This design comes from an exercise in tuning for small area and a short achievable clock period on the open sky130 flow, not from production work.
RTL that was checked went through simulation tests only; none was proved equivalent to the original.
Not every run is shown, and edits may drop behaviour that the tests do not exercise.
Function not checked in runs 12 to 16: the RTL went through the layout flow alone.

### Met3 routing, run 1

Bar = 100 um.
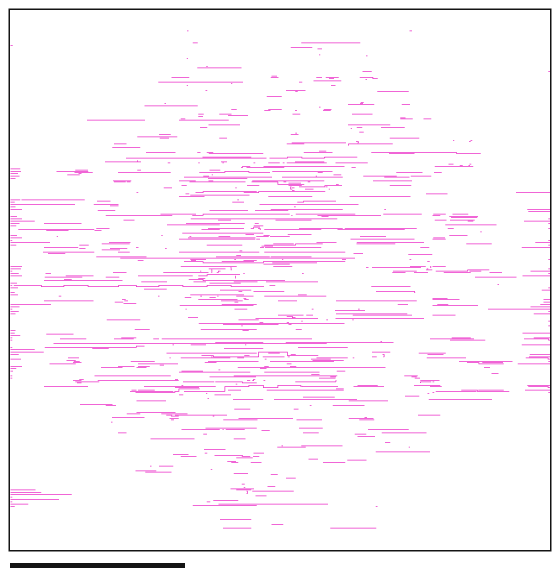
### I/O pins on the die edge, run 1

Bar = 100 um. Pins as bars across the die edge, other pins in grey.
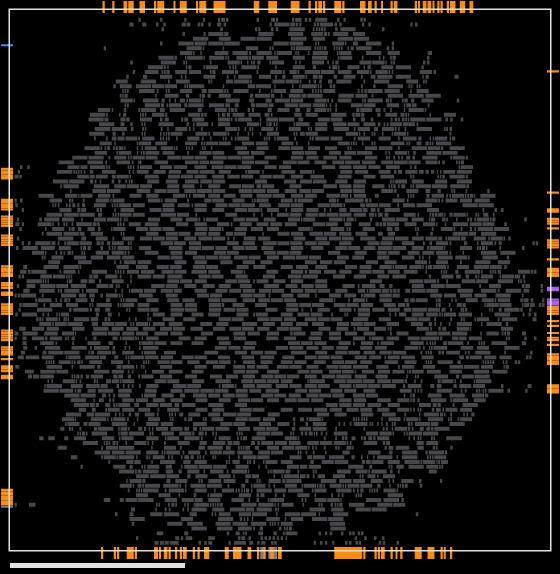
### Signal wires by layer, run 1

Only two layers are drawn.
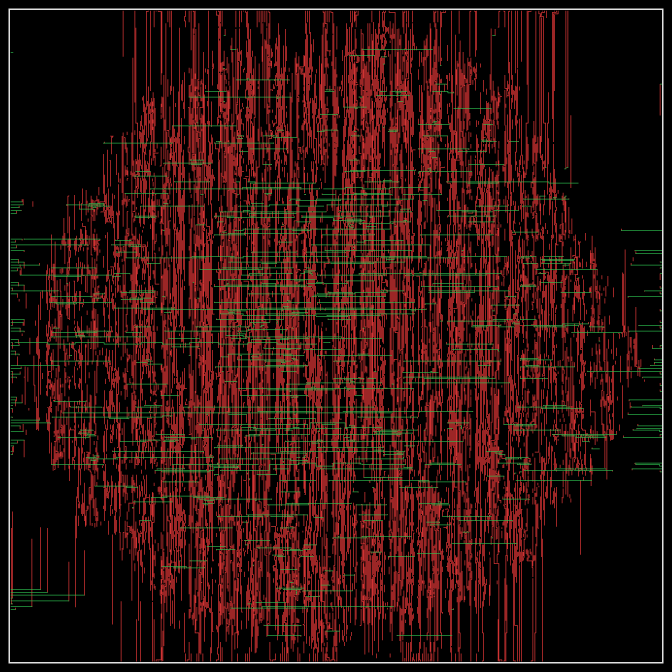
--- flow/design.v: outline only ---
// module fa: 9 lines
// module fir_direct_nom: 6006 lines
module fir_direct_nom (
    input              clk,
    input              rst,
    input  signed [4:0] in,
    output signed [4:0] out,
    input  [249:0]     tap_coeffs
);
  // ...
==> flow/flow/run.sh <==
#!/bin/bash
# ORFS layout (standard.sh) in three calls:
#  1. synthesis to placement as standard, with plain buf_2 port buffers;
#  2. CTS and 3. routing to finish, with timing repair aimed at a setup
#     slack margin and at the worst paths only.
set -e
export BUFFER_PORTS_ARGS="-buffer_cell sky130_fd_sc_hd__buf_2"
bash standard.sh synth floorplan place > standard_place.log 2>&1
export SETUP_SLACK_MARGIN=7.4
export TNS_END_PERCENT=0
bash standard.sh cts > standard_cts.log 2>&1
bash standard.sh > standard_finish.log 2>&1
==> flow/standard.sh <==
#!/bin/bash
# synth_recipe.tcl (not shown) runs the flow's synth.tcl, then flattens the netlist and writes it again
# the make line also repeats each setting of config.mk as NAME=value (left out here)
make -C /OpenROAD-flow-scripts/flow DESIGN_CONFIG=/design/flow/config.mk WORK_HOME=/design/flow/orfs CLKGATE_MAP_FILE= SYNTH_SCRIPT=/design/flow/synth_recipe.tcl "${@:-finish}"
==> flow/config.mk <==
export PLATFORM = sky130hd
export DESIGN_NAME = fir_direct_nom
export DESIGN_NICKNAME = fir_direct_nom
export VERILOG_FILES = /design/flow/design.v
export SDC_FILE = /design/flow/constraint.sdc
export NUM_CORES = 4
export LEC_CHECK = 0
export CAP_MARGIN = 20
export CORE_MARGIN = 2
export CORE_UTILIZATION = 40
export SLEW_MARGIN = 20
export SYNTH_HIERARCHICAL = 1
export SYNTH_MINIMUM_KEEP_SIZE = 0
==> flow/constraint.sdc <==
create_clock -name core_clock -period 12.0 [get_ports {clk}]
set_input_delay 2.4000 -clock core_clock [delete_from_list [all_inputs] [get_ports {clk}]]
set_output_delay 2.4000 -clock core_clock [all_outputs]
set_load 0.01 [all_outputs]
==> impl_metrics.csv, run 1 <==
group,metric,value,unit
outcome,status,"complete, no violations",
final_layout,design_area,0.0431,mm^2
sta,period_minus_slack,4.86,ns
worst_hold_path,hold_depth,0,
synthesis,ys_seq_area_frac,0.263,
sta,grt_setup_unrepaired,"yes",
place,dpl-instance-area,0.0401,mm^2
sta,tns,0,ns
sta,worst_pin_slew,0.894,ns
floorplan,row_count,111,
global_routing,top_usage_layer,"met2",
detailed_routing,met1_length,50900,um
setup_path,critPathMostFrequentCell,"fa_2",
sta,fmax,206,MHz
global_routing,grt_pass1_vias,27600,
synthesis,synth_compound_area_frac,0.0164,
setup_path,path_buf_inv,1,
floorplan,die_w,309,um
synthesis,muxShareOfSynthArea,0,
global_routing,antenna_found_initial,4,
global_routing,met3_usage,0.0425,
global_routing,grtUsageTotal,0.282,
sta,slew_viol_final,0,
global_routing,grt_max_degree,68,
floorplan,start_util,0.404,
detailed_routing,ant_nets,0,
synthesis,yosysWarnings,7,
final_layout,finalNonFillerCells,4550,
detailed_routing,first_pass_iters,6,
final_layout,fin_nets,4564,
setup_path,rrSetupSlack,7.61,ns
clock_network,clk_transition_reported_paths,0.06,ns
clock_network,root_buffer,"clkbuf_16",
floorplan,dieHeight,309,um
synthesis,synth.distinct_cells,30,
detailed_routing,wl_met2,63100,um
sta,finClkSkew,0.0454,ns
clock_network,worstSkewPairLatency,0.64,ns
synthesis,syn_inst,2934,
clock_network,htree_levels,2,
setup_path,required,12.50,ns
setup_path,cp-start-kind,"primary input",
setup_path,worst-path-stages,8,
synthesis,ys_ff_latch,426,
final_layout,drive_above_1_share,0.188,
clock_network,cts_tree,"built",
setup_path,cp_slowest_cell,"fa_2",
synthesis,syn_avg_cell_area,12.7,um^2
global_routing,grt-ovfl-total,0,
global_routing,use_met1,0.384,
place,dpl.cell_count,4440,
Notes on 'Met3 routing' above:
The wires run mostly horizontal. The layer holds 7.3% of the routed length. The longest straight run is 156 um. The layer carries 9410 um of wire. 537 nets have wire on it.

Notes on 'I/O pins on the die edge' above:
Key: blue = clk [pins 1, direction input, edge west]; orange = tap_coeffs [pins 250, direction input, edge 83 north, 74 south, 57 west, 36 east]; purple = out [pins 5, direction output, edge east]
All pins by edge: 83 north, 79 south, 59 west, 41 east.

Notes on 'Signal wires by layer' above:
Key: red = met2 [wire length 63.1 mm]; green = met3 [wire length 9410 um]
per-cell routed wire length: 28.5 um
WL final: 130000 um

## run 1: metrics by stage
step | hold WS [ns]
6_report | 0.349
5_1_grt | 0.363
4_1_cts | 0.351
3_5_place_dp | 0.338
3_3_place_gp | 0.334
2_1_floorplan | 0.331
## run 1: layout make-up
| class | instances | area, um^2 |
|---|---|---|
| flip-flops and latches | 426 | 9760 |
| repair buffers | 273 | 1660 |
| diodes | 3 | 7.51 |
| clock buffers | 78 | 1570 |
| multi-input cells | 2439 | 28100 |
| well taps | 1243 | 1560 |
| clock inverters | 20 | 191 |
| inverters | 68 | 263 |
| fillers | 8355 | 48800 |
## run 1: timing repair
| item | 4_1_cts | 5_1_grt |
|---|---|---|
| setup endpoints to repair | 139 | 145 |
| pin swaps | 111 | 115 |
| hold buffers | 0 | 0 |
| setup buffers | 6 | 3 |
| gates resized for setup | 218 | 156 |
## run 1: cells in the mapped netlist
cell / count / area share
fa_1: 1031 / 0.56
nand2_1: 1004 / 0.10
dfrtp_1: 247 / 0.17
dfxtp_1: 179 / 0.096
nor4_1: 150 / 0.025
a21oi_1: 103 / 0.014
inv_1: 68 / 0.0069
and4_1: 50 / 0.012
nand3b_1: 50 / 0.010
ha_1: 15 / 0.0050
nand3_1: 6 / 0.00081
xnor2_1: 6 / 0.0014
xor2_1: 5 / 0.0012
o221ai_1: 4 / 0.00094
a211o_2: 1 / 0.00027
a211oi_2: 1 / 0.00034
a21o_1: 1 / 0.00020
a31oi_1: 1 / 0.00017
and2_1: 1 / 0.00017
buf_1: 1 / 0.00010
conb_1: 1 / 0.00010
nand2b_1: 1 / 0.00017
nand4_1: 1 / 0.00017
nor2b_1: 1 / 0.00017
nor3_1: 1 / 0.00013
nor4_4: 1 / 0.00057
o211a_1: 1 / 0.00027
o21ai_0: 1 / 0.00013
o22ai_1: 1 / 0.00017
or3_1: 1 / 0.00017
==> run 2: changes to the inputs <==
--- a/flow/config.mk
+++ b/flow/config.mk
@@ -9,4 +9,7 @@
 export CORE_MARGIN = 2
 export CORE_UTILIZATION = 40
+export CTS_BUF_LIST = sky130_fd_sc_hd__clkbuf_8
+export CTS_CLUSTER_DIAMETER = 50
+export CTS_CLUSTER_SIZE = 16
 export SLEW_MARGIN = 20
 export SYNTH_HIERARCHICAL = 1
==> impl_metrics.csv, run 2 <==
group,metric,value,unit
outcome,status,"complete, no violations",
global_routing,grt-ovfl-total,0,
setup_path,rrSetupSlack,7.66,ns
setup_path,required,12.57,ns
sta,worst_pin_slew,0.906,ns
clock_network,cts_tree,"built",
sta,grt_setup_unrepaired,"yes",
setup_path,cp-start-kind,"primary input",
clock_network,cts_resized,49,
synthesis,synth_top_area_share,0.555,
clock_network,postCtsHoldBufs,0,
synthesis,async_flop_share,0.580,
sta,period_minus_slack,4.82,ns
synthesis,synth_area_leaders,"fa_1 56%, dfrtp_1 17%, nand2_1 10%",
detailed_routing,first_pass_iters,7,
detailed_routing,wl_per_cell,28.2,um
worst_hold_path,hold_depth,0,
synthesis,synth_top_area_cell,"fa_1",
synthesis,ys_seq_area_frac,0.263,
synthesis,synth.distinct_cells,30,
floorplan,dieHeight,309,um
synthesis,synth-edff-count,0,
global_routing,grt_max_degree,68,
floorplan,die_w,309,um
final_layout,fin_nets,4578,
final_layout,design_area,0.0422,mm^2
global_routing,grt_pass1_vias,27600,
floorplan,row_count,111,
sta,fmax,208,MHz
synthesis,yosysWarnings,7,
clock_network,clk_transition_reported_paths,0.07,ns
synthesis,synth_most_common_cell,"fa_1",
synthesis,synthFlopType,"dfrtp_1",
sta,tns,0,ns
clock_network,htree_levels,3,
place,dpl-instance-area,0.0401,mm^2
final_layout,nFillCells,8512,
sta,finClkSkew,0.0535,ns
synthesis,syn_inst,2934,
clock_network,root_buffer,"clkbuf_8",
[run 2: cell types whose count changed in the layout (fill, tap and decap cells not counted), sizes merged]
cell | previous run | this run
clkinv | 16 | 15
bufinv | 2 | 5
clkbuf | 96 | 77
clkinvlp | 1 | 5
buf | 255 | 271
inv | 69 | 90
[run 2: metrics by stage]
| stage | instances | utilization | hold WS, ns | setup slack, ns |
|---|---|---|---|---|
| 2_1_floorplan | 2934 | - | 0.331 | 2.81 |
| 3_3_place_gp | 4440 | 0.436 | 0.334 | 6.23 |
| 3_5_place_dp | 4440 | 0.436 | 0.338 | 6.26 |
| 4_1_cts | 4568 | 0.455 | 0.360 | 7.25 |
| 5_1_grt | 4573 | 0.459 | 0.375 | 7.16 |
| 6_report | 4574 | 0.459 | 0.358 | 7.18 |
[run 2: critical path, cell delays in order]
cell and delay (ns):
buf_2 0.13, nor4_1 0.32, and4_1 0.28, a21oi_1 0.07
fa_1 0.52, fa_1 0.58, fa_2 0.64, fa_2 0.44
[run 2: layout make-up]
type                            count  area [um^2]  share of cell area
Multi-Input combinational cell   2439        27600               0.654
Sequential cell                   426         9770               0.231
Tap cell                         1243         1560              0.0368
Timing Repair Buffer              271         1460              0.0345
Clock buffer                       77         1060              0.0251
Clock inverter                     47          507              0.0120
Inverter                           68          263             0.00622
Antenna cell                        3         7.51            0.000178
[run 2: cells by family after synthesis]
| kind of cell | after synthesis | synth area share |
|---|---|---|
| adder cells (fa/ha/maj) | 1046 | 0.560 |
| other | 1 | 0.000101 |
| AND/OR/NAND/NOR | 1267 | 0.151 |
| AO/OA/AOI/OAI | 114 | 0.0164 |
| buffers and inverters | 69 | 0.00697 |
| XOR/XNOR | 11 | 0.00259 |
| flip-flops | 426 | 0.263 |
[run 2: metal layers]
metal | up-vias | routed length (um) | global-route usage
met5 | - | 0 | 0
met4 | 0 | 5760 | 0.110
met3 | 247 | 10200 | 0.0523
met2 | 1142 | 62700 | 0.459
met1 | 13600 | 50400 | 0.378
li1 | 10100 | - | -
### Routed clock nets over the placement, run 2

Bar = 100 um.
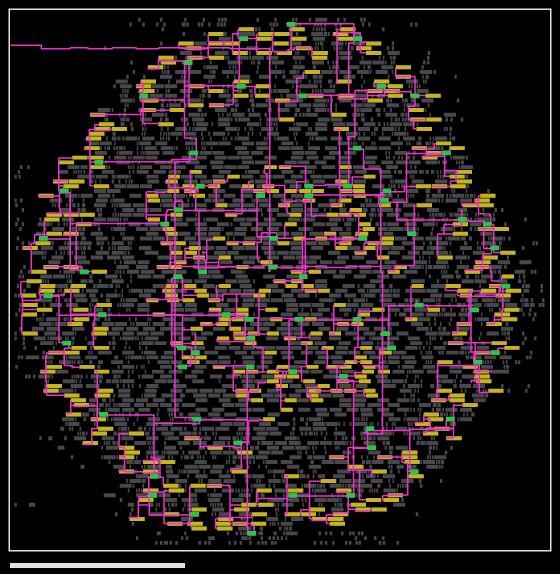
Key: magenta = clock wires [length 7060 um]; green = cells driving clock nets [count 69]; yellow = flip-flops [count 426]
Position of the flops: widely spread.
Clock Latency Late Sink: 0.72 ns

### Signal wires by layer, run 2

Only two layers are drawn.
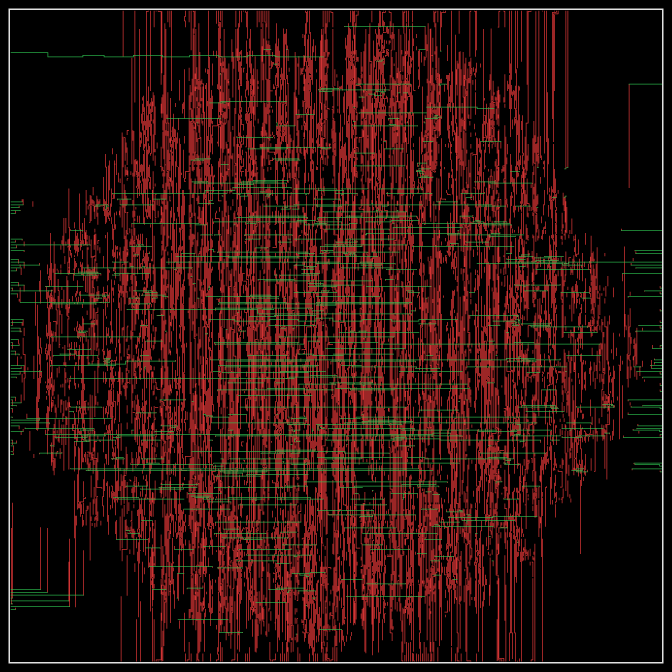
Key: green = met3 [wire length 10200 um]; red = met2 [wire length 62.7 mm]
Global Route Usage Sum: 0.282
WL final: 129000 um

### I/O pins on the die edge, run 2

Bar = 100 um. Pins as bars across the die edge, other pins in grey.
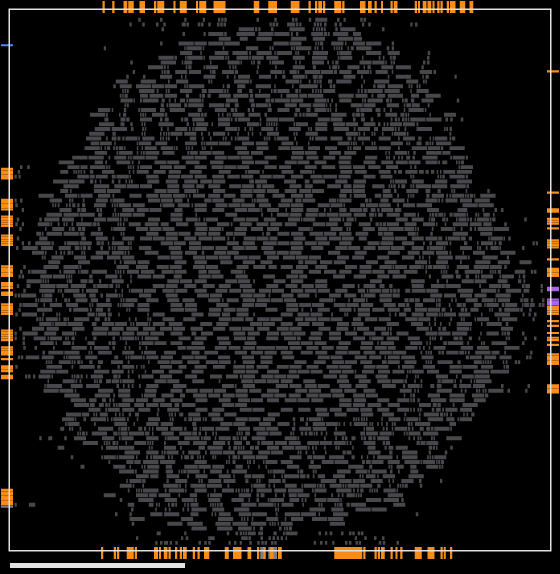
Key: purple = out [pins 5, direction output, edge east]; blue = clk [pins 1, direction input, edge west]; orange = tap_coeffs [pins 250, direction input, edge 83 north, 74 south, 57 west, 36 east]
All pins by edge: 83 north, 79 south, 59 west, 41 east.

==> run 3: changes to the inputs <==
--- a/flow/flow/run.sh
+++ b/flow/flow/run.sh
@@ -8,5 +8,5 @@
 bash standard.sh synth floorplan place > standard_place.log 2>&1
 export SETUP_SLACK_MARGIN=7.4
-export TNS_END_PERCENT=0
+export TNS_END_PERCENT=100
 bash standard.sh cts > standard_cts.log 2>&1
 bash standard.sh > standard_finish.log 2>&1
==> impl_metrics.csv, run 3 <==
group,metric,value,unit
global_routing,grt-ovfl-total,0,
sta,period_minus_slack,4.80,ns
worst_hold_path,min_path_type,"flop to flop",
clock_network,clk_transition_reported_paths,0.07,ns
sta,worst_pin_slew,0.907,ns
setup_path,reg2reg_depth,9,
synthesis,syn_inst,2934,
clock_network,postCtsHoldBufs,0,
sta,grt_setup_unrepaired,"yes",
floorplan,row_count,111,
floorplan,die_w,309,um
final_layout,layout_common_cells,"855 x nand2_1, 571 x fa_1, 460 x fa_2",
global_routing,grt_pass1_vias,27800,
sta,tns,0,ns
synthesis,synth.distinct_cells,30,
sta,setup_ws,7.20,ns
sta,slew_viol_final,0,
floorplan,dieHeight,309,um
synthesis,synth_area_leaders,"fa_1 56%, dfrtp_1 17%, nand2_1 10%",
final_layout,fin_util,0.496,
sta,fmax,209,MHz
clock_network,cts_tree,"built",
place,dpl-instance-area,0.0401,mm^2
final_layout,fin_nets,4590,
clock_network,root_buffer,"clkbuf_8",
setup_path,required,12.56,ns
synthesis,synth_most_common_cell,"fa_1",
final_layout,design_area,0.0456,mm^2
worst_hold_path,hold_depth,0,
synthesis,yosysWarnings,7,
detailed_routing,first_pass_iters,5,
synthesis,async_flop_share,0.580,
synthesis,synth_top_area_cell,"fa_1",
place,dp_slack,6.26,ns
place,gp_congestion,1.04,
global_routing,grt_max_degree,68,
floorplan,core-area,0.0919,mm^2
clock_network,worstSkewPairLatency,0.71,ns
synthesis,synth_top_area_share,0.555,
synthesis,synth-edff-count,0,
outcome,status,"complete, no violations",
sta,finClkSkew,0.0504,ns
-- run 3: logic make-up after synthesis --
kind of cell	count (synthesis)	synth area share
and+or+nand+nor	1267	0.151
adders and majority gates	1046	0.560
DFF	426	0.263
AOI/OAI and AO/OA	114	0.0164
buffers and inverters	69	0.00697
xor gates and xnor gates	11	0.00259
other	1	0.000101
-- run 3: cell type report --
class                      instances  area [um^2]
antenna                            1         2.50
clock inverter                    47          507
timing repair buffer             283         2470
clock buffer                      77         1060
inverter                          68          263
sequential                       426         9770
fill                            8094        46300
multi-input combinational       2439        30000
tap                             1243         1560
-- run 3: what timing repair did --
item | 4_1_cts | 5_1_grt
pin swaps | 296 | 368
gates resized for setup | 567 | 676
setup buffers | 14 | 5
endpoints found under the setup margin | 117 | 104
-- run 3: per-layer routing --
layer | vias up | global-route usage | wire, um
met4 | 0 | 0.118 | 6900
met2 | 1165 | 0.461 | 63300
met1 | 13700 | 0.380 | 50500
met3 | 270 | 0.0499 | 10100
li1 | 10200 | - | -
met5 | - | 0 | 0
-- run 3: worst max-delay path, cell delays in order --
cell,delay [ns]
buf_6,0.11
nor4_4,0.29
and4_4,0.27
a21oi_2,0.05
fa_2,0.62
fa_2,0.50
fa_2,0.66
fa_2,0.45
-- run 3: through the flow --
stage	hold slack, ns	cells
6_report	0.358	4584
5_1_grt	0.376	4584
4_1_cts	0.360	4578
3_5_place_dp	0.338	4440
3_3_place_gp	0.334	4440
2_1_floorplan	0.331	2934
### I/O pins on the die edge, run 3

Bar = 100 um. Pins as bars across the die edge, other pins in grey.
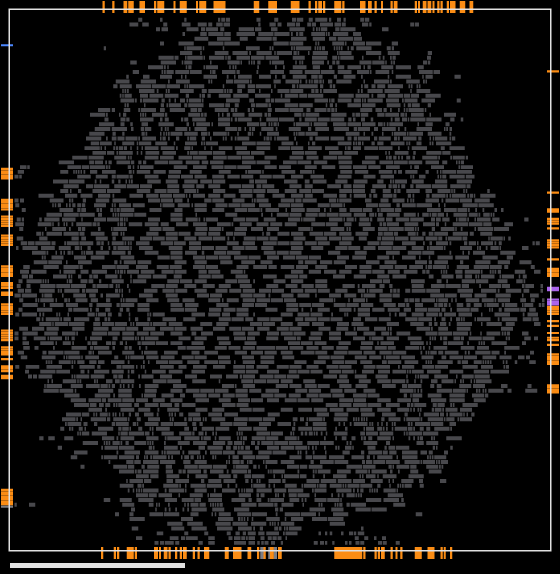
Key: orange = tap_coeffs [pins 250, direction input, edge 83 north, 74 south, 57 west, 36 east]; purple = out [pins 5, direction output, edge east]; blue = clk [pins 1, direction input, edge west]
All pins by edge: 83 north, 79 south, 59 west, 41 east.

### Met3 routing, run 3

Bar = 100 um.
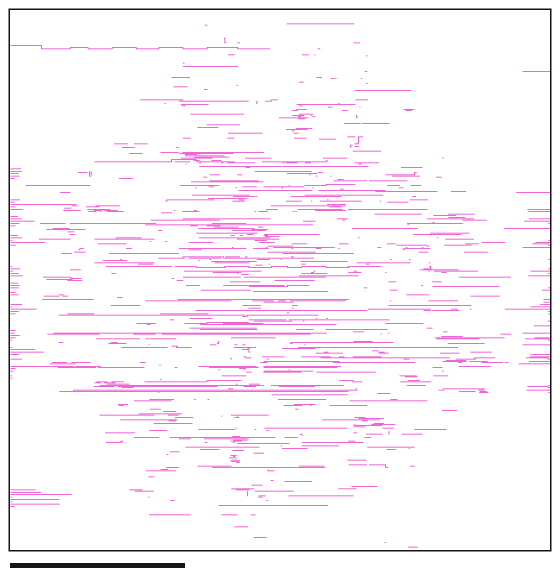
The longest straight run is 165 um. The wires run mostly horizontal. 550 nets have wire on it. The layer carries 10100 um of wire.

### Signal wires by layer, run 3

Only two layers are drawn.
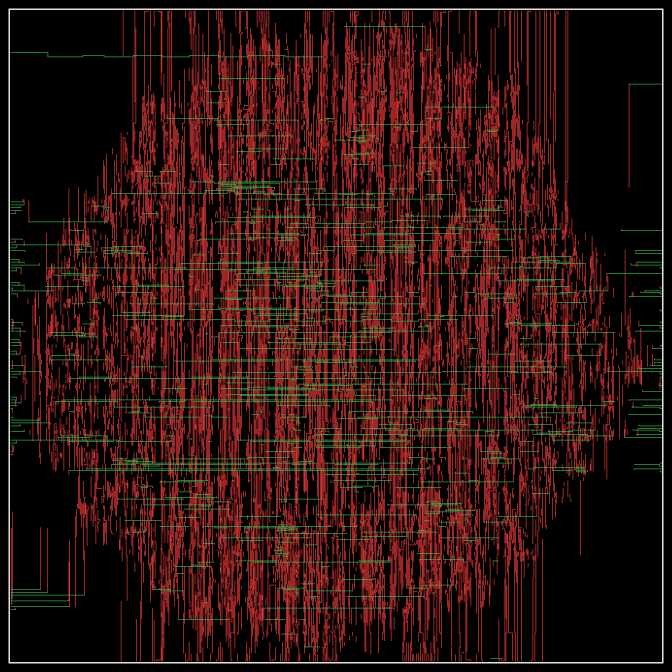
Key: green = met3 [wire length 10100 um]; red = met2 [wire length 63.3 mm]
per-cell routed wire length: 28.5 um
Vias: 25300
WL final: 131000 um
Global Route Usage Sum: 0.284

==> run 4: changes to the inputs <==
--- a/flow/flow/run.sh
+++ b/flow/flow/run.sh
@@ -8,5 +8,5 @@
 bash standard.sh synth floorplan place > standard_place.log 2>&1
 export SETUP_SLACK_MARGIN=7.4
-export TNS_END_PERCENT=100
+export TNS_END_PERCENT=0
 bash standard.sh cts > standard_cts.log 2>&1
 bash standard.sh > standard_finish.log 2>&1
--- a/flow/config.mk
+++ b/flow/config.mk
@@ -12,4 +12,5 @@
 export CTS_CLUSTER_DIAMETER = 50
 export CTS_CLUSTER_SIZE = 16
+export PLACE_DENSITY = 0.7
 export SLEW_MARGIN = 20
 export SYNTH_HIERARCHICAL = 1
==> impl_metrics.csv, run 4 <==
group,metric,value,unit
outcome,status,"complete, no violations",
synthesis,synth_top_area_share,0.555,
setup_path,slowest_delay,0.62,ns
final_layout,fin_nets,4574,
final_layout,design_area,0.0427,mm^2
synthesis,synth_top_area_cell,"fa_1",
setup_path,required,12.57,ns
detailed_routing,first_pass_iters,6,
sta,grt_setup_unrepaired,"yes",
worst_hold_path,hold_depth,0,
sta,finClkSkew,0.0335,ns
synthesis,synth.distinct_cells,30,
sta,slew_viol_final,0,
global_routing,grt-ovfl-total,0,
synthesis,async_flop_share,0.580,
clock_network,root_buffer,"clkbuf_8",
clock_network,clk_transition_reported_paths,0.09,ns
clock_network,worstSkewPairLatency,0.72,ns
setup_path,critPathMostFrequentCell,"fa_1",
place,dpl-instance-area,0.0400,mm^2
synthesis,synth-edff-count,0,
synthesis,synth_area_leaders,"fa_1 56%, dfrtp_1 17%, nand2_1 10%",
synthesis,syn_inst,2934,
place,gp_congestion,1.08,
floorplan,core-area,0.0919,mm^2
detailed_routing,wl_per_cell,28.0,um
sta,tns,0,ns
global_routing,met3_usage,0.0589,
global_routing,grtUsageTotal,0.278,
final_layout,nFillCells,8295,
synthesis,synth_most_common_cell,"fa_1",
run 4: cell counts after synthesis:
No cell type changed its count.
run 4: kinds of logic after synthesis:
kind of cell,count (synthesis),synth area share
other,1,0.000101
AO/OA/AOI/OAI,114,0.0164
buffers and inverters,69,0.00697
adder cells (fa/ha/maj),1046,0.560
AND/OR/NAND/NOR,1267,0.151
flip-flops,426,0.263
XOR/XNOR,11,0.00259
run 4: timing repair:
action / in CTS / in global routing
setup endpoints to repair: 109 / 136
hold buffers: 0 / 0
resized for setup: 182 / 140
pin swaps: 72 / 88
buffers inserted: 5 / 2
run 4: area by class of cell:
type	instances	area [um^2]	area share
Clock inverter	48	549	0.0129
Antenna cell	4	10.0	0.000235
Inverter	68	263	0.00616
Timing Repair Buffer	270	1700	0.0397
Clock buffer	73	1000	0.0235
Multi-Input combinational cell	2439	27800	0.652
Sequential cell	426	9770	0.229
Tap cell	1243	1560	0.0365
run 4: metrics by stage:
stage               setup WS (ns)  utilization
floorplan                    2.81            -
global placement             6.32        0.436
detailed placement           6.35        0.436
CTS                          7.31        0.459
global route                 7.21        0.464
finish                       7.23        0.464
run 4: worst max-delay path, delay by kind of cell:
| family | cells | cell delay [ns] |
|---|---|---|
| simple gates | 1 | 0.06 |
| fa+ha+maj | 5 | 2.73 |
| buf+inv | 2 | 0.15 |
run 4: per-layer routing:
metal	routed length, um	up-vias
li1	-	10100
met1	46600	13900
met2	61400	1610
met3	12400	352
met4	7350	6
met5	36	-
### I/O pins on the die edge, run 4

Bar = 100 um. Pins as bars across the die edge, other pins in grey.
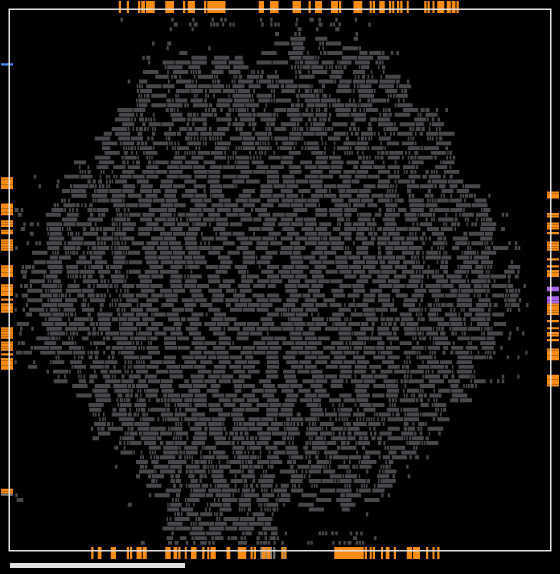
Key: orange = tap_coeffs [pins 250, direction input, edge 82 north, 78 south, 52 west, 38 east]; purple = out [pins 5, direction output, edge east]; blue = clk [pins 1, direction input, edge west]
All pins by edge: 83 south, 82 north, 54 west, 43 east.
die width: 309 um
IO Port Bufs: 261
die height: 309 um

### Routing view, run 4

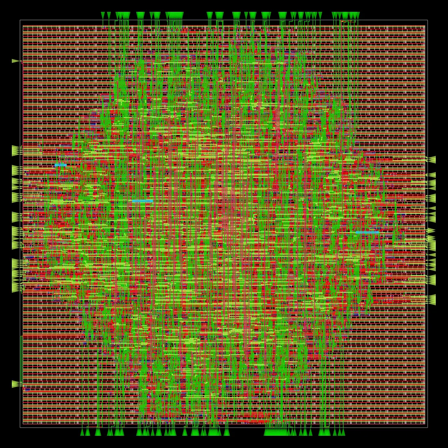
Top Metal Used: met5
Vias: 26000

### Signal wires by layer, run 4

Only two layers are drawn.
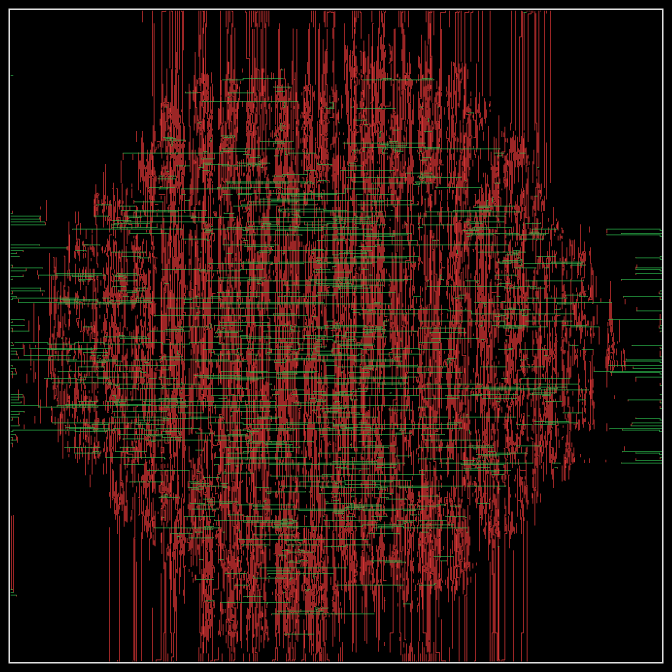
Key: red = met2 [wire length 61.4 mm]; green = met3 [wire length 12400 um]

==> run 5: changes to the inputs <==
--- a/flow/config.mk
+++ b/flow/config.mk
@@ -8,9 +8,8 @@
 export CAP_MARGIN = 20
 export CORE_MARGIN = 2
-export CORE_UTILIZATION = 40
+export CORE_UTILIZATION = 55
 export CTS_BUF_LIST = sky130_fd_sc_hd__clkbuf_8
 export CTS_CLUSTER_DIAMETER = 50
 export CTS_CLUSTER_SIZE = 16
-export PLACE_DENSITY = 0.7
 export SLEW_MARGIN = 20
 export SYNTH_HIERARCHICAL = 1
==> impl_metrics.csv, run 5 <==
group,metric,value,unit
synthesis,synth-simple-area-share,0.151,
final_layout,fin_nets,4575,
clock_network,postCtsHoldBufs,0,
global_routing,grt_pass1_wl,191000,um
sta,grt_setup_unrepaired,"yes",
sta,worst_pin_slew,0.993,ns
synthesis,synth_top_area_cell,"fa_1",
synthesis,synth-edff-count,0,
synthesis,synth.distinct_cells,30,
synthesis,synth_area_leaders,"fa_1 56%, dfrtp_1 17%, nand2_1 10%",
clock_network,root_buffer,"clkbuf_8",
synthesis,synth_compound_area_frac,0.0164,
clock_network,clk_transition_reported_paths,0.10,ns
clock_network,clock_sinks,426,
synthesis,synth_xor_area_frac,0.00259,
synthesis,muxShareOfSynthArea,0,
clock_network,worstSkewPairLatency,0.70,ns
sta,finClkSkew,0.0533,ns
setup_path,worst-path-stages,7,
setup_path,path_buf_inv,1,
synthesis,syn_area,0.0372,mm^2
sta,tns,0,ns
final_layout,nFillCells,5236,
floorplan,dieHeight,264,um
sta,slew_viol_final,0,
synthesis,syn_inst,2934,
floorplan,core-area,0.0670,mm^2
final_layout,largest_reg_flops,245,
floorplan,die_w,264,um
setup_path,slowest_delay,0.65,ns
synthesis,synth_adder_area_share,0.560,
final_layout,drive_above_1_share,0.227,
synthesis,synth_most_common_cell,"fa_1",
worst_hold_path,hold_depth,0,
setup_path,arrival,5.35,ns
place,gp_congestion,1.03,
synthesis,synth_top_family_by_area,"adder cells",
place,io_buffers,261,
synthesis,synth_top_area_share,0.555,
setup_path,cp-end-kind,"flop",
final_layout,fin_util,0.639,
synthesis,syn_avg_cell_area,12.7,um^2
global_routing,grt-ovfl-total,0,
setup_path,critPathMostFrequentCell,"fa_1",
detailed_routing,first_pass_iters,6,
setup_path,required,12.56,ns
synthesis,async_flop_share,0.580,
setup_path,critPathTopFamily,"adder cells",
outcome,status,"complete, no violations",
==> run 5: cells by family (layout without fill, tap and decap cells) <==
logic type	after synthesis	count (layout)
other	1	2
XOR/XNOR	11	11
AO/OA/AOI/OAI	114	114
buffers and inverters	69	459
flip-flops	426	426
AND/OR/NAND/NOR	1267	1267
adder cells (fa/ha/maj)	1046	1046
==> run 5: per-layer routing <==
metal  GRT usage  vias to the layer above  routed length, um
met5           0                        -                  0
met4       0.150                        0               6300
met3      0.0962                      270              11900
met2       0.625                     1314              62000
met1       0.521                    13700              49200
li1            -                    10100                  -
==> run 5: per-stage QoR <==
stage | setup slack (ns) | cell area (um^2)
final | 7.21 | 42800
after global routing | 7.20 | 42800
after CTS | 7.31 | 42100
after detailed placement | 6.33 | 39600
after global placement | 6.33 | 39600
after floorplan | 2.81 | 37200
==> run 5: layout make-up <==
type	count	area (um^2)	area share
Antenna cell	1	2.50	0.0000584
Inverter	68	263	0.00614
Timing Repair Buffer	270	1750	0.0408
Clock buffer	75	1030	0.0241
Clock inverter	46	449	0.0105
Multi-Input combinational cell	2439	28500	0.665
Tap cell	873	1090	0.0255
Sequential cell	426	9770	0.228
==> run 5: timing repair <==
action | CTS | global route
setup endpoints to repair | 131 | 128
gates resized for setup | 337 | 202
endpoints found under the hold margin | 0 | 0
pin swaps | 200 | 159
buffers inserted | 5 | 1
### Routed clock nets over the placement, run 5

Bar = 100 um.
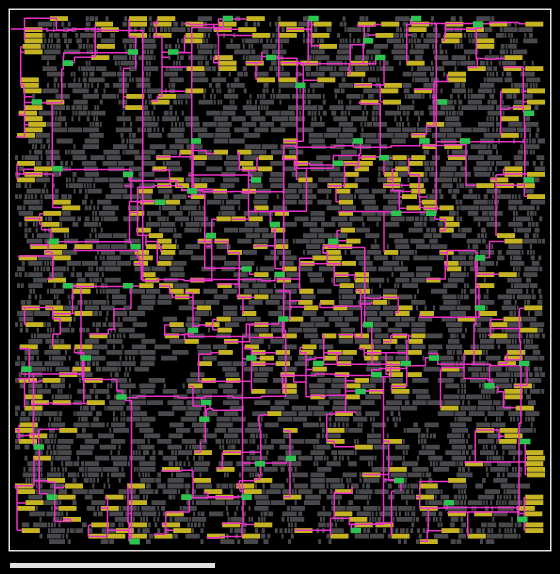
Key: magenta = clock wires [length 6930 um]; green = cells driving clock nets [count 67]; yellow = flip-flops [count 426]
There are 68 routed clock nets.

### Signal wires by layer, run 5

Only two layers are drawn.
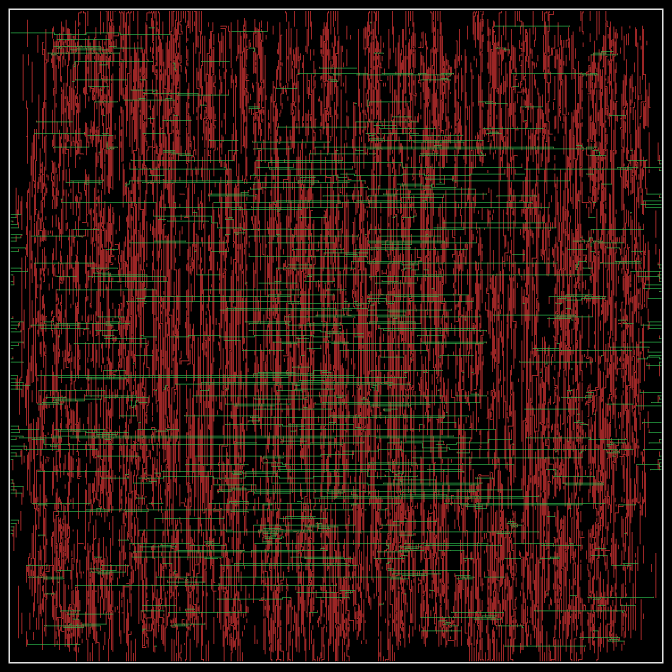
Key: green = met3 [wire length 11900 um]; red = met2 [wire length 62.0 mm]
WL final: 129000 um
Vias: 25400
Global Route Usage Sum: 0.390
per-cell routed wire length: 30.8 um

### Routing view, run 5

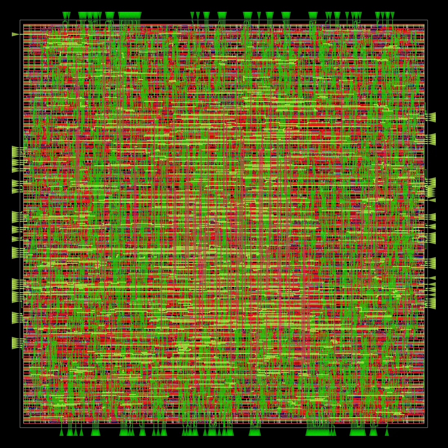
met1 WL: 49200 um
Top Metal Used: met4
WL met3: 11900 um
met2 wire length: 62000 um

==> run 6: changes to the inputs <==
--- a/flow/flow/run.sh
+++ b/flow/flow/run.sh
@@ -7,5 +7,5 @@
 export BUFFER_PORTS_ARGS="-buffer_cell sky130_fd_sc_hd__buf_2"
 bash standard.sh synth floorplan place > standard_place.log 2>&1
-export SETUP_SLACK_MARGIN=7.4
+export SETUP_SLACK_MARGIN=7.1
 export TNS_END_PERCENT=0
 bash standard.sh cts > standard_cts.log 2>&1
--- a/flow/config.mk
+++ b/flow/config.mk
@@ -8,5 +8,5 @@
 export CAP_MARGIN = 20
 export CORE_MARGIN = 2
-export CORE_UTILIZATION = 55
+export CORE_UTILIZATION = 40
 export CTS_BUF_LIST = sky130_fd_sc_hd__clkbuf_8
 export CTS_CLUSTER_DIAMETER = 50
==> impl_metrics.csv, run 6 <==
group,metric,value,unit
place,io_buffers,261,
global_routing,grt_pass1_wl,190000,um
synthesis,synth_area_leaders,"fa_1 56%, dfrtp_1 17%, nand2_1 10%",
final_layout,nFillCells,8565,
synthesis,synth-simple-area-share,0.151,
sta,tns,0,ns
detailed_routing,wl_per_cell,28.2,um
clock_network,clock_sinks,426,
worst_hold_path,hold_depth,0,
outcome,status,"complete, no violations",
floorplan,die_w,309,um
sta,finClkSkew,0.0494,ns
final_layout,multi_input_area,0.0272,mm^2
synthesis,synth_adder_area_share,0.560,
setup_path,required,12.56,ns
sta,worst_pin_slew,0.914,ns
setup_path,critPathTopFamily,"adder cells",
global_routing,grtUsageTotal,0.282,
final_layout,drive_above_1_share,0.117,
global_routing,grt-ovfl-total,0,
synthesis,syn_inst,2934,
setup_path,arrival,5.47,ns
synthesis,synth_xor_area_frac,0.00259,
synthesis,synth-edff-count,0,
final_layout,largest_reg_flops,245,
synthesis,syn_area,0.0372,mm^2
[run 6: cell counts after synthesis]
No cell type changed its count.
[run 6: cell type report]
| class | instances | area share |
|---|---|---|
| multi-input combinational | 2439 | 0.652 |
| inverter | 68 | 0.00630 |
| clock inverter | 47 | 0.0122 |
| tap | 1243 | 0.0373 |
| sequential | 426 | 0.234 |
| clock buffer | 77 | 0.0254 |
| timing repair buffer | 266 | 0.0325 |
| antenna | 2 | 0.000120 |
[run 6: what timing repair did]
| item | in CTS | in global routing |
|---|---|---|
| gates resized for setup | 3 | 3 |
| pin swaps | 1 | 3 |
| hold buffers | 0 | 0 |
| buffers inserted | 0 | 2 |
| setup endpoints to repair | 7 | 16 |
[run 6: routing by layer]
| metal | wire length [um] | up-vias | global-route usage |
|---|---|---|---|
| met5 | 0 | - | 0 |
| met2 | 63000 | 1083 | 0.459 |
| met3 | 9770 | 220 | 0.0515 |
| met4 | 5440 | 0 | 0.110 |
| li1 | - | 10100 | - |
| met1 | 50800 | 13600 | 0.378 |
[run 6: kinds of logic after synthesis]
logic type / Yosys count
other: 1
DFF: 426
buffers and inverters: 69
AOI/OAI and AO/OA: 114
adders and majority gates: 1046
xor gates and xnor gates: 11
and+or+nand+nor: 1267
[run 6: metrics by stage]
stage	hold WS, ns	instance area, um^2	cells
floorplan	0.331	37200	2934
global placement	0.334	40100	4440
detailed placement	0.338	40100	4440
CTS	0.360	41600	4564
global route	0.375	41700	4568
finish	0.361	41700	4568
[run 6: worst register-to-register path: cells and delay by family (launching register included)]
kind | cells | cell delay, ns
adder cells (fa/ha/maj) | 8 | 3.61
XOR/XNOR | 1 | 0.31
flip-flops | 1 | 0.35
### Signal wires by layer, run 6

Only two layers are drawn.
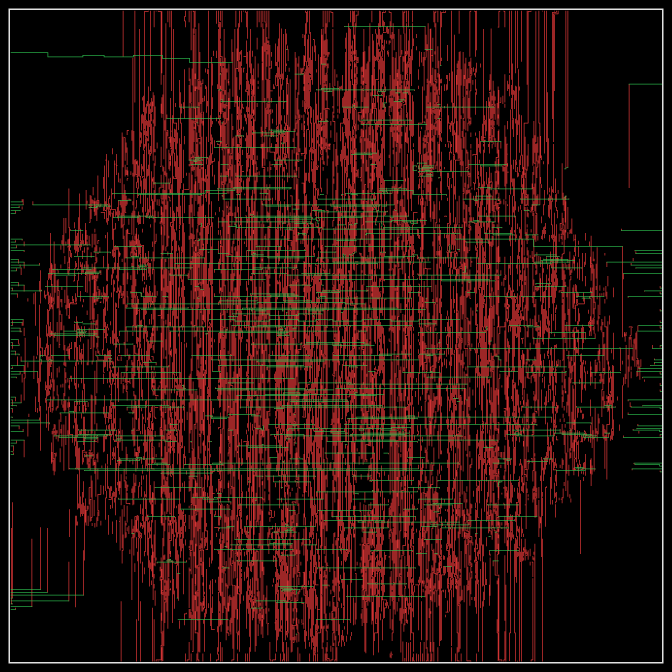
Key: green = met3 [wire length 9770 um]; red = met2 [wire length 63.0 mm]

### I/O pins on the die edge, run 6

Bar = 100 um. Pins as bars across the die edge, other pins in grey.
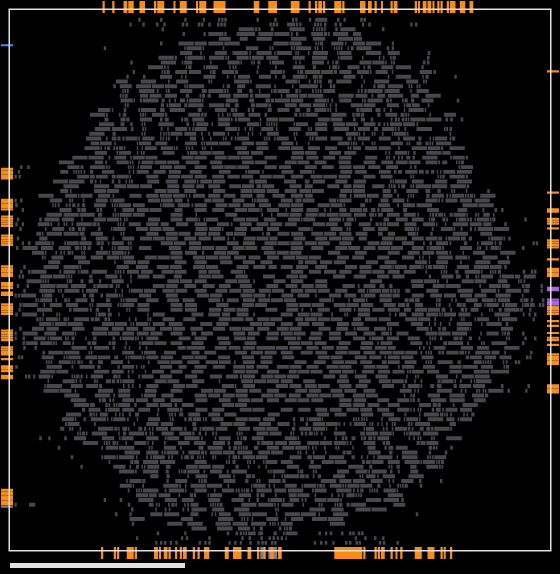
Key: blue = clk [pins 1, direction input, edge west]; purple = out [pins 5, direction output, edge east]; orange = tap_coeffs [pins 250, direction input, edge 83 north, 74 south, 57 west, 36 east]

### Routing view, run 6

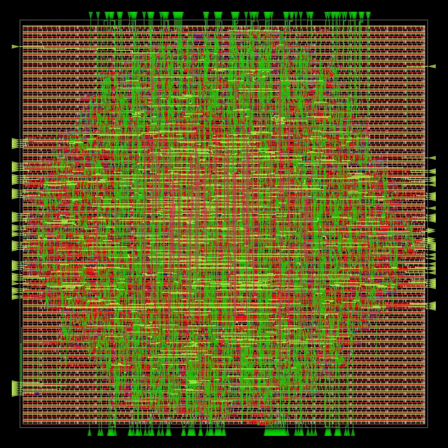
Vias: 25100
WL met3: 9770 um
met2 wire length: 63000 um
WL final: 129000 um

==> run 7: changes to the inputs <==
--- a/flow/design.v
+++ b/flow/design.v
@@ -17,6 +17,6 @@
 logic [48:0][4:0] sr;     
 logic [160:0] ra, ra_d;  
-logic [5:0] lo_q;         
-logic [5:0] x_q, g_q, o_q;  
+logic [6:0] lo_q;         
+logic [4:0] x_q, g_q, o_q;  
 logic v1, v2;              
 wire [10:0] sum_a, sum_b, sum;
@@ -5981,5 +5981,5 @@
 assign sum_a = {n3411, n3413, n3397, n3373, n3334, n3333, n3231, ~n3228, n3175, n3132, ~n3095};
 assign sum_b = {n3414, 1'b0, n3408, n3396, n3372, 1'b0, n3283, n3230, n3179, 1'b0, n3098};
-assign sum = {6'b0, {1'b0, sum_a[4:0]} + {1'b0, sum_b[4:0]}};
+assign sum = {5'b0, {1'b0, sum_a[5:0]} + {1'b0, sum_b[5:0]}};
 always @(posedge clk or posedge rst) begin
     if (rst) begin
@@ -5995,20 +5995,20 @@
 always @(posedge clk) begin
     ra <= ra_d;
-    lo_q <= sum[5:0];
-    x_q <= sum_a[10:5] ^ sum_b[10:5];
-    g_q <= sum_a[10:5] & sum_b[10:5];
-    o_q <= sum_a[10:5] | sum_b[10:5];
+    lo_q <= sum[6:0];
+    x_q <= sum_a[10:6] ^ sum_b[10:6];
+    g_q <= sum_a[10:6] & sum_b[10:6];
+    o_q <= sum_a[10:6] | sum_b[10:6];
 end
-wire hz = (x_q[0] == lo_q[5]) && (x_q[5:1] == o_q[4:0]);
-wire ho = (x_q[0] != lo_q[5]) && (&(x_q[5:1] ^ g_q[4:0]));
-wire [6:0] c;   
-assign c[0] = lo_q[5];
+wire hz = (x_q[0] == lo_q[6]) && (x_q[4:1] == o_q[3:0]);
+wire ho = (x_q[0] != lo_q[6]) && (&(x_q[4:1] ^ g_q[3:0]));
+wire [5:0] c;   
+assign c[0] = lo_q[6];
 genvar gi;
-for (gi = 0; gi < 6; gi = gi + 1) begin : g_c
+for (gi = 0; gi < 5; gi = gi + 1) begin : g_c
     assign c[gi+1] = g_q[gi] | (x_q[gi] & c[gi]);
 end
-wire sgn = x_q[5] ^ c[5];
-wire lz = ~|lo_q[4:4];
-wire lo1 = &lo_q[4:4];
+wire sgn = x_q[4] ^ c[4];
+wire lz = ~|lo_q[5:4];
+wire lo1 = &lo_q[5:4];
 wire inr = (hz && lz) || (ho && lo1);
 assign out = !v2 ? 5'sd0 : inr ? lo_q[4:0] : sgn ? -5'sd16 : 5'sd15;
--- a/flow/flow/run.sh
+++ b/flow/flow/run.sh
@@ -7,5 +7,5 @@
 export BUFFER_PORTS_ARGS="-buffer_cell sky130_fd_sc_hd__buf_2"
 bash standard.sh synth floorplan place > standard_place.log 2>&1
-export SETUP_SLACK_MARGIN=7.1
+export SETUP_SLACK_MARGIN=7.4
 export TNS_END_PERCENT=0
 bash standard.sh cts > standard_cts.log 2>&1
==> impl_metrics.csv, run 7 <==
group,metric,value,unit
synthesis,synthTopCellsByCount,"1031 x fa_1, 1004 x nand2_1, 247 x dfrtp_1, 179 x dfxtp_1, 150 x nor4_1",
floorplan,die_w,309,um
clock_network,cts_setup_buffers,0,
place,gp_congestion,0.999,
clock_network,clk_transition_reported_paths,0.08,ns
synthesis,ys_ff_latch,426,
synthesis,synth.distinct_cells,32,
setup_path,cp_cell_sequence,"clkbuf_4 > nand2_1 > fa_1 > fa_2 > fa_2 > fa_1 > inv_2 > fa_2",
flow_run,max_cap_viol_count,0,
clock_network,worstSkewPairLatency,0.71,ns
sta,post-route-period-util,0.406,
setup_path,critPathMostFrequentCell,"fa_2",
setup_path,cp_slowest_cell,"fa_2",
synthesis,syn_avg_cell_area,12.7,um^2
final_layout,largest_reg_flops,245,
clock_network,clock_sinks,426,
synthesis,syn_area,0.0372,mm^2
synthesis,async_flop_share,0.580,
worst_hold_path,min_path_type,"flop to flop",
synthesis,synthFlopType,"dfrtp_1",
synthesis,syn_inst,2935,
synthesis,synth-edff-count,0,
final_layout,nFillCells,8585,
setup_path,rrSetupSlack,7.44,ns
setup_path,cp-end-kind,"flop",
outcome,status,"complete, no violations",
sta,fmax,205,MHz
sta,slew_viol_final,0,
sta,maxSlewHeadroom,0.384,
final_layout,fin_nets,4572,
global_routing,grt_pass1_vias,28000,
sta,tns,0,ns
detailed_routing,top_layer_used,"met4",
clock_network,numCtsBuffers,69,
setup_path,required,12.64,ns
place,io_buffers,261,
final_layout,drive_above_1_share,0.125,
worst_hold_path,hold_depth,0,
global_routing,grt-ovfl-total,0,
sta,hold_violations,0,
setup_path,critPathKind,"primary input to flop",
sta,worst_pin_slew,0.924,ns
global_routing,grt_pass1_wl,190000,um
sta,period_minus_slack,4.87,ns
sta,finalHoldWorstSlack,0.355,ns
setup_path,cp-start-kind,"primary input",
synthesis,synth_most_common_cell,"fa_1",
synthesis,synth_area_leaders,"fa_1 56%, dfrtp_1 17%, nand2_1 10%",
setup_path,arrival,5.51,ns
floorplan,dieHeight,309,um
floorplan,core-area,0.0919,mm^2
[run 7: changes by cell type in the layout (fill, tap and decap cells not counted), sizes merged, moves of 2 or more]
| cell | previous run | this run |
|---|---|---|
| diode | 2 | 5 |
| buf | 266 | 255 |
| o211ai | 0 | 2 |
| bufinv | 5 | 7 |
| o221ai | 4 | 0 |
| mux2i | 0 | 4 |
| clkbuf | 77 | 82 |
| inv | 90 | 95 |
| nor3b | 0 | 2 |
| o21ai | 1 | 3 |
| xor2 | 5 | 3 |
| nand3 | 6 | 1 |
[run 7: layer usage]
metal / track usage / vias to the layer above
li1: - / 10100
met1: 0.373 / 13700
met2: 0.459 / 1182
met3: 0.0512 / 232
met4: 0.116 / 0
met5: 0 / -
[run 7: layout make-up]
cell class	count	area, um^2	share of cell area
Multi-Input combinational cell	2441	27200	0.652
Sequential cell	426	9770	0.234
Tap cell	1243	1560	0.0372
Timing Repair Buffer	263	1350	0.0323
Clock buffer	74	1020	0.0244
Clock inverter	53	582	0.0139
Inverter	68	263	0.00629
Antenna cell	5	12.5	0.000299
[run 7: cells by family (layout without fill, tap and decap cells)]
group,after synthesis,in the layout,share of synthesized area
xor+xnor,10,10,0.00236
mux,4,4,0.00108
fa+ha+maj,1046,1046,0.560
simple gates,1266,1266,0.151
buf+inv,68,458,0.00687
other cells,1,6,0.000101
compound gates,114,114,0.0162
flops,426,426,0.263
[run 7: worst max-delay path, delay by kind of cell]
family        cells  cell delay, ns
simple gates      1            0.08
buf+inv           2            0.19
fa+ha+maj         5            2.82
[run 7: timing repair]
action | 4_1_cts | 5_1_grt
pin swaps | 5 | 15
gates resized for setup | 12 | 29
hold buffers | 0 | 0
endpoints found under the setup margin | 108 | 142
[run 7: per-stage QoR]
step                       util  instances  setup slack, ns  instance area (um^2)
after floorplan               -       2935             2.81                 37200
after global placement    0.436       4441             6.28                 40100
after detailed placement  0.436       4441             6.27                 40100
after CTS                 0.454       4568             7.13                 41700
after global routing      0.454       4570             7.08                 41800
final                     0.454       4573             7.13                 41800
### Routed clock nets over the placement, run 7

Bar = 100 um.
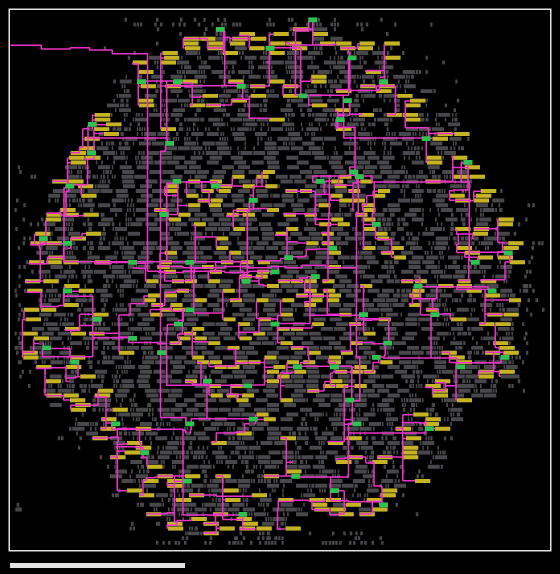
Key: yellow = flip-flops [count 426]; green = cells driving clock nets [count 69]; magenta = clock wires [length 6990 um]
Position of the flops: widely spread. There are 70 routed clock nets.
Clock Skew: 0.0486 ns

### Routing view, run 7

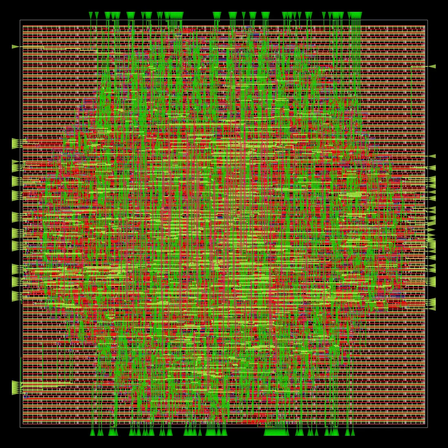
WL met3: 10900 um
met2 wire length: 62000 um
per-cell routed wire length: 28.1 um
met1 WL: 49400 um

### Signal wires by layer, run 7

Only two layers are drawn.
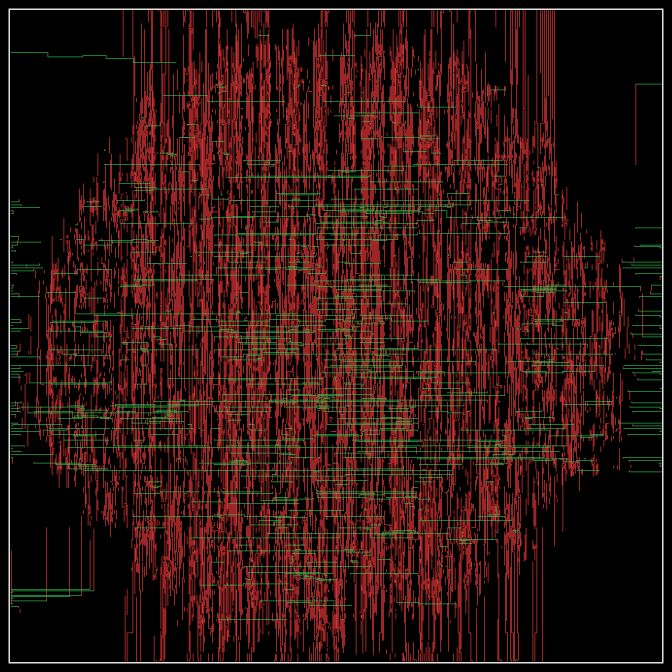
Key: green = met3 [wire length 10900 um]; red = met2 [wire length 62.0 mm]
WL final: 128000 um
Vias: 25200
Global Route Usage Sum: 0.281

==> run 8: changes to the inputs <==
--- a/flow/config.mk
+++ b/flow/config.mk
@@ -12,4 +12,5 @@
 export CTS_CLUSTER_DIAMETER = 50
 export CTS_CLUSTER_SIZE = 16
+export PLACE_DENSITY = 0.7
 export SLEW_MARGIN = 20
 export SYNTH_HIERARCHICAL = 1
==> impl_metrics.csv, run 8 <==
group,metric,value,unit
setup_path,cp_cell_sequence,"buf_2 > nand2_1 > fa_1 > fa_1 > fa_1 > fa_1 > fa_1",
clock_network,worstSkewPairLatency,0.75,ns
sta,tns,0,ns
global_routing,grt-ovfl-total,0,
flow_run,max_cap_viol_count,0,
synthesis,synthFlopType,"dfrtp_1",
global_routing,gr-usage-met2,0.448,
place,io_buffers,261,
synthesis,syn_area,0.0372,mm^2
setup_path,required,12.61,ns
setup_path,rrSetupSlack,7.34,ns
synthesis,syn_inst,2935,
setup_path,critPathMostFrequentCell,"fa_1",
global_routing,met3_usage,0.0729,
sta,slew_viol_final,0,
sta,maxSlewHeadroom,0.385,
place,gp_congestion,1.06,
clock_network,numCtsBuffers,60,
setup_path,cp_slowest_cell,"fa_1",
synthesis,async_flop_share,0.580,
synthesis,synth_adder_area_share,0.560,
final_layout,largest_reg_flops,245,
sta,fmax,206,MHz
floorplan,die_w,309,um
sta,worst_pin_slew,0.923,ns
sta,post-route-period-util,0.405,
final_layout,fin_util,0.451,
floorplan,core-area,0.0919,mm^2
floorplan,dieHeight,309,um
synthesis,synth_most_common_cell,"fa_1",
synthesis,syn_avg_cell_area,12.7,um^2
outcome,status,"complete, no violations",
clock_network,clock_sinks,426,
synthesis,synth_top_family_by_area,"adder cells",
setup_path,path_buf_inv,1,
setup_path,worst-path-stages,7,
[run 8: what timing repair did]
item / in CTS / in global routing
cloned: 0 / 0
gates resized for setup: 5 / 6
pin swaps: 3 / 1
endpoints found under the setup margin: 88 / 132
endpoints found under the hold margin: 0 / 0
setup buffers: 1 / 0
[run 8: logic make-up after synthesis]
group,Yosys count
DFF,426
and+or+nand+nor,1266
buffers and inverters,68
adders and majority gates,1046
other,1
muxes,4
AOI/OAI and AO/OA,114
xor gates and xnor gates,10
[run 8: through the flow]
stage	area (um^2)	hold slack, ns	cells	worst slack [ns]
2_1_floorplan	37200	0.331	2935	2.81
3_3_place_gp	40100	0.332	4442	6.36
3_5_place_dp	40100	0.336	4442	6.32
4_1_cts	41500	0.358	4557	7.18
5_1_grt	41500	0.390	4561	7.10
6_report	41500	0.360	4562	7.14
[run 8: worst register-to-register path: stages, from the launching register on]
cell,delay [ns]
dfxtp_1,0.32
fa_1,0.51
fa_1,0.48
fa_1,0.60
fa_1,0.46
fa_1,0.43
fa_1,0.45
fa_1,0.40
fa_1,0.42
xnor2_2,0.44
[run 8: layer usage]
metal	vias to the layer above	routed length, um
met3	322	13300
met5	-	34
li1	10100	-
met4	4	6670
met1	13600	45400
met2	1559	61000
[run 8: layout make-up]
type / instances / area [um^2]
fill: 8464 / 50400
multi-input combinational: 2441 / 27200
sequential: 426 / 9770
tap: 1243 / 1560
timing repair buffer: 265 / 1340
clock buffer: 62 / 853
clock inverter: 52 / 498
inverter: 68 / 263
antenna: 5 / 12.5
### Routed clock nets over the placement, run 8

Bar = 100 um.
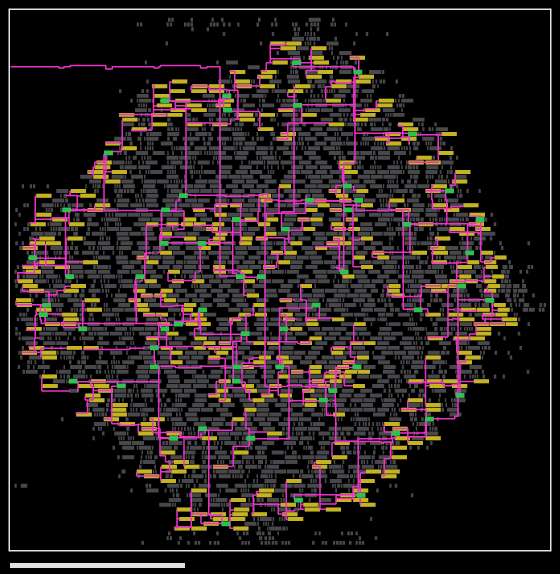
Key: green = cells driving clock nets [count 60]; yellow = flip-flops [count 426]; magenta = clock wires [length 6440 um]
There are 61 routed clock nets.
Clock Skew: 0.0524 ns

### Routing view, run 8

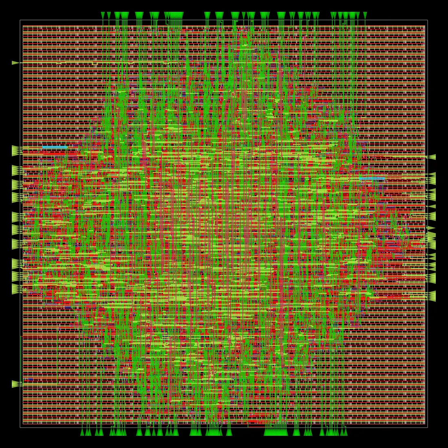
Vias: 25600
per-cell routed wire length: 27.7 um

### Signal wires by layer, run 8

Only two layers are drawn.
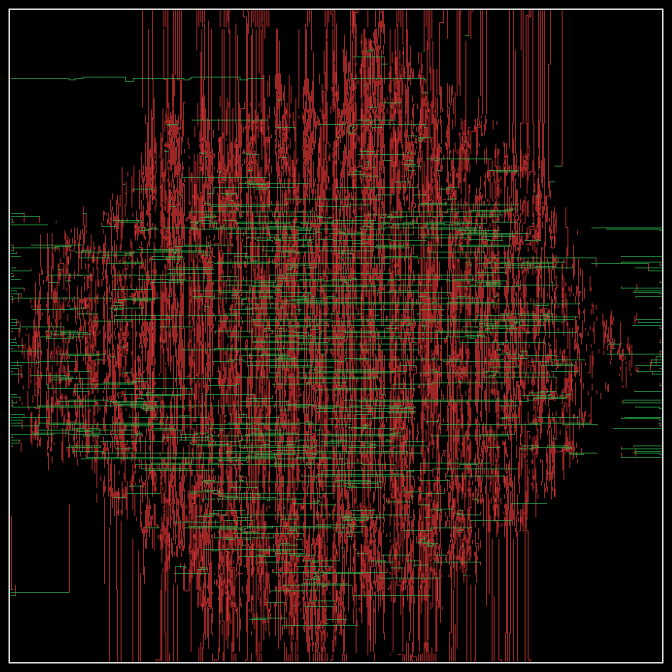
Key: red = met2 [wire length 61.0 mm]; green = met3 [wire length 13300 um]
Global Route Usage Sum: 0.276
WL final: 126000 um

==> run 9: changes to the inputs <==
--- a/flow/config.mk
+++ b/flow/config.mk
@@ -6,4 +6,5 @@
 export NUM_CORES = 4
 export LEC_CHECK = 0
+export ABC_AREA = 1
 export CAP_MARGIN = 20
 export CORE_MARGIN = 2
==> impl_metrics.csv, run 9 <==
group,metric,value,unit
outcome,status,"complete, no violations",
floorplan,core-area,0.0935,mm^2
setup_path,required,12.56,ns
sta,post-route-period-util,0.400,
sta,worst_pin_slew,0.981,ns
synthesis,syn_area,0.0378,mm^2
flow_run,max_cap_viol_count,0,
synthesis,synth_adder_area_share,0.551,
place,io_buffers,261,
setup_path,rrSetupSlack,7.29,ns
synthesis,synthFlopType,"dfrtp_1",
global_routing,grt-ovfl-total,0,
final_layout,fin_util,0.464,
detailed_routing,wl_per_cell,26.9,um
floorplan,die-area,0.0969,mm^2
clock_network,root_buffer,"clkbuf_8",
sta,tns,0,ns
final_layout,finalNonFillerCells,4754,
final_layout,largest_reg_flops,245,
sta,finClkSkew,0.0485,ns
place,dpl-instance-area,0.0407,mm^2
clock_network,clock_sinks,426,
synthesis,async_flop_share,0.580,
sta,maxSlewHeadroom,0.346,
sta,slew_viol_final,0,
place,gp_congestion,1.04,
synthesis,synth_top_family_by_area,"adder cells",
clock_network,numCtsBuffers,66,
synthesis,syn_avg_cell_area,12.2,um^2
sta,finalHoldWorstSlack,0.366,ns
sta,fmax,208,MHz
clock_network,worstSkewPairLatency,0.70,ns
clock_network,cts_tree,"built",
synthesis,syn_inst,3107,
global_routing,grtUsageTotal,0.273,
-- run 9: kinds of logic (layout without fill, tap and decap cells) --
| family | count (synthesis) | after routing |
|---|---|---|
| xor gates and xnor gates | 4 | 4 |
| buffers and inverters | 81 | 468 |
| adders and majority gates | 1046 | 1046 |
| and+or+nand+nor | 1438 | 1438 |
| AOI/OAI and AO/OA | 111 | 111 |
| other | 1 | 7 |
| DFF | 426 | 426 |
-- run 9: critical path, stage by stage --
cell    delay [ns]
buf_2         0.15
or2_4         0.27
nor4_4        0.26
or2_1         0.19
fa_2          0.48
fa_2          0.68
fa_1          0.48
fa_1          0.44
-- run 9: layout make-up --
| class | instances | area (um^2) |
|---|---|---|
| flip-flops and latches | 426 | 9760 |
| multi-input cells | 2600 | 28500 |
| diodes | 6 | 15.0 |
| well taps | 1254 | 1570 |
| clock buffers | 73 | 1000 |
| fillers | 8358 | 50100 |
| inverters | 81 | 312 |
| repair buffers | 267 | 1690 |
| clock inverters | 47 | 529 |
-- run 9: through the flow --
| step | setup WS, ns |
|---|---|
| final | 7.20 |
| after global routing | 7.16 |
| after CTS | 7.28 |
| after detailed placement | 6.25 |
| after global placement | 6.26 |
| after floorplan | 2.81 |
-- run 9: timing repair --
action	4_1_cts	5_1_grt
endpoints found under the setup margin	118	144
buffers inserted	3	1
hold buffers	0	0
gates resized for setup	175	192
pin swaps	134	168
-- run 9: routing by layer --
metal  part of all wire  vias up  routed length [um]  GRT usage
met1               0.36    13900               45700      0.345
met3               0.10      312               13000     0.0658
li1                   -    10400                   -          -
met5            0.00055        -                  70          0
met2               0.49     1503               62300      0.444
met4              0.054       14                6860      0.129
### Routed clock nets over the placement, run 9

Bar = 100 um.
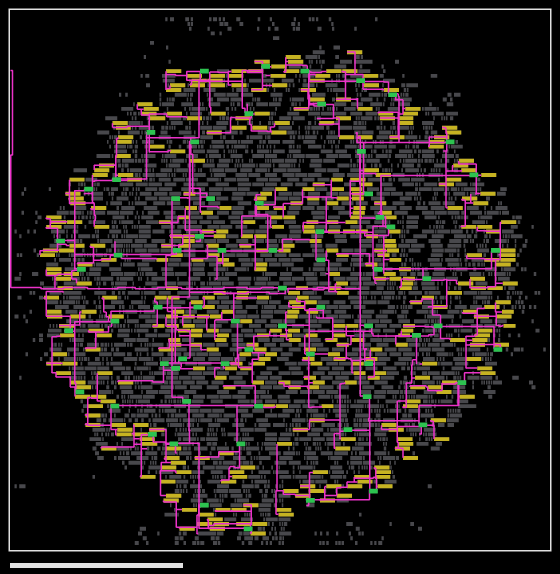
Key: yellow = flip-flops [count 426]; green = cells driving clock nets [count 66]; magenta = clock wires [length 6680 um]
There are 67 routed clock nets.

### Met3 routing, run 9

Bar = 100 um.
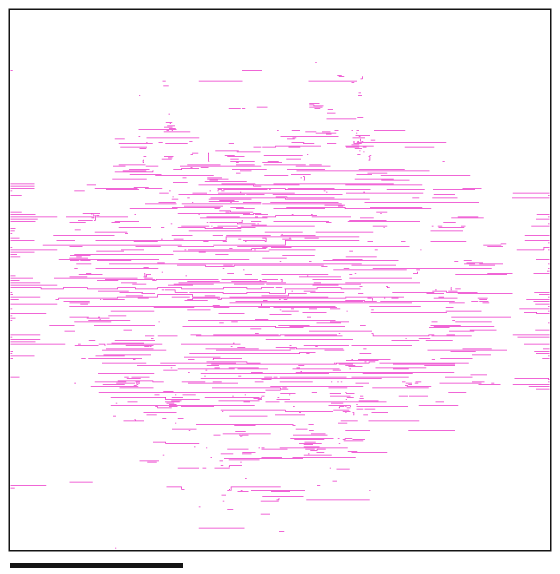
The layer holds 10% of the routed length. The wires run mostly horizontal. The layer carries 13000 um of wire.
Vias: 26100
met3 usage: 0.0658
WL final: 128000 um

### I/O pins on the die edge, run 9

Bar = 100 um. Pins as bars across the die edge, other pins in grey.
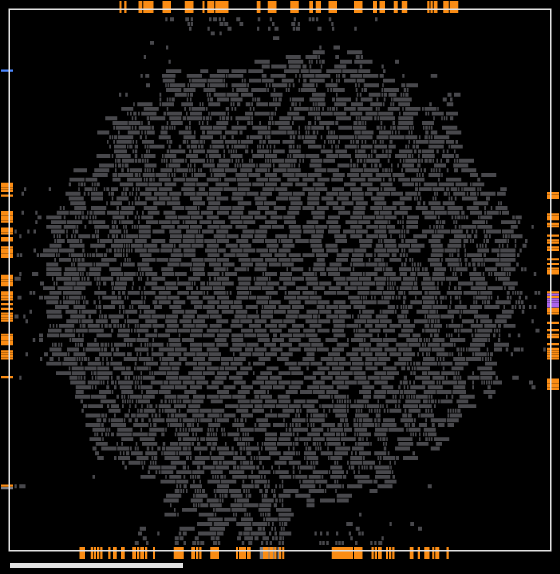
Key: orange = tap_coeffs [pins 250, direction input, edge 84 south, 82 north, 46 west, 38 east]; blue = clk [pins 1, direction input, edge west]; purple = out [pins 5, direction output, edge east]
All pins by edge: 89 south, 82 north, 48 west, 43 east.
die height: 311 um
die width: 311 um

==> run 10: changes to the inputs <==
--- a/flow/flow/run.sh
+++ b/flow/flow/run.sh
@@ -7,5 +7,5 @@
 export BUFFER_PORTS_ARGS="-buffer_cell sky130_fd_sc_hd__buf_2"
 bash standard.sh synth floorplan place > standard_place.log 2>&1
-export SETUP_SLACK_MARGIN=7.4
+export SETUP_SLACK_MARGIN=7.1
 export TNS_END_PERCENT=0
 bash standard.sh cts > standard_cts.log 2>&1
--- a/flow/config.mk
+++ b/flow/config.mk
@@ -6,5 +6,4 @@
 export NUM_CORES = 4
 export LEC_CHECK = 0
-export ABC_AREA = 1
 export CAP_MARGIN = 20
 export CORE_MARGIN = 2
@@ -13,5 +12,4 @@
 export CTS_CLUSTER_DIAMETER = 50
 export CTS_CLUSTER_SIZE = 16
-export PLACE_DENSITY = 0.7
 export SLEW_MARGIN = 20
 export SYNTH_HIERARCHICAL = 1
==> impl_metrics.csv, run 10 <==
group,metric,value,unit
final_layout,drive_above_1_share,0.119,
sta,slew_viol_final,0,
final_layout,nFillCells,8591,
sta,post-route-period-util,0.413,
synthesis,ys_ff_latch,426,
clock_network,ctsLongestPathBuffers,3,
synthesis,synth_top_area_share,0.555,
clock_network,cts_setup_buffers,0,
sta,worst_pin_slew,0.926,ns
detailed_routing,drc,0,
synthesis,yosysWarnings,7,
floorplan,dieHeight,309,um
sta,maxSlewHeadroom,0.383,
synthesis,syn_area,0.0372,mm^2
worst_hold_path,hold_depth,0,
clock_network,root_buffer,"clkbuf_8",
detailed_routing,ant_nets,0,
global_routing,grt-ovfl-total,0,
final_layout,final_common_cell,"fa_1",
sta,period_minus_slack,4.95,ns
synthesis,async_flop_share,0.580,
worst_hold_path,min_path_type,"flop to flop",
place,gp_congestion,0.999,
floorplan,die-area,0.0954,mm^2
floorplan,pin_count,262,
clock_network,numCtsBuffers,69,
place,io_buffers,261,
setup_path,critPathKind,"primary input to flop",
synthesis,synthTopCellsByCount,"1031 x fa_1, 1004 x nand2_1, 247 x dfrtp_1, 179 x dfxtp_1, 150 x nor4_1",
synthesis,synthFlopType,"dfrtp_1",
setup_path,required,12.56,ns
synthesis,synth_top_area_cell,"fa_1",
outcome,status,"complete, no violations",
place,dpl-instance-area,0.0401,mm^2
setup_path,rrSetupSlack,7.48,ns
setup_path,cp_max_fo,6,
synthesis,synth_area_leaders,"fa_1 56%, dfrtp_1 17%, nand2_1 10%",
sta,tns,0,ns
sta,fmax,202,MHz
sta,hold_violations,0,
floorplan,core-area,0.0919,mm^2
sta,finalHoldWorstSlack,0.355,ns
place,hpwlAfterDp,112000,um
synthesis,syn_inst,2935,
sta,setup-violations-final,0,
global_routing,grt_pass1_vias,28000,
clock_network,cts_tree,"built",
final_layout,largest_reg_flops,245,
final_layout,layout_common_cells,"1026 x fa_1, 1004 x nand2_1, 261 x buf_2",
synthesis,syn_avg_cell_area,12.7,um^2
clock_network,clock_sinks,426,
sta,grt_setup_unrepaired,"yes",
floorplan,die_w,309,um
floorplan,start_util,0.404,
flow_run,max_cap_viol_count,0,
final_layout,fin_util,0.454,
[run 10: cell count changes after synthesis, moves of 49 or more]
cell      previous run  this run
and4_1               0        50
nand2_1           1076      1004
nand3b_1             1        50
nor2_1             102         1
nor4_1              60       150
or2_1               76         0
[run 10: per-layer routing]
metal / routed length [um] / share of wire / track usage
met5: 0 / 0 / 0
met4: 5960 / 0.046 / 0.118
met3: 10900 / 0.085 / 0.0566
met2: 62100 / 0.48 / 0.458
met1: 49300 / 0.38 / 0.369
[run 10: worst max-delay path: stages]
cell and delay (ns):
buf_2 0.14, nand2_1 0.10, fa_1 0.54, fa_1 0.66, fa_2 0.53, fa_1 0.57, inv_1 0.07, fa_1 0.49
[run 10: repair_timing]
item / 4_1_cts / 5_1_grt
resized for setup: 7 / 1
hold endpoints to repair: 0 / 0
endpoints found under the setup margin: 7 / 16
hold buffers: 0 / 0
pin swaps: 3 / 1
[run 10: cell type report]
class / instances / area [um^2] / area share
Tap cell: 1243 / 1560 / 0.0373
Multi-Input combinational cell: 2441 / 27200 / 0.652
Inverter: 68 / 263 / 0.00630
Sequential cell: 426 / 9760 / 0.234
Antenna cell: 4 / 10.0 / 0.000240
Clock buffer: 74 / 1020 / 0.0244
Timing Repair Buffer: 263 / 1320 / 0.0317
Clock inverter: 53 / 582 / 0.0140
[run 10: cell families (layout without fill, tap and decap cells)]
family                   count (synthesis)  count (layout)  synth area share
other                                    1               5          0.000101
flip-flops                             426             426             0.263
multiplexers                             4               4           0.00108
AO/OA/AOI/OAI                          114             114            0.0162
adder cells (fa/ha/maj)               1046            1046             0.560
buffers and inverters                   68             458           0.00687
AND/OR/NAND/NOR                       1266            1266             0.151
XOR/XNOR                                10              10           0.00236
[run 10: per-stage QoR]
| step | std cells | setup WS (ns) |
|---|---|---|
| after floorplan | 2935 | 2.81 |
| after global routing | 4570 | 7.03 |
| after detailed placement | 4441 | 6.27 |
| after CTS | 4568 | 7.08 |
| after global placement | 4441 | 6.28 |
| final | 4572 | 7.05 |
### Routed clock nets over the placement, run 10

Bar = 100 um.
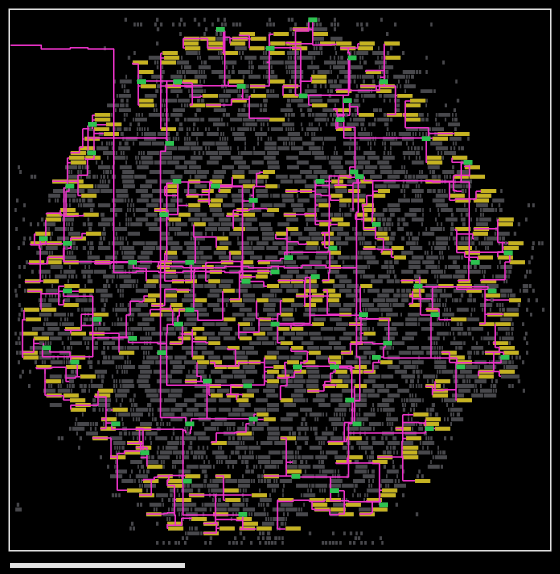
Key: yellow = flip-flops [count 426]; green = cells driving clock nets [count 69]; magenta = clock wires [length 6980 um]
There are 70 routed clock nets.
Clock Skew: 0.0513 ns
Clock Latency Late Sink: 0.71 ns

### Signal wires by layer, run 10

Only two layers are drawn.
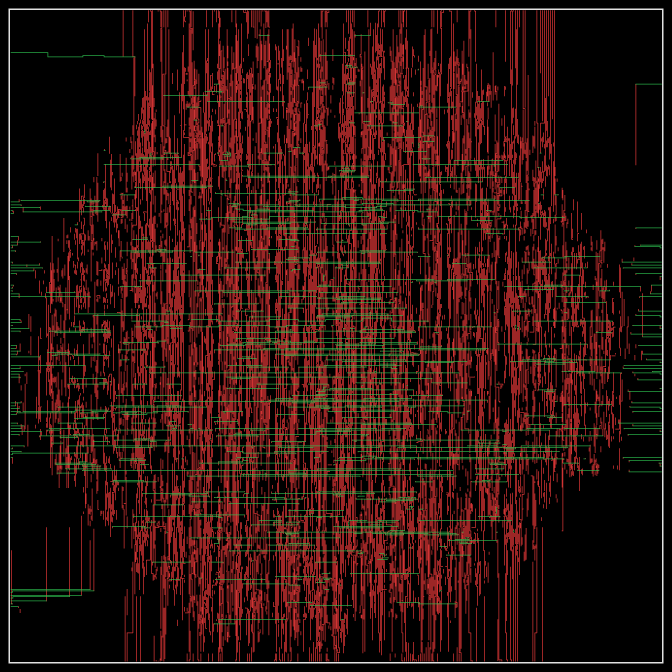
Key: green = met3 [wire length 10900 um]; red = met2 [wire length 62.1 mm]
Vias: 25200
Global Route Usage Sum: 0.281
WL final: 128000 um
per-cell routed wire length: 28.1 um

### I/O pins on the die edge, run 10

Bar = 100 um. Pins as bars across the die edge, other pins in grey.
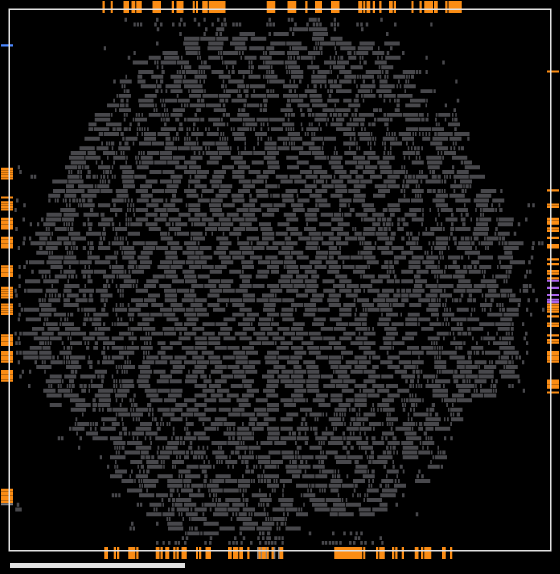
Key: blue = clk [pins 1, direction input, edge west]; orange = tap_coeffs [pins 250, direction input, edge 83 north, 74 south, 56 west, 37 east]; purple = out [pins 5, direction output, edge east]
All pins by edge: 83 north, 79 south, 58 west, 42 east.

==> run 11: changes to the inputs <==
--- a/flow/flow/run.sh
+++ b/flow/flow/run.sh
@@ -7,5 +7,5 @@
 export BUFFER_PORTS_ARGS="-buffer_cell sky130_fd_sc_hd__buf_2"
 bash standard.sh synth floorplan place > standard_place.log 2>&1
-export SETUP_SLACK_MARGIN=7.1
+export SETUP_SLACK_MARGIN=7.4
 export TNS_END_PERCENT=0
 bash standard.sh cts > standard_cts.log 2>&1
--- a/flow/config.mk
+++ b/flow/config.mk
@@ -10,6 +10,7 @@
 export CORE_UTILIZATION = 40
 export CTS_BUF_LIST = sky130_fd_sc_hd__clkbuf_8
-export CTS_CLUSTER_DIAMETER = 50
-export CTS_CLUSTER_SIZE = 16
+export CTS_CLUSTER_DIAMETER = 60
+export CTS_CLUSTER_SIZE = 20
+export PLACE_DENSITY = 0.7
 export SLEW_MARGIN = 20
 export SYNTH_HIERARCHICAL = 1
==> impl_metrics.csv, run 11 <==
group,metric,value,unit
global_routing,grt_pass1_vias,27900,
final_layout,nFillCells,8433,
worst_hold_path,min_path_type,"flop to flop",
final_layout,drive_above_1_share,0.117,
global_routing,grt-ovfl-total,0,
final_layout,layout_common_cells,"1015 x fa_1, 1004 x nand2_1, 260 x buf_2",
floorplan,die_w,309,um
floorplan,die-area,0.0954,mm^2
setup_path,cp_max_fo,6,
sta,slew_viol_final,0,
clock_network,postCtsHoldBufs,0,
detailed_routing,drc,0,
synthesis,synth_top_area_cell,"fa_1",
synthesis,synth_area_leaders,"fa_1 56%, dfrtp_1 17%, nand2_1 10%",
sta,post-route-period-util,0.407,
final_layout,final_common_cell,"fa_1",
outcome,status,"complete, no violations",
setup_path,critPathKind,"primary input to flop",
global_routing,grtUsageTotal,0.275,
floorplan,pin_count,262,
detailed_routing,ant_nets,0,
sta,tns,0,ns
place,io_buffers,261,
synthesis,syn_area,0.0372,mm^2
sta,maxSlewHeadroom,0.375,
floorplan,start_util,0.404,
setup_path,required,12.57,ns
run 11: cell counts after synthesis:
No cell type changed its count.
run 11: metrics by stage:
stage / area, um^2 / cells / setup slack [ns] / hold slack [ns]
finish: 41400 / 4536 / 7.11 / 0.362
global route: 41400 / 4535 / 7.11 / 0.396
CTS: 41300 / 4529 / 7.20 / 0.364
detailed placement: 40100 / 4442 / 6.32 / 0.336
global placement: 40100 / 4442 / 6.36 / 0.332
floorplan: 37200 / 2935 / 2.81 / 0.331
run 11: final cells by class:
class	count	area, um^2	area share
clock buffer	47	647	0.0156
clock inverter	38	509	0.0123
inverter	68	263	0.00635
sequential	426	9770	0.236
antenna	6	15.0	0.000363
multi-input combinational	2441	27300	0.659
timing repair buffer	267	1350	0.0327
tap	1243	1560	0.0376
run 11: routing by layer:
layer	global-route usage	part of all wire
met1	0.354	0.35
met2	0.445	0.48
met3	0.0676	0.11
met4	0.123	0.055
met5	0	0.00027
run 11: worst max-delay path: stages:
cell and delay [ns]:
buf_2 0.15, nor4_1 0.25, and4_1 0.28, a21oi_2 0.06, fa_1 0.63, fa_2 0.49, fa_2 0.72, fa_2 0.48
run 11: logic make-up (layout without fill, tap and decap cells):
logic type	count (synthesis)	count (layout)	share of synthesized area
adder cells (fa/ha/maj)	1046	1046	0.560
other	1	7	0.000101
flip-flops	426	426	0.263
buffers and inverters	68	420	0.00687
AND/OR/NAND/NOR	1266	1266	0.151
XOR/XNOR	10	10	0.00236
AO/OA/AOI/OAI	114	114	0.0162
multiplexers	4	4	0.00108
run 11: repair_timing:
| action | 4_1_cts | 5_1_grt |
|---|---|---|
| gates resized for setup | 15 | 18 |
| pin swaps | 10 | 9 |
| buffers inserted | 2 | 1 |
| endpoints found under the setup margin | 107 | 139 |
### Routed clock nets over the placement, run 11

Bar = 100 um.
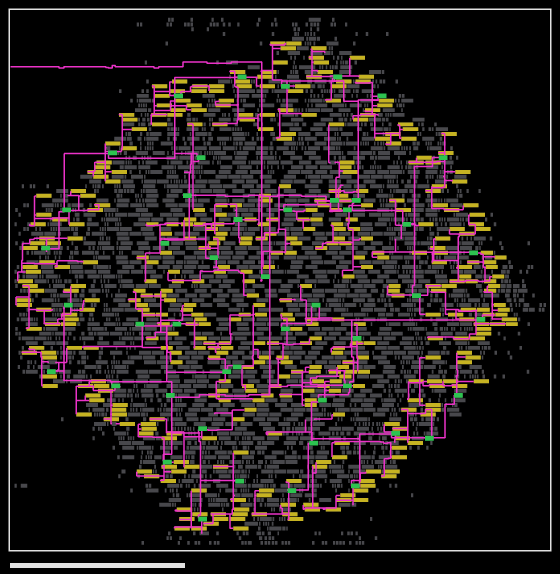
Key: green = cells driving clock nets [count 46]; yellow = flip-flops [count 426]; magenta = clock wires [length 6090 um]
Position of the flops: widely spread.
Clock Skew: 0.0580 ns

### I/O pins on the die edge, run 11

Bar = 100 um. Pins as bars across the die edge, other pins in grey.
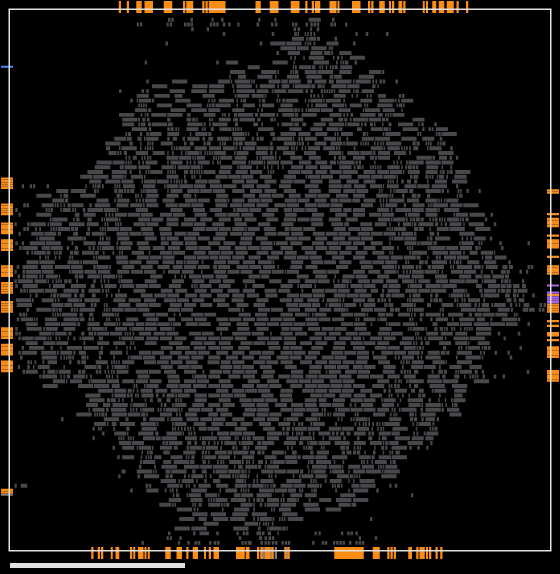
Key: purple = out [pins 5, direction output, edge east]; blue = clk [pins 1, direction input, edge west]; orange = tap_coeffs [pins 250, direction input, edge 83 north, 78 south, 52 west, 37 east]
All pins by edge: 83 south, 83 north, 54 west, 42 east.

### Routing view, run 11

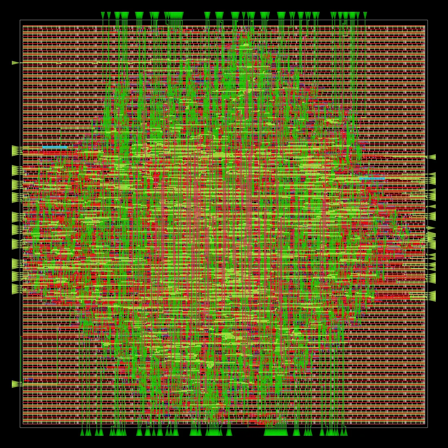
Top Metal Used: met5
WL met3: 13800 um
Vias: 25500

--- run 12: outline of the changes from run 11 ---
flow/design.v: 6015 -> 6063 lines; modules unchanged: 1
  fir_direct_nom: edited, 6006 -> 6054 lines
--- a/flow/config.mk
+++ b/flow/config.mk
@@ -9,8 +9,4 @@
 export CORE_MARGIN = 2
 export CORE_UTILIZATION = 40
-export CTS_BUF_LIST = sky130_fd_sc_hd__clkbuf_8
-export CTS_CLUSTER_DIAMETER = 60
-export CTS_CLUSTER_SIZE = 20
-export PLACE_DENSITY = 0.7
 export SLEW_MARGIN = 20
 export SYNTH_HIERARCHICAL = 1
==> impl_metrics.csv, run 12 <==
group,metric,value,unit
setup_path,rrSetupSlack,7.51,ns
global_routing,grt-ovfl-total,0,
floorplan,start_util,0.403,
setup_path,worst-path-stages,8,
synthesis,synth-simple-area-share,0.151,
synthesis,synth_top_family_by_area,"adder cells",
global_routing,grtUsageTotal,0.281,
place,io_buffers,261,
setup_path,slowest_delay,0.73,ns
clock_network,worstSkewPairLatency,0.62,ns
sta,maxSlewHeadroom,0.351,
synthesis,synth_xor_area_frac,0.00326,
setup_path,required,12.49,ns
synthesis,syn_area,0.0376,mm^2
global_routing,grt_pass1_vias,28200,
clock_network,postCtsHoldBufs,0,
floorplan,die-area,0.0965,mm^2
synthesis,synth_most_common_cell,"fa_1",
sta,post-route-period-util,0.408,
detailed_routing,drc,0,
synthesis,synth_compound_area_frac,0.0174,
sta,slew_viol_final,0,
setup_path,path_buf_inv,1,
setup_path,critPathKind,"primary input to flop",
setup_path,cp_slowest_cell,"fa_2",
floorplan,dieHeight,311,um
synthesis,synth_adder_area_share,0.558,
synthesis,muxShareOfSynthArea,0,
floorplan,pin_count,262,
setup_path,cp_cell_sequence,"buf_4 > nor4_1 > and4_2 > a21oi_2 > fa_1 > fa_1 > fa_2 > fa_2",
synthesis,synthTopCellsByCount,"1030 x fa_1, 1003 x nand2_1, 247 x dfrtp_1, 183 x dfxtp_1, 150 x nor4_1",
detailed_routing,first_pass_iters,7,
detailed_routing,ant_nets,0,
floorplan,die_w,311,um
worst_hold_path,hold_depth,0,
final_layout,nFillCells,8588,
sta,tns,0,ns
global_routing,antenna_found_initial,4,
final_layout,drive_above_1_share,0.157,
setup_path,cp_max_fo,5,
outcome,status,"complete, no violations",
synthesis,async_flop_share,0.574,
final_layout,area_growth,14.7,%
setup_path,critPathTopFamily,"adder cells",
sta,finClkSkew,0.0213,ns
synthesis,synth_area_leaders,"fa_1 55%, dfrtp_1 16%, nand2_1 10%",
synthesis,synth_top_area_cell,"fa_1",
worst_hold_path,min_path_type,"flop to flop",
final_layout,layout_common_cells,"993 x nand2_1, 941 x fa_1, 247 x dfrtp_1",
final_layout,final_common_cell,"nand2_1",
## run 12: cell type report
class / count / area (um^2) / area share
Clock buffer: 74 / 1590 / 0.0369
Multi-Input combinational cell: 2468 / 28100 / 0.651
Timing Repair Buffer: 268 / 1500 / 0.0348
Clock inverter: 22 / 206 / 0.00479
Antenna cell: 3 / 7.51 / 0.000174
Sequential cell: 430 / 9850 / 0.228
Inverter: 86 / 330 / 0.00766
Tap cell: 1254 / 1570 / 0.0364
## run 12: logic make-up after synthesis
| group | count (synthesis) |
|---|---|
| AOI/OAI and AO/OA | 120 |
| xor gates and xnor gates | 14 |
| adders and majority gates | 1060 |
| buffers and inverters | 88 |
| DFF | 430 |
| other | 1 |
| and+or+nand+nor | 1273 |
## run 12: metrics by stage
| step | cells | hold slack, ns | setup slack [ns] | util | area, um^2 |
|---|---|---|---|---|---|
| 6_report | 4605 | 0.350 | 7.11 | 0.462 | 43100 |
| 5_1_grt | 4604 | 0.361 | 7.06 | 0.462 | 43100 |
| 4_1_cts | 4600 | 0.352 | 7.19 | 0.459 | 42800 |
| 3_5_place_dp | 4502 | 0.337 | 6.31 | 0.434 | 40500 |
| 3_3_place_gp | 4502 | 0.333 | 6.29 | 0.434 | 40500 |
| 2_1_floorplan | 2986 | 0.331 | 2.81 | - | 37600 |
## run 12: per-layer routing
| layer | global-route usage | vias up | share of wire |
|---|---|---|---|
| met4 | 0.105 | 0 | 0.045 |
| met1 | 0.374 | 13800 | 0.39 |
| met2 | 0.462 | 1114 | 0.49 |
| met3 | 0.0513 | 239 | 0.074 |
| met5 | 0 | - | 0 |
| li1 | - | 10300 | - |
## run 12: repair_timing
item / in CTS / in global routing
resized for setup: 157 / 80
pin swaps: 77 / 56
setup buffers: 2 / 2
setup endpoints to repair: 138 / 151
### Met3 routing, run 12

Bar = 100 um.
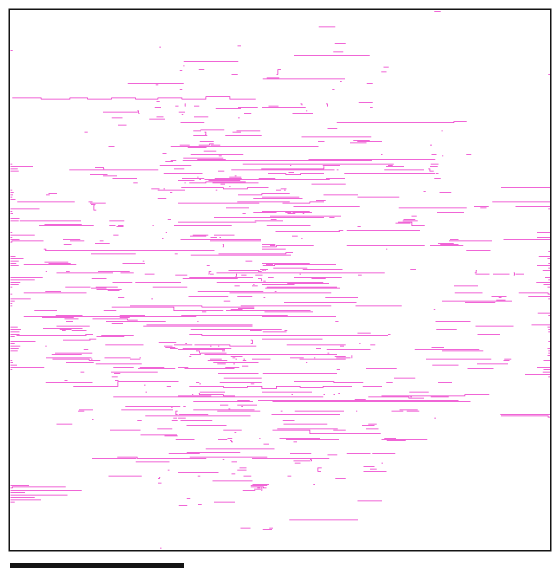
531 nets have wire on it. The layer carries 9740 um of wire. The wires run mostly horizontal. The layer holds 7.4% of the routed length. The longest straight run is 121 um.
met3 usage: 0.0513
WL final: 132000 um
Vias: 25400

### Routed clock nets over the placement, run 12

Bar = 100 um.
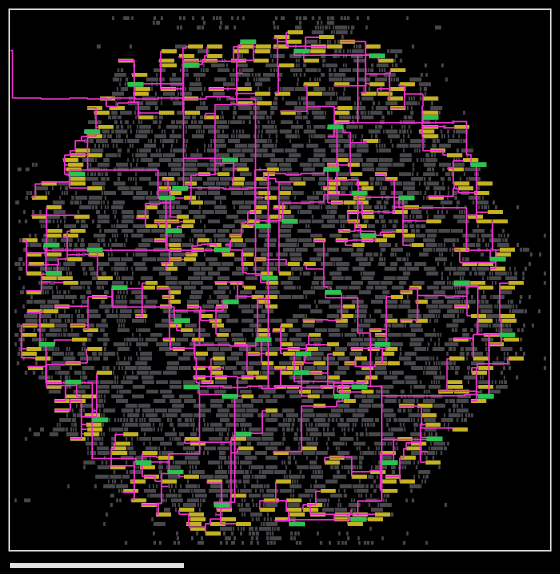
Key: magenta = clock wires [length 6950 um]; green = cells driving clock nets [count 52]; yellow = flip-flops [count 430]
Position of the flops: widely spread.

### I/O pins on the die edge, run 12

Bar = 100 um. Pins as bars across the die edge, other pins in grey.
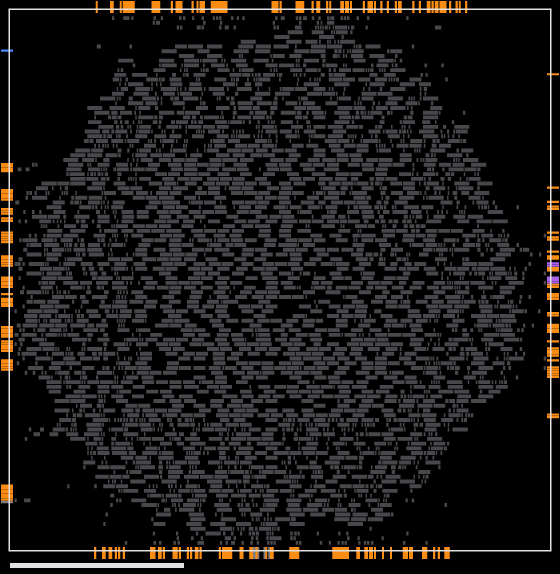
Key: purple = out [pins 5, direction output, edge east]; blue = clk [pins 1, direction input, edge west]; orange = tap_coeffs [pins 250, direction input, edge 81 north, 76 south, 56 west, 37 east]

--- run 13: outline of the changes from run 12 ---
flow/design.v: 6063 -> 6013 lines; modules unchanged: 1
  fir_direct_nom: edited, 6054 -> 6004 lines
--- a/flow/config.mk
+++ b/flow/config.mk
@@ -9,4 +9,7 @@
 export CORE_MARGIN = 2
 export CORE_UTILIZATION = 40
+export CTS_BUF_LIST = sky130_fd_sc_hd__clkbuf_8
+export CTS_CLUSTER_DIAMETER = 50
+export CTS_CLUSTER_SIZE = 16
 export SLEW_MARGIN = 20
 export SYNTH_HIERARCHICAL = 1
==> impl_metrics.csv, run 13 <==
group,metric,value,unit
sta,tns,0,ns
final_layout,design_area,0.0428,mm^2
outcome,status,"complete, no violations",
sta,slew_viol_final,0,
final_layout,area_growth,15.2,%
synthesis,synth_most_common_cell,"fa_1",
place,io_buffers,261,
final_layout,final_common_cell,"nand2_1",
floorplan,die-area,0.0954,mm^2
final_layout,finalNonFillerCells,4579,
synthesis,async_flop_share,0.580,
detailed_routing,first_pass_iters,5,
global_routing,antenna_found_initial,4,
setup_path,cp_max_fo,6,
floorplan,pin_count,262,
place,dpl-instance-area,0.0400,mm^2
final_layout,nFillCells,8308,
setup_path,rrSetupSlack,7.49,ns
final_layout,multi_input_area,0.0279,mm^2
sta,maxSlewHeadroom,0.369,
global_routing,grt_pass1_vias,28000,
synthesis,synth_area_leaders,"fa_1 56%, dfrtp_1 17%, nand2_1 10%",
global_routing,grtUsageTotal,0.282,
synthesis,synth_top_area_cell,"fa_1",
clock_network,postCtsHoldBufs,0,
floorplan,start_util,0.405,
global_routing,grt-ovfl-total,0,
[run 13: changes by cell type in the layout (fill, tap and decap cells not counted), sizes merged, moves of 3 or more]
cell      delta
clkinv       +5
ha          -15
nand3b       -8
xor2         +3
clkinvlp     +4
buf          +4
a21oi        -4
nand3        +5
xnor2        -6
nor2         -4
dfxtp        -4
[run 13: per-layer routing]
metal  GRT usage  vias to the layer above  routed length [um]
li1            -                    10100                   -
met1       0.373                    13700               49500
met2       0.461                     1284               62500
met3      0.0475                      249                9990
met4       0.120                        2                6350
met5           0                        -                  13
[run 13: cell families (layout without fill, tap and decap cells)]
logic type	Yosys count	after routing	share of synthesized area
compound gates	114	114	0.0164
xor+xnor	11	11	0.00259
fa+ha+maj	1046	1046	0.560
buf+inv	67	469	0.00677
flops	426	426	0.263
other cells	1	3	0.000101
simple gates	1267	1267	0.151
[run 13: final cells by class]
| type | instances | area share |
|---|---|---|
| multi-input cells | 2439 | 0.653 |
| flip-flops and latches | 426 | 0.228 |
| repair buffers | 273 | 0.0392 |
| well taps | 1243 | 0.0363 |
| clock buffers | 75 | 0.0241 |
| clock inverters | 55 | 0.0134 |
| inverters | 66 | 0.00596 |
| diodes | 2 | 0.000117 |
[run 13: metrics by stage]
step                utilization  setup slack [ns]  hold WS (ns)
global placement          0.436              6.41         0.336
floorplan                     -              2.81         0.331
finish                    0.466              7.24         0.366
CTS                       0.462              7.33         0.365
detailed placement        0.436              6.39         0.344
global route              0.466              7.20         0.378
[run 13: timing repair]
action	in CTS	in global routing
cloned	0	0
resized for setup	253	76
pin swaps	115	66
setup buffers	5	4
setup endpoints to repair	112	134
endpoints found under the hold margin	0	0
[run 13: critical path, stage by stage]
cell and delay [ns]:
buf_2 0.15, nand2_1 0.09, fa_1 0.62, fa_2 0.55
fa_2 0.43, fa_2 0.64, fa_1 0.44
### I/O pins on the die edge, run 13

Bar = 100 um. Pins as bars across the die edge, other pins in grey.
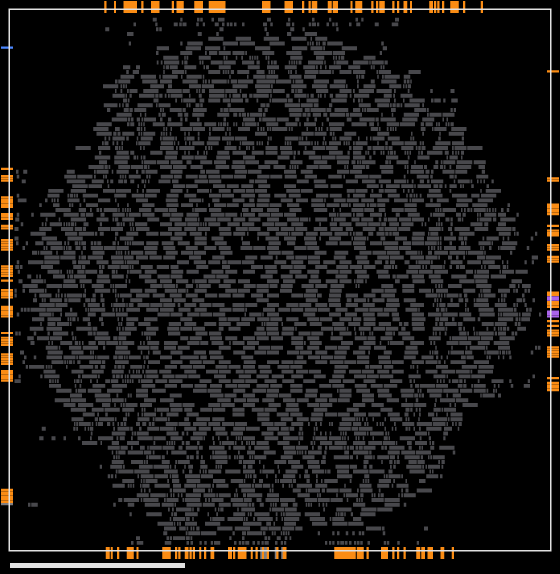
Key: orange = tap_coeffs [pins 250, direction input, edge 83 north, 74 south, 55 west, 38 east]; purple = out [pins 5, direction output, edge east]; blue = clk [pins 1, direction input, edge west]
All pins by edge: 83 north, 79 south, 57 west, 43 east.

### Met3 routing, run 13

Bar = 100 um.
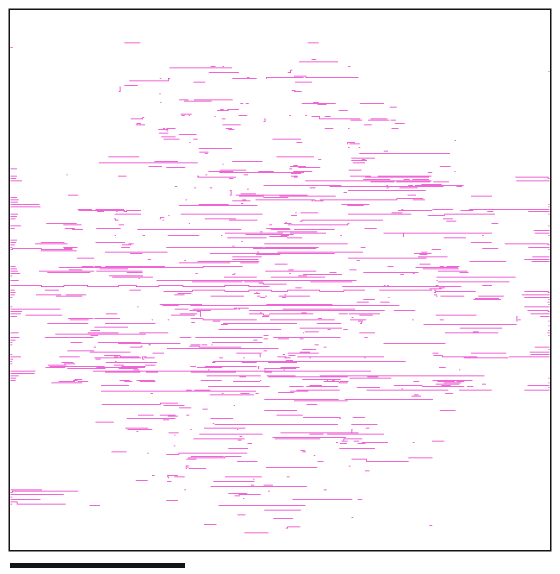
The longest straight run is 159 um. The layer holds 7.8% of the routed length. 584 nets have wire on it. The wires run mostly horizontal.
WL final: 128000 um
Vias: 25400

### Routed clock nets over the placement, run 13

Bar = 100 um.
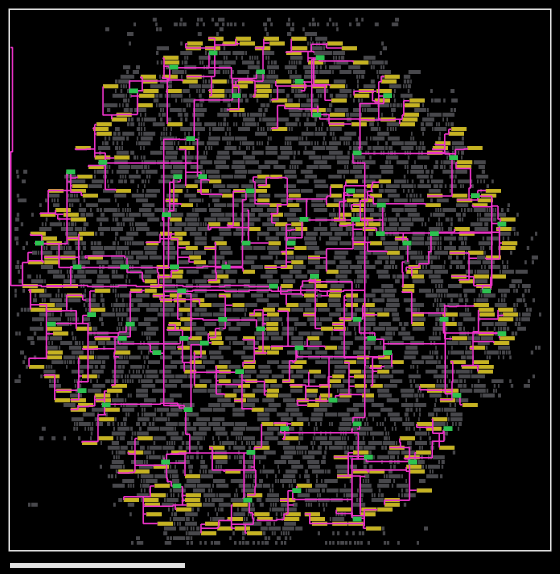
Key: yellow = flip-flops [count 426]; green = cells driving clock nets [count 70]; magenta = clock wires [length 7160 um]
Position of the flops: widely spread.
Clock Skew: 0.0615 ns
Clock Latency Late Sink: 0.73 ns

--- run 14: outline of the changes from run 13 ---
flow/design.v: 6013 -> 6032 lines; modules unchanged: 1
  fir_direct_nom: edited, 6004 -> 6023 lines
==> impl_metrics.csv, run 14 <==
group,metric,value,unit
final_layout,nFillCells,8615,
detailed_routing,first_pass_iters,5,
place,gp_congestion,0.981,
place,dp_slack,6.34,ns
global_routing,grt-ovfl-total,0,
clock_network,worstSkewPairLatency,0.74,ns
sta,post-route-period-util,0.436,
detailed_routing,vias,25000,
final_layout,fin_util,0.454,
clock_network,htree_levels,3,
floorplan,pin_count,262,
global_routing,antenna_found_initial,10,
synthesis,synth_area_leaders,"fa_1 55%, dfrtp_1 16%, dfxtp_1 11%",
synthesis,async_flop_share,0.549,
sta,slew_viol_final,0,
synthesis,synth_most_common_cell,"fa_1",
setup_path,cp_max_fo,2,
synthesis,synth_top_area_share,0.549,
sta,setup_ws,6.77,ns
floorplan,core-area,0.0933,mm^2
final_layout,area_growth,12.6,%
synthesis,synthFlopType,"dfrtp_1",
final_layout,drive_above_1_share,0.135,
setup_path,rrSetupSlack,6.77,ns
floorplan,die-area,0.0966,mm^2
setup_path,cp-start-kind,"flop",
outcome,status,"complete, no violations",
detailed_routing,drc,0,
place,io_buffers,261,
synthesis,syn_avg_cell_area,12.8,um^2
sta,maxSlewHeadroom,0.410,
synthesis,syn_inst,2946,
clock_network,numCtsBuffers,73,
setup_path,reg2reg_depth,14,
global_routing,grt_pass1_vias,28100,
synthesis,synth_top_area_cell,"fa_1",
clock_network,postCtsHoldBufs,0,
sta,tns,0,ns
final_layout,final_common_cell,"nand2_1",
floorplan,start_util,0.403,
## run 14: cells by family after synthesis
group / synth area share
compound gates: 0.0155
fa+ha+maj: 0.554
flops: 0.272
other cells: 0.0000996
buf+inv: 0.00578
simple gates: 0.149
xor+xnor: 0.00326
mux: 0.000266
## run 14: layer usage
| metal | up-vias | GRT usage | wire length, um |
|---|---|---|---|
| li1 | 10200 | - | - |
| met1 | 13600 | 0.360 | 50600 |
| met2 | 1065 | 0.455 | 63400 |
| met3 | 239 | 0.0576 | 9440 |
| met4 | 8 | 0.114 | 5960 |
| met5 | - | 0 | 61 |
## run 14: repair_timing
action | in CTS | in global routing
resized for setup | 39 | 18
pin swaps | 20 | 11
hold endpoints to repair | 0 | 0
gates cloned | 0 | 0
setup buffers | 0 | 0
setup endpoints to repair | 77 | 105
## run 14: area by class of cell
cell class | instances | area (um^2) | share of cell area
inverters | 58 | 225 | 0.00531
repair buffers | 264 | 1330 | 0.0313
diodes | 8 | 20.0 | 0.000472
flip-flops and latches | 450 | 10300 | 0.242
well taps | 1254 | 1570 | 0.0370
clock buffers | 81 | 1110 | 0.0263
clock inverters | 52 | 578 | 0.0136
multi-input cells | 2438 | 27300 | 0.644
## run 14: worst max-delay path, stage by stage, from the launching register on
cell     delay [ns]
dfxtp_1        0.37
fa_2           0.46
fa_1           0.45
fa_1           0.47
fa_1           0.56
inv_1          0.08
fa_1           0.54
fa_2           0.46
fa_1           0.56
inv_2          0.05
ha_4           0.16
fa_2           0.52
nand2_1        0.06
nor4_2         0.27
xor2_1         0.15
## run 14: stage by stage
| stage | instance area [um^2] | hold slack (ns) | instances |
|---|---|---|---|
| after floorplan | 37600 | 0.331 | 2946 |
| after global placement | 40500 | 0.335 | 4464 |
| after detailed placement | 40500 | 0.336 | 4464 |
| after CTS | 42300 | 0.363 | 4597 |
| after global routing | 42400 | 0.371 | 4601 |
| final | 42400 | 0.356 | 4605 |
### Routing view, run 14

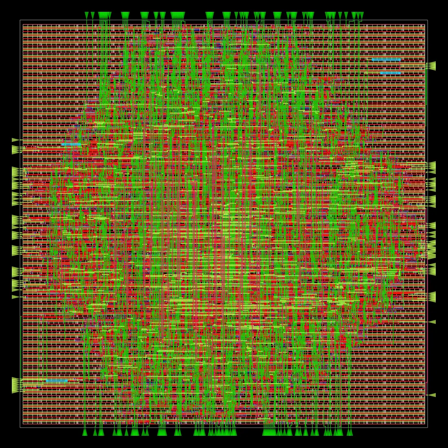
met1 WL: 50600 um
Global Route Usage Sum: 0.277
WL final: 129000 um
met2 wire length: 63400 um
WL met3: 9440 um

### Routed clock nets over the placement, run 14

Bar = 100 um.
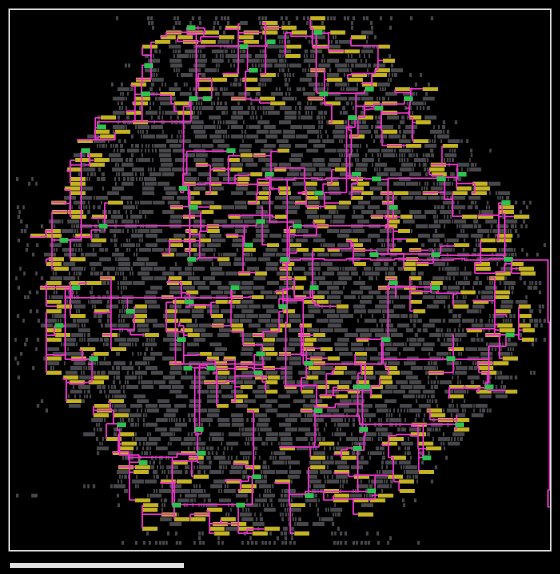
Key: yellow = flip-flops [count 450]; green = cells driving clock nets [count 73]; magenta = clock wires [length 7200 um]
Position of the flops: widely spread. There are 74 routed clock nets.
Clock Skew: 0.0777 ns

### I/O pins on the die edge, run 14

Bar = 100 um. Pins as bars across the die edge, other pins in grey.
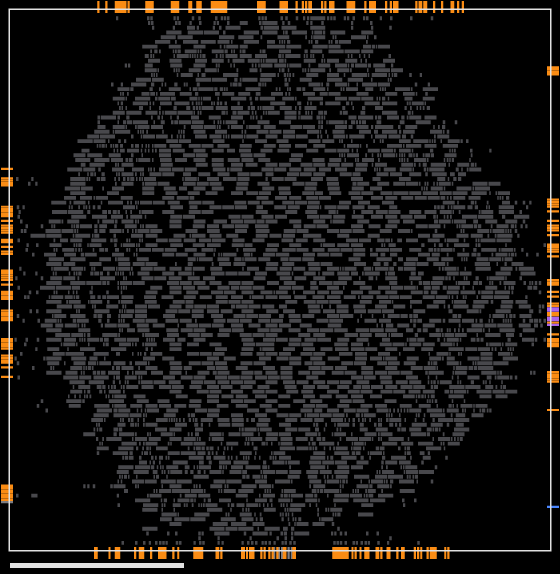
Key: blue = clk [pins 1, direction input, edge east]; purple = out [pins 5, direction output, edge east]; orange = tap_coeffs [pins 250, direction input, edge 81 north, 76 south, 53 west, 40 east]
All pins by edge: 81 south, 81 north, 54 west, 46 east.

==> run 15: changes to the inputs <==
--- a/flow/design.v
+++ b/flow/design.v
@@ -18,8 +18,5 @@
 logic [183:0] ra, ra_d;  
 logic [5:0] lo_q;         
-logic x0_q;                
-logic [5:1] ez_q, eo_q;  
-logic sg0_q, sg1_q;        
-wire [5:0] xh, gh, oh;
+logic [5:0] x_q, g_q, o_q;  
 logic v1, v2;              
 wire [10:0] sum_a, sum_b, sum;
@@ -5992,15 +5989,4 @@
 assign sum_b = {~n3406, 1'b0, ~n3391, ~n3390, ~n3328, 1'b0, ~n3278, ~n3224, n3164, 1'b0, n3068};
 assign sum = {6'b0, {1'b0, sum_a[4:0]} + {1'b0, sum_b[4:0]}};
-wire [5:0] hs0 = sum_a[10:5] + sum_b[10:5];
-wire [5:0] hs1 = sum_a[10:5] + sum_b[10:5] + 1'b1;
-assign xh = sum_a[10:5] ^ sum_b[10:5];
-assign gh = sum_a[10:5] & sum_b[10:5];
-assign oh = sum_a[10:5] | sum_b[10:5];
-wire [5:0] cg;   
-assign cg[0] = 1'b0;
-genvar gi;
-for (gi = 1; gi < 6; gi = gi + 1) begin : g_cg
-    assign cg[gi] = gh[gi-1] | (xh[gi-1] & cg[gi-1]);
-end
 always @(posedge clk or posedge rst) begin
     if (rst) begin
@@ -6017,13 +6003,17 @@
     ra <= ra_d;
     lo_q <= sum[5:0];
-    x0_q <= xh[0];
-    ez_q <= xh[5:1] ~^ oh[4:0];
-    eo_q <= xh[5:1] ^ gh[4:0];
-    sg0_q <= hs0[5];
-    sg1_q <= hs1[5];
+    x_q <= sum_a[10:5] ^ sum_b[10:5];
+    g_q <= sum_a[10:5] & sum_b[10:5];
+    o_q <= sum_a[10:5] | sum_b[10:5];
+end
+wire hz = (x_q[0] == lo_q[5]) && (x_q[5:1] == o_q[4:0]);
+wire ho = (x_q[0] != lo_q[5]) && (&(x_q[5:1] ^ g_q[4:0]));
+wire [6:0] c;   
+assign c[0] = lo_q[5];
+genvar gi;
+for (gi = 0; gi < 6; gi = gi + 1) begin : g_c
+    assign c[gi+1] = g_q[gi] | (x_q[gi] & c[gi]);
 end
-wire hz = (&ez_q) && (x0_q == lo_q[5]);
-wire ho = (&eo_q) && (x0_q != lo_q[5]);
-wire sgn = lo_q[5] ? sg1_q : sg0_q;
+wire sgn = x_q[5] ^ c[5];
 wire lz = ~|lo_q[4:4];
 wire lo1 = &lo_q[4:4];
==> impl_metrics.csv, run 15 <==
group,metric,value,unit
synthesis,synth_top_area_cell,"fa_1",
sta,finalHoldWorstSlack,0.360,ns
global_routing,grt-ovfl-total,0,
synthesis,synthFlopType,"dfrtp_1",
final_layout,area_growth,12.6,%
synthesis,async_flop_share,0.550,
setup_path,cp_slowest_cell,"fa_1",
detailed_routing,first_pass_iters,6,
outcome,status,"complete, no violations",
global_routing,grt_pass1_vias,28100,
synthesis,synth_area_leaders,"fa_1 55%, dfrtp_1 16%, dfxtp_1 11%",
clock_network,numCtsBuffers,69,
final_layout,design_area,0.0423,mm^2
synthesis,syn_avg_cell_area,12.7,um^2
global_routing,grt_max_degree,69,
synthesis,syn_area,0.0376,mm^2
clock_network,postCtsHoldBufs,0,
setup_path,slowest_delay,0.65,ns
floorplan,die_w,311,um
place,dpl-instance-area,0.0405,mm^2
place,io_buffers,261,
final_layout,fin_util,0.454,
place,gp_congestion,1.04,
synthesis,synth_top_area_share,0.549,
global_routing,antenna_found_initial,6,
final_layout,final_common_cell,"fa_1",
synthesis,synth_fp_nets,4254,
worst_hold_path,hold_depth,0,
final_layout,nFillCells,8561,
floorplan,pin_count,262,
sta,maxSlewHeadroom,0.406,
sta,tns,0,ns
floorplan,die-area,0.0965,mm^2
sta,slew_viol_final,0,
clock_network,htree_levels,3,
synthesis,synth-edff-count,0,
setup_path,cp_cell_sequence,"buf_2 > nand2_1 > fa_1 > fa_1 > fa_1 > fa_1 > fa_1",
setup_path,cp-start-kind,"primary input",
place,dp_slack,6.41,ns
detailed_routing,drc,0,
sta,setup_ws,7.17,ns
synthesis,synth_most_common_cell,"fa_1",
floorplan,core-area,0.0932,mm^2
flow_run,max_cap_viol_count,0,
floorplan,start_util,0.404,
setup_path,reg2reg_depth,11,
clock_network,worstSkewPairLatency,0.74,ns
final_layout,drive_above_1_share,0.124,
synthesis,syn_inst,2951,
run 15: routing by layer:
metal / track usage / vias to the layer above / wire length, um
met3: 0.0645 / 229 / 10900
li1: - / 10200 / -
met4: 0.127 / 4 / 6330
met2: 0.444 / 1195 / 62100
met5: 0 / - / 21
met1: 0.352 / 13400 / 49100
run 15: repair_timing:
action,4_1_cts,5_1_grt
resized for setup,20,12
pin swaps,5,1
setup endpoints to repair,60,104
gates cloned,0,0
setup buffers,3,0
run 15: kinds of logic after synthesis:
| family | share of synthesized area |
|---|---|
| other | 0.0000997 |
| and+or+nand+nor | 0.149 |
| AOI/OAI and AO/OA | 0.0162 |
| xor gates and xnor gates | 0.00256 |
| buffers and inverters | 0.00629 |
| adders and majority gates | 0.554 |
| DFF | 0.272 |
run 15: critical path: cells and delay by family:
family	cells	cell delay [ns]
and+or+nand+nor	1	0.11
adders and majority gates	5	2.71
buffers and inverters	1	0.15
run 15: cell type report:
type | instances | area (um^2) | area share
Multi-Input combinational cell | 2439 | 27300 | 0.645
Sequential cell | 449 | 10200 | 0.242
Tap cell | 1254 | 1570 | 0.0371
Timing Repair Buffer | 267 | 1360 | 0.0322
Clock buffer | 79 | 1090 | 0.0257
Clock inverter | 45 | 527 | 0.0124
Inverter | 62 | 240 | 0.00568
Antenna cell | 3 | 7.51 | 0.000177
run 15: through the flow:
stage,instances
2_1_floorplan,2951
3_3_place_gp,4468
3_5_place_dp,4468
4_1_cts,4595
5_1_grt,4598
6_report,4598
### Routing view, run 15

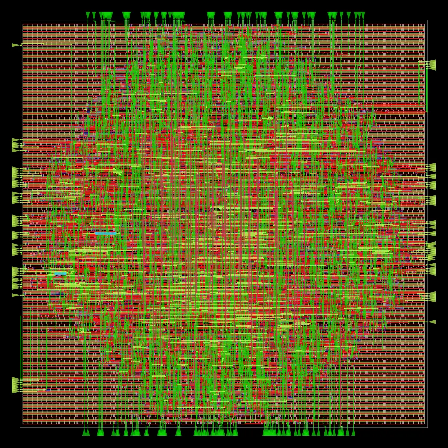
met1 WL: 49100 um
Global Route Usage Sum: 0.274
met2 wire length: 62100 um
per-cell routed wire length: 27.9 um
Vias: 25100

### Signal wires by layer, run 15

Only two layers are drawn.
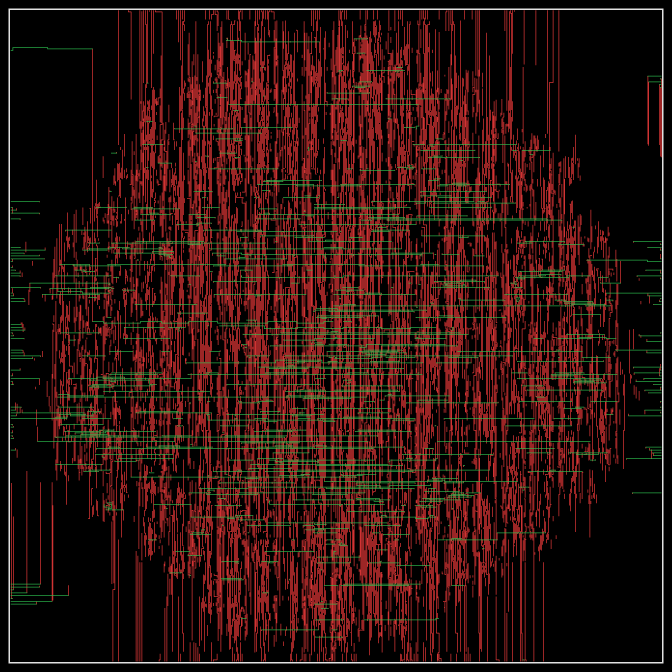
Key: green = met3 [wire length 10900 um]; red = met2 [wire length 62.1 mm]
WL final: 128000 um

### Met3 routing, run 15

Bar = 100 um.
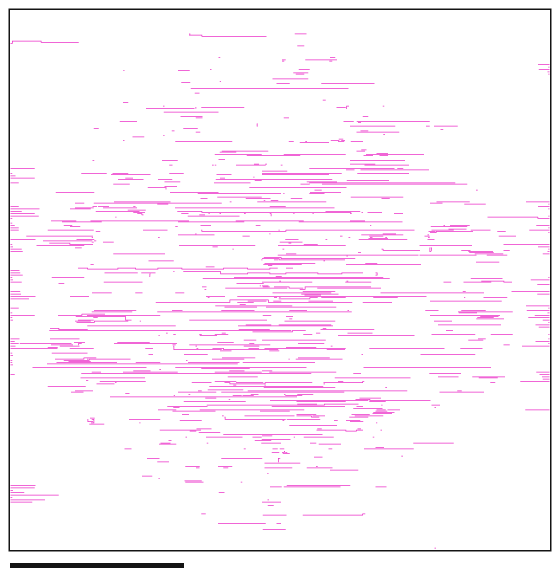
The longest straight run is 139 um. 558 nets have wire on it.

==> run 16: changes to the inputs <==
--- a/flow/flow/run.sh
+++ b/flow/flow/run.sh
@@ -7,5 +7,5 @@
 export BUFFER_PORTS_ARGS="-buffer_cell sky130_fd_sc_hd__buf_2"
 bash standard.sh synth floorplan place > standard_place.log 2>&1
-export SETUP_SLACK_MARGIN=7.4
+export SETUP_SLACK_MARGIN=7.7
 export TNS_END_PERCENT=0
 bash standard.sh cts > standard_cts.log 2>&1
==> impl_metrics.csv, run 16 <==
group,metric,value,unit
synthesis,synth_most_common_cell,"fa_1",
flow_run,max_cap_viol_count,0,
floorplan,die_w,311,um
worst_hold_path,hold_depth,0,
synthesis,synth_top_area_cell,"fa_1",
sta,tns,0,ns
sta,slew_viol_final,0,
synthesis,synth_fp_nets,4254,
final_layout,drive_above_1_share,0.124,
sta,maxSlewHeadroom,0.406,
detailed_routing,totalWireLength,128000,um
place,dp_slack,6.41,ns
final_layout,nFillCells,8561,
detailed_routing,wl_per_cell,27.9,um
global_routing,grt_max_degree,69,
synthesis,synth_area_leaders,"fa_1 55%, dfrtp_1 16%, dfxtp_1 11%",
final_layout,design_area,0.0423,mm^2
synthesis,syn_inst,2951,
detailed_routing,first_pass_iters,6,
final_layout,final_common_cell,"fa_1",
place,io_buffers,261,
final_layout,multi_input_area,0.0273,mm^2
synthesis,syn_avg_cell_area,12.7,um^2
detailed_routing,vias,25100,
place,gp_congestion,1.04,
synthesis,synth_top_area_share,0.549,
place,dpl-instance-area,0.0405,mm^2
synthesis,async_flop_share,0.550,
detailed_routing,drc,0,
setup_path,reg2reg_depth,11,
outcome,status,"complete, no violations",
floorplan,pin_count,262,
global_routing,antenna_found_initial,6,
clock_network,postCtsHoldBufs,0,
final_layout,area_growth,12.6,%
clock_network,numCtsBuffers,69,
floorplan,start_util,0.404,
global_routing,grt-ovfl-total,0,
-- run 16: timing repair --
action,CTS,global route
resized for setup,20,12
buffers inserted,3,0
endpoints found under the setup margin,130,151
pin swaps,5,1
-- run 16: layout make-up --
cell class	count	area share
antenna	3	0.000177
clock buffer	79	0.0257
clock inverter	45	0.0124
inverter	62	0.00568
multi-input combinational	2439	0.645
sequential	449	0.242
tap	1254	0.0371
timing repair buffer	267	0.0322
-- run 16: cells by family after synthesis --
logic type	Yosys count	share of synthesized area
XOR/XNOR	11	0.00256
AO/OA/AOI/OAI	114	0.0162
buffers and inverters	63	0.00629
AND/OR/NAND/NOR	1267	0.149
other	1	0.0000997
flip-flops	449	0.272
adder cells (fa/ha/maj)	1046	0.554
-- run 16: metal layers --
| metal | share of wire | GRT usage | up-vias |
|---|---|---|---|
| met1 | 0.38 | 0.352 | 13400 |
| met2 | 0.48 | 0.444 | 1195 |
| met4 | 0.049 | 0.127 | 4 |
| met5 | 0.00016 | 0 | - |
| met3 | 0.085 | 0.0645 | 229 |
| li1 | - | - | 10200 |
-- run 16: worst max-delay path: stages --
cell	delay, ns
buf_2	0.15
nand2_1	0.11
fa_1	0.53
fa_1	0.57
fa_1	0.51
fa_1	0.65
fa_1	0.45
-- run 16: metrics by stage --
step                 util  std cells  hold slack, ns
finish              0.454       4598           0.360
global route        0.454       4598           0.383
global placement    0.435       4468           0.338
CTS                 0.454       4595           0.366
detailed placement  0.435       4468           0.340
floorplan               -       2951           0.331
### Routed clock nets over the placement, run 16

Bar = 100 um.
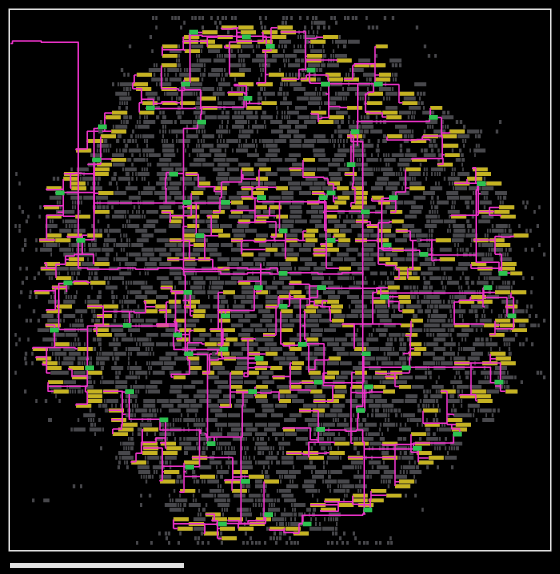
Key: magenta = clock wires [length 7070 um]; green = cells driving clock nets [count 69]; yellow = flip-flops [count 449]
There are 70 routed clock nets.

### I/O pins on the die edge, run 16

Bar = 100 um. Pins as bars across the die edge, other pins in grey.
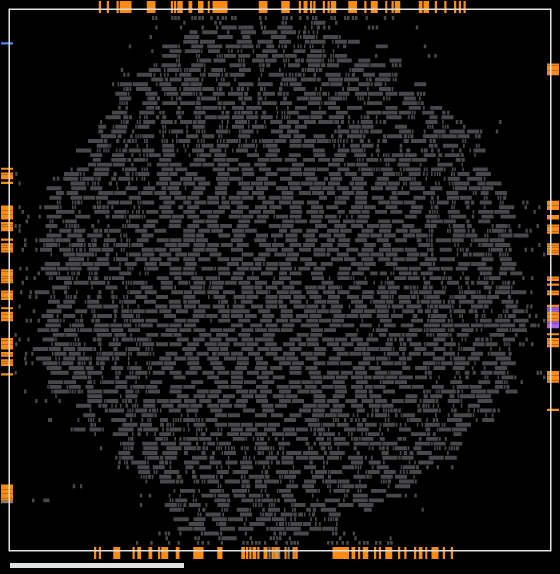
Key: purple = out [pins 5, direction output, edge east]; orange = tap_coeffs [pins 250, direction input, edge 80 north, 76 south, 53 west, 41 east]; blue = clk [pins 1, direction input, edge west]
All pins by edge: 81 south, 80 north, 55 west, 46 east.

port drivers added, routing unchanged:
The flow's constraints put no driver on any port. The routed layouts listed below were extracted and timed again, unchanged, in two steps.
Step 1 (the two cells are an assumption about what drives the block):
set clk [get_ports {clk}]
set_driving_cell -lib_cell sky130_fd_sc_hd__clkbuf_16 $clk
set_driving_cell -lib_cell sky130_fd_sc_hd__buf_2 [delete_from_list [all_inputs] $clk]
Step 2 moves the port delays by t, midway between the first and last clock arrival at a register: inputs arrive t later, outputs are due t later. That takes back most of the time a late clock gives input paths.
a / b / c = ideal / step 1 / step 2; a / b = the first two.
| run | shift t [ns] | setup slack, ns | latest minus earliest clock arrival (ns) |
|---|---|---|---|
| run 1 | 0.684 | 7.135 / 7.174 / 6.490 | 0.045 / 0.046 |
| run 2 | 0.760 | 7.184 / 7.223 / 6.470 | 0.054 / 0.054 |
| run 3 | 0.750 | 7.205 / 7.233 / 6.483 | 0.051 / 0.051 |
| run 4 | 0.760 | 7.232 / 7.214 / 6.454 | 0.039 / 0.039 |
| run 5 | 0.738 | 7.210 / 7.245 / 6.507 | 0.053 / 0.053 |
| run 6 | 0.752 | 7.094 / 7.111 / 6.359 | 0.050 / 0.049 |
| run 7 | 0.754 | 7.130 / 7.085 / 6.393 | 0.049 / 0.049 |
| run 8 | 0.787 | 7.141 / 7.122 / 6.388 | 0.053 / 0.053 |
| run 9 | 0.737 | 7.199 / 7.197 / 6.460 | 0.048 / 0.048 |
| run 10 | 0.760 | 7.050 / 7.052 / 6.310 | 0.051 / 0.052 |
| run 11 | 0.751 | 7.111 / 7.157 / 6.406 | 0.059 / 0.058 |
| run 12 | 0.683 | 7.108 / 7.133 / 6.449 | 0.025 / 0.025 |
| run 13 | 0.758 | 7.239 / 7.211 / 6.453 | 0.061 / 0.062 |
| run 14 | 0.775 | 6.771 / 6.771 / 6.265 | 0.080 / 0.080 |
| run 15 | 0.761 | 7.172 / 7.171 / 6.447 | 0.082 / 0.082 |
| run 16 | 0.761 | 7.172 / 7.171 / 6.447 | 0.082 / 0.082 |
After both steps setup and hold are still met in every run listed. The setup slack of run 13, which loses most, moves by -0.028 ns with the drivers and by -0.786 ns with both steps.
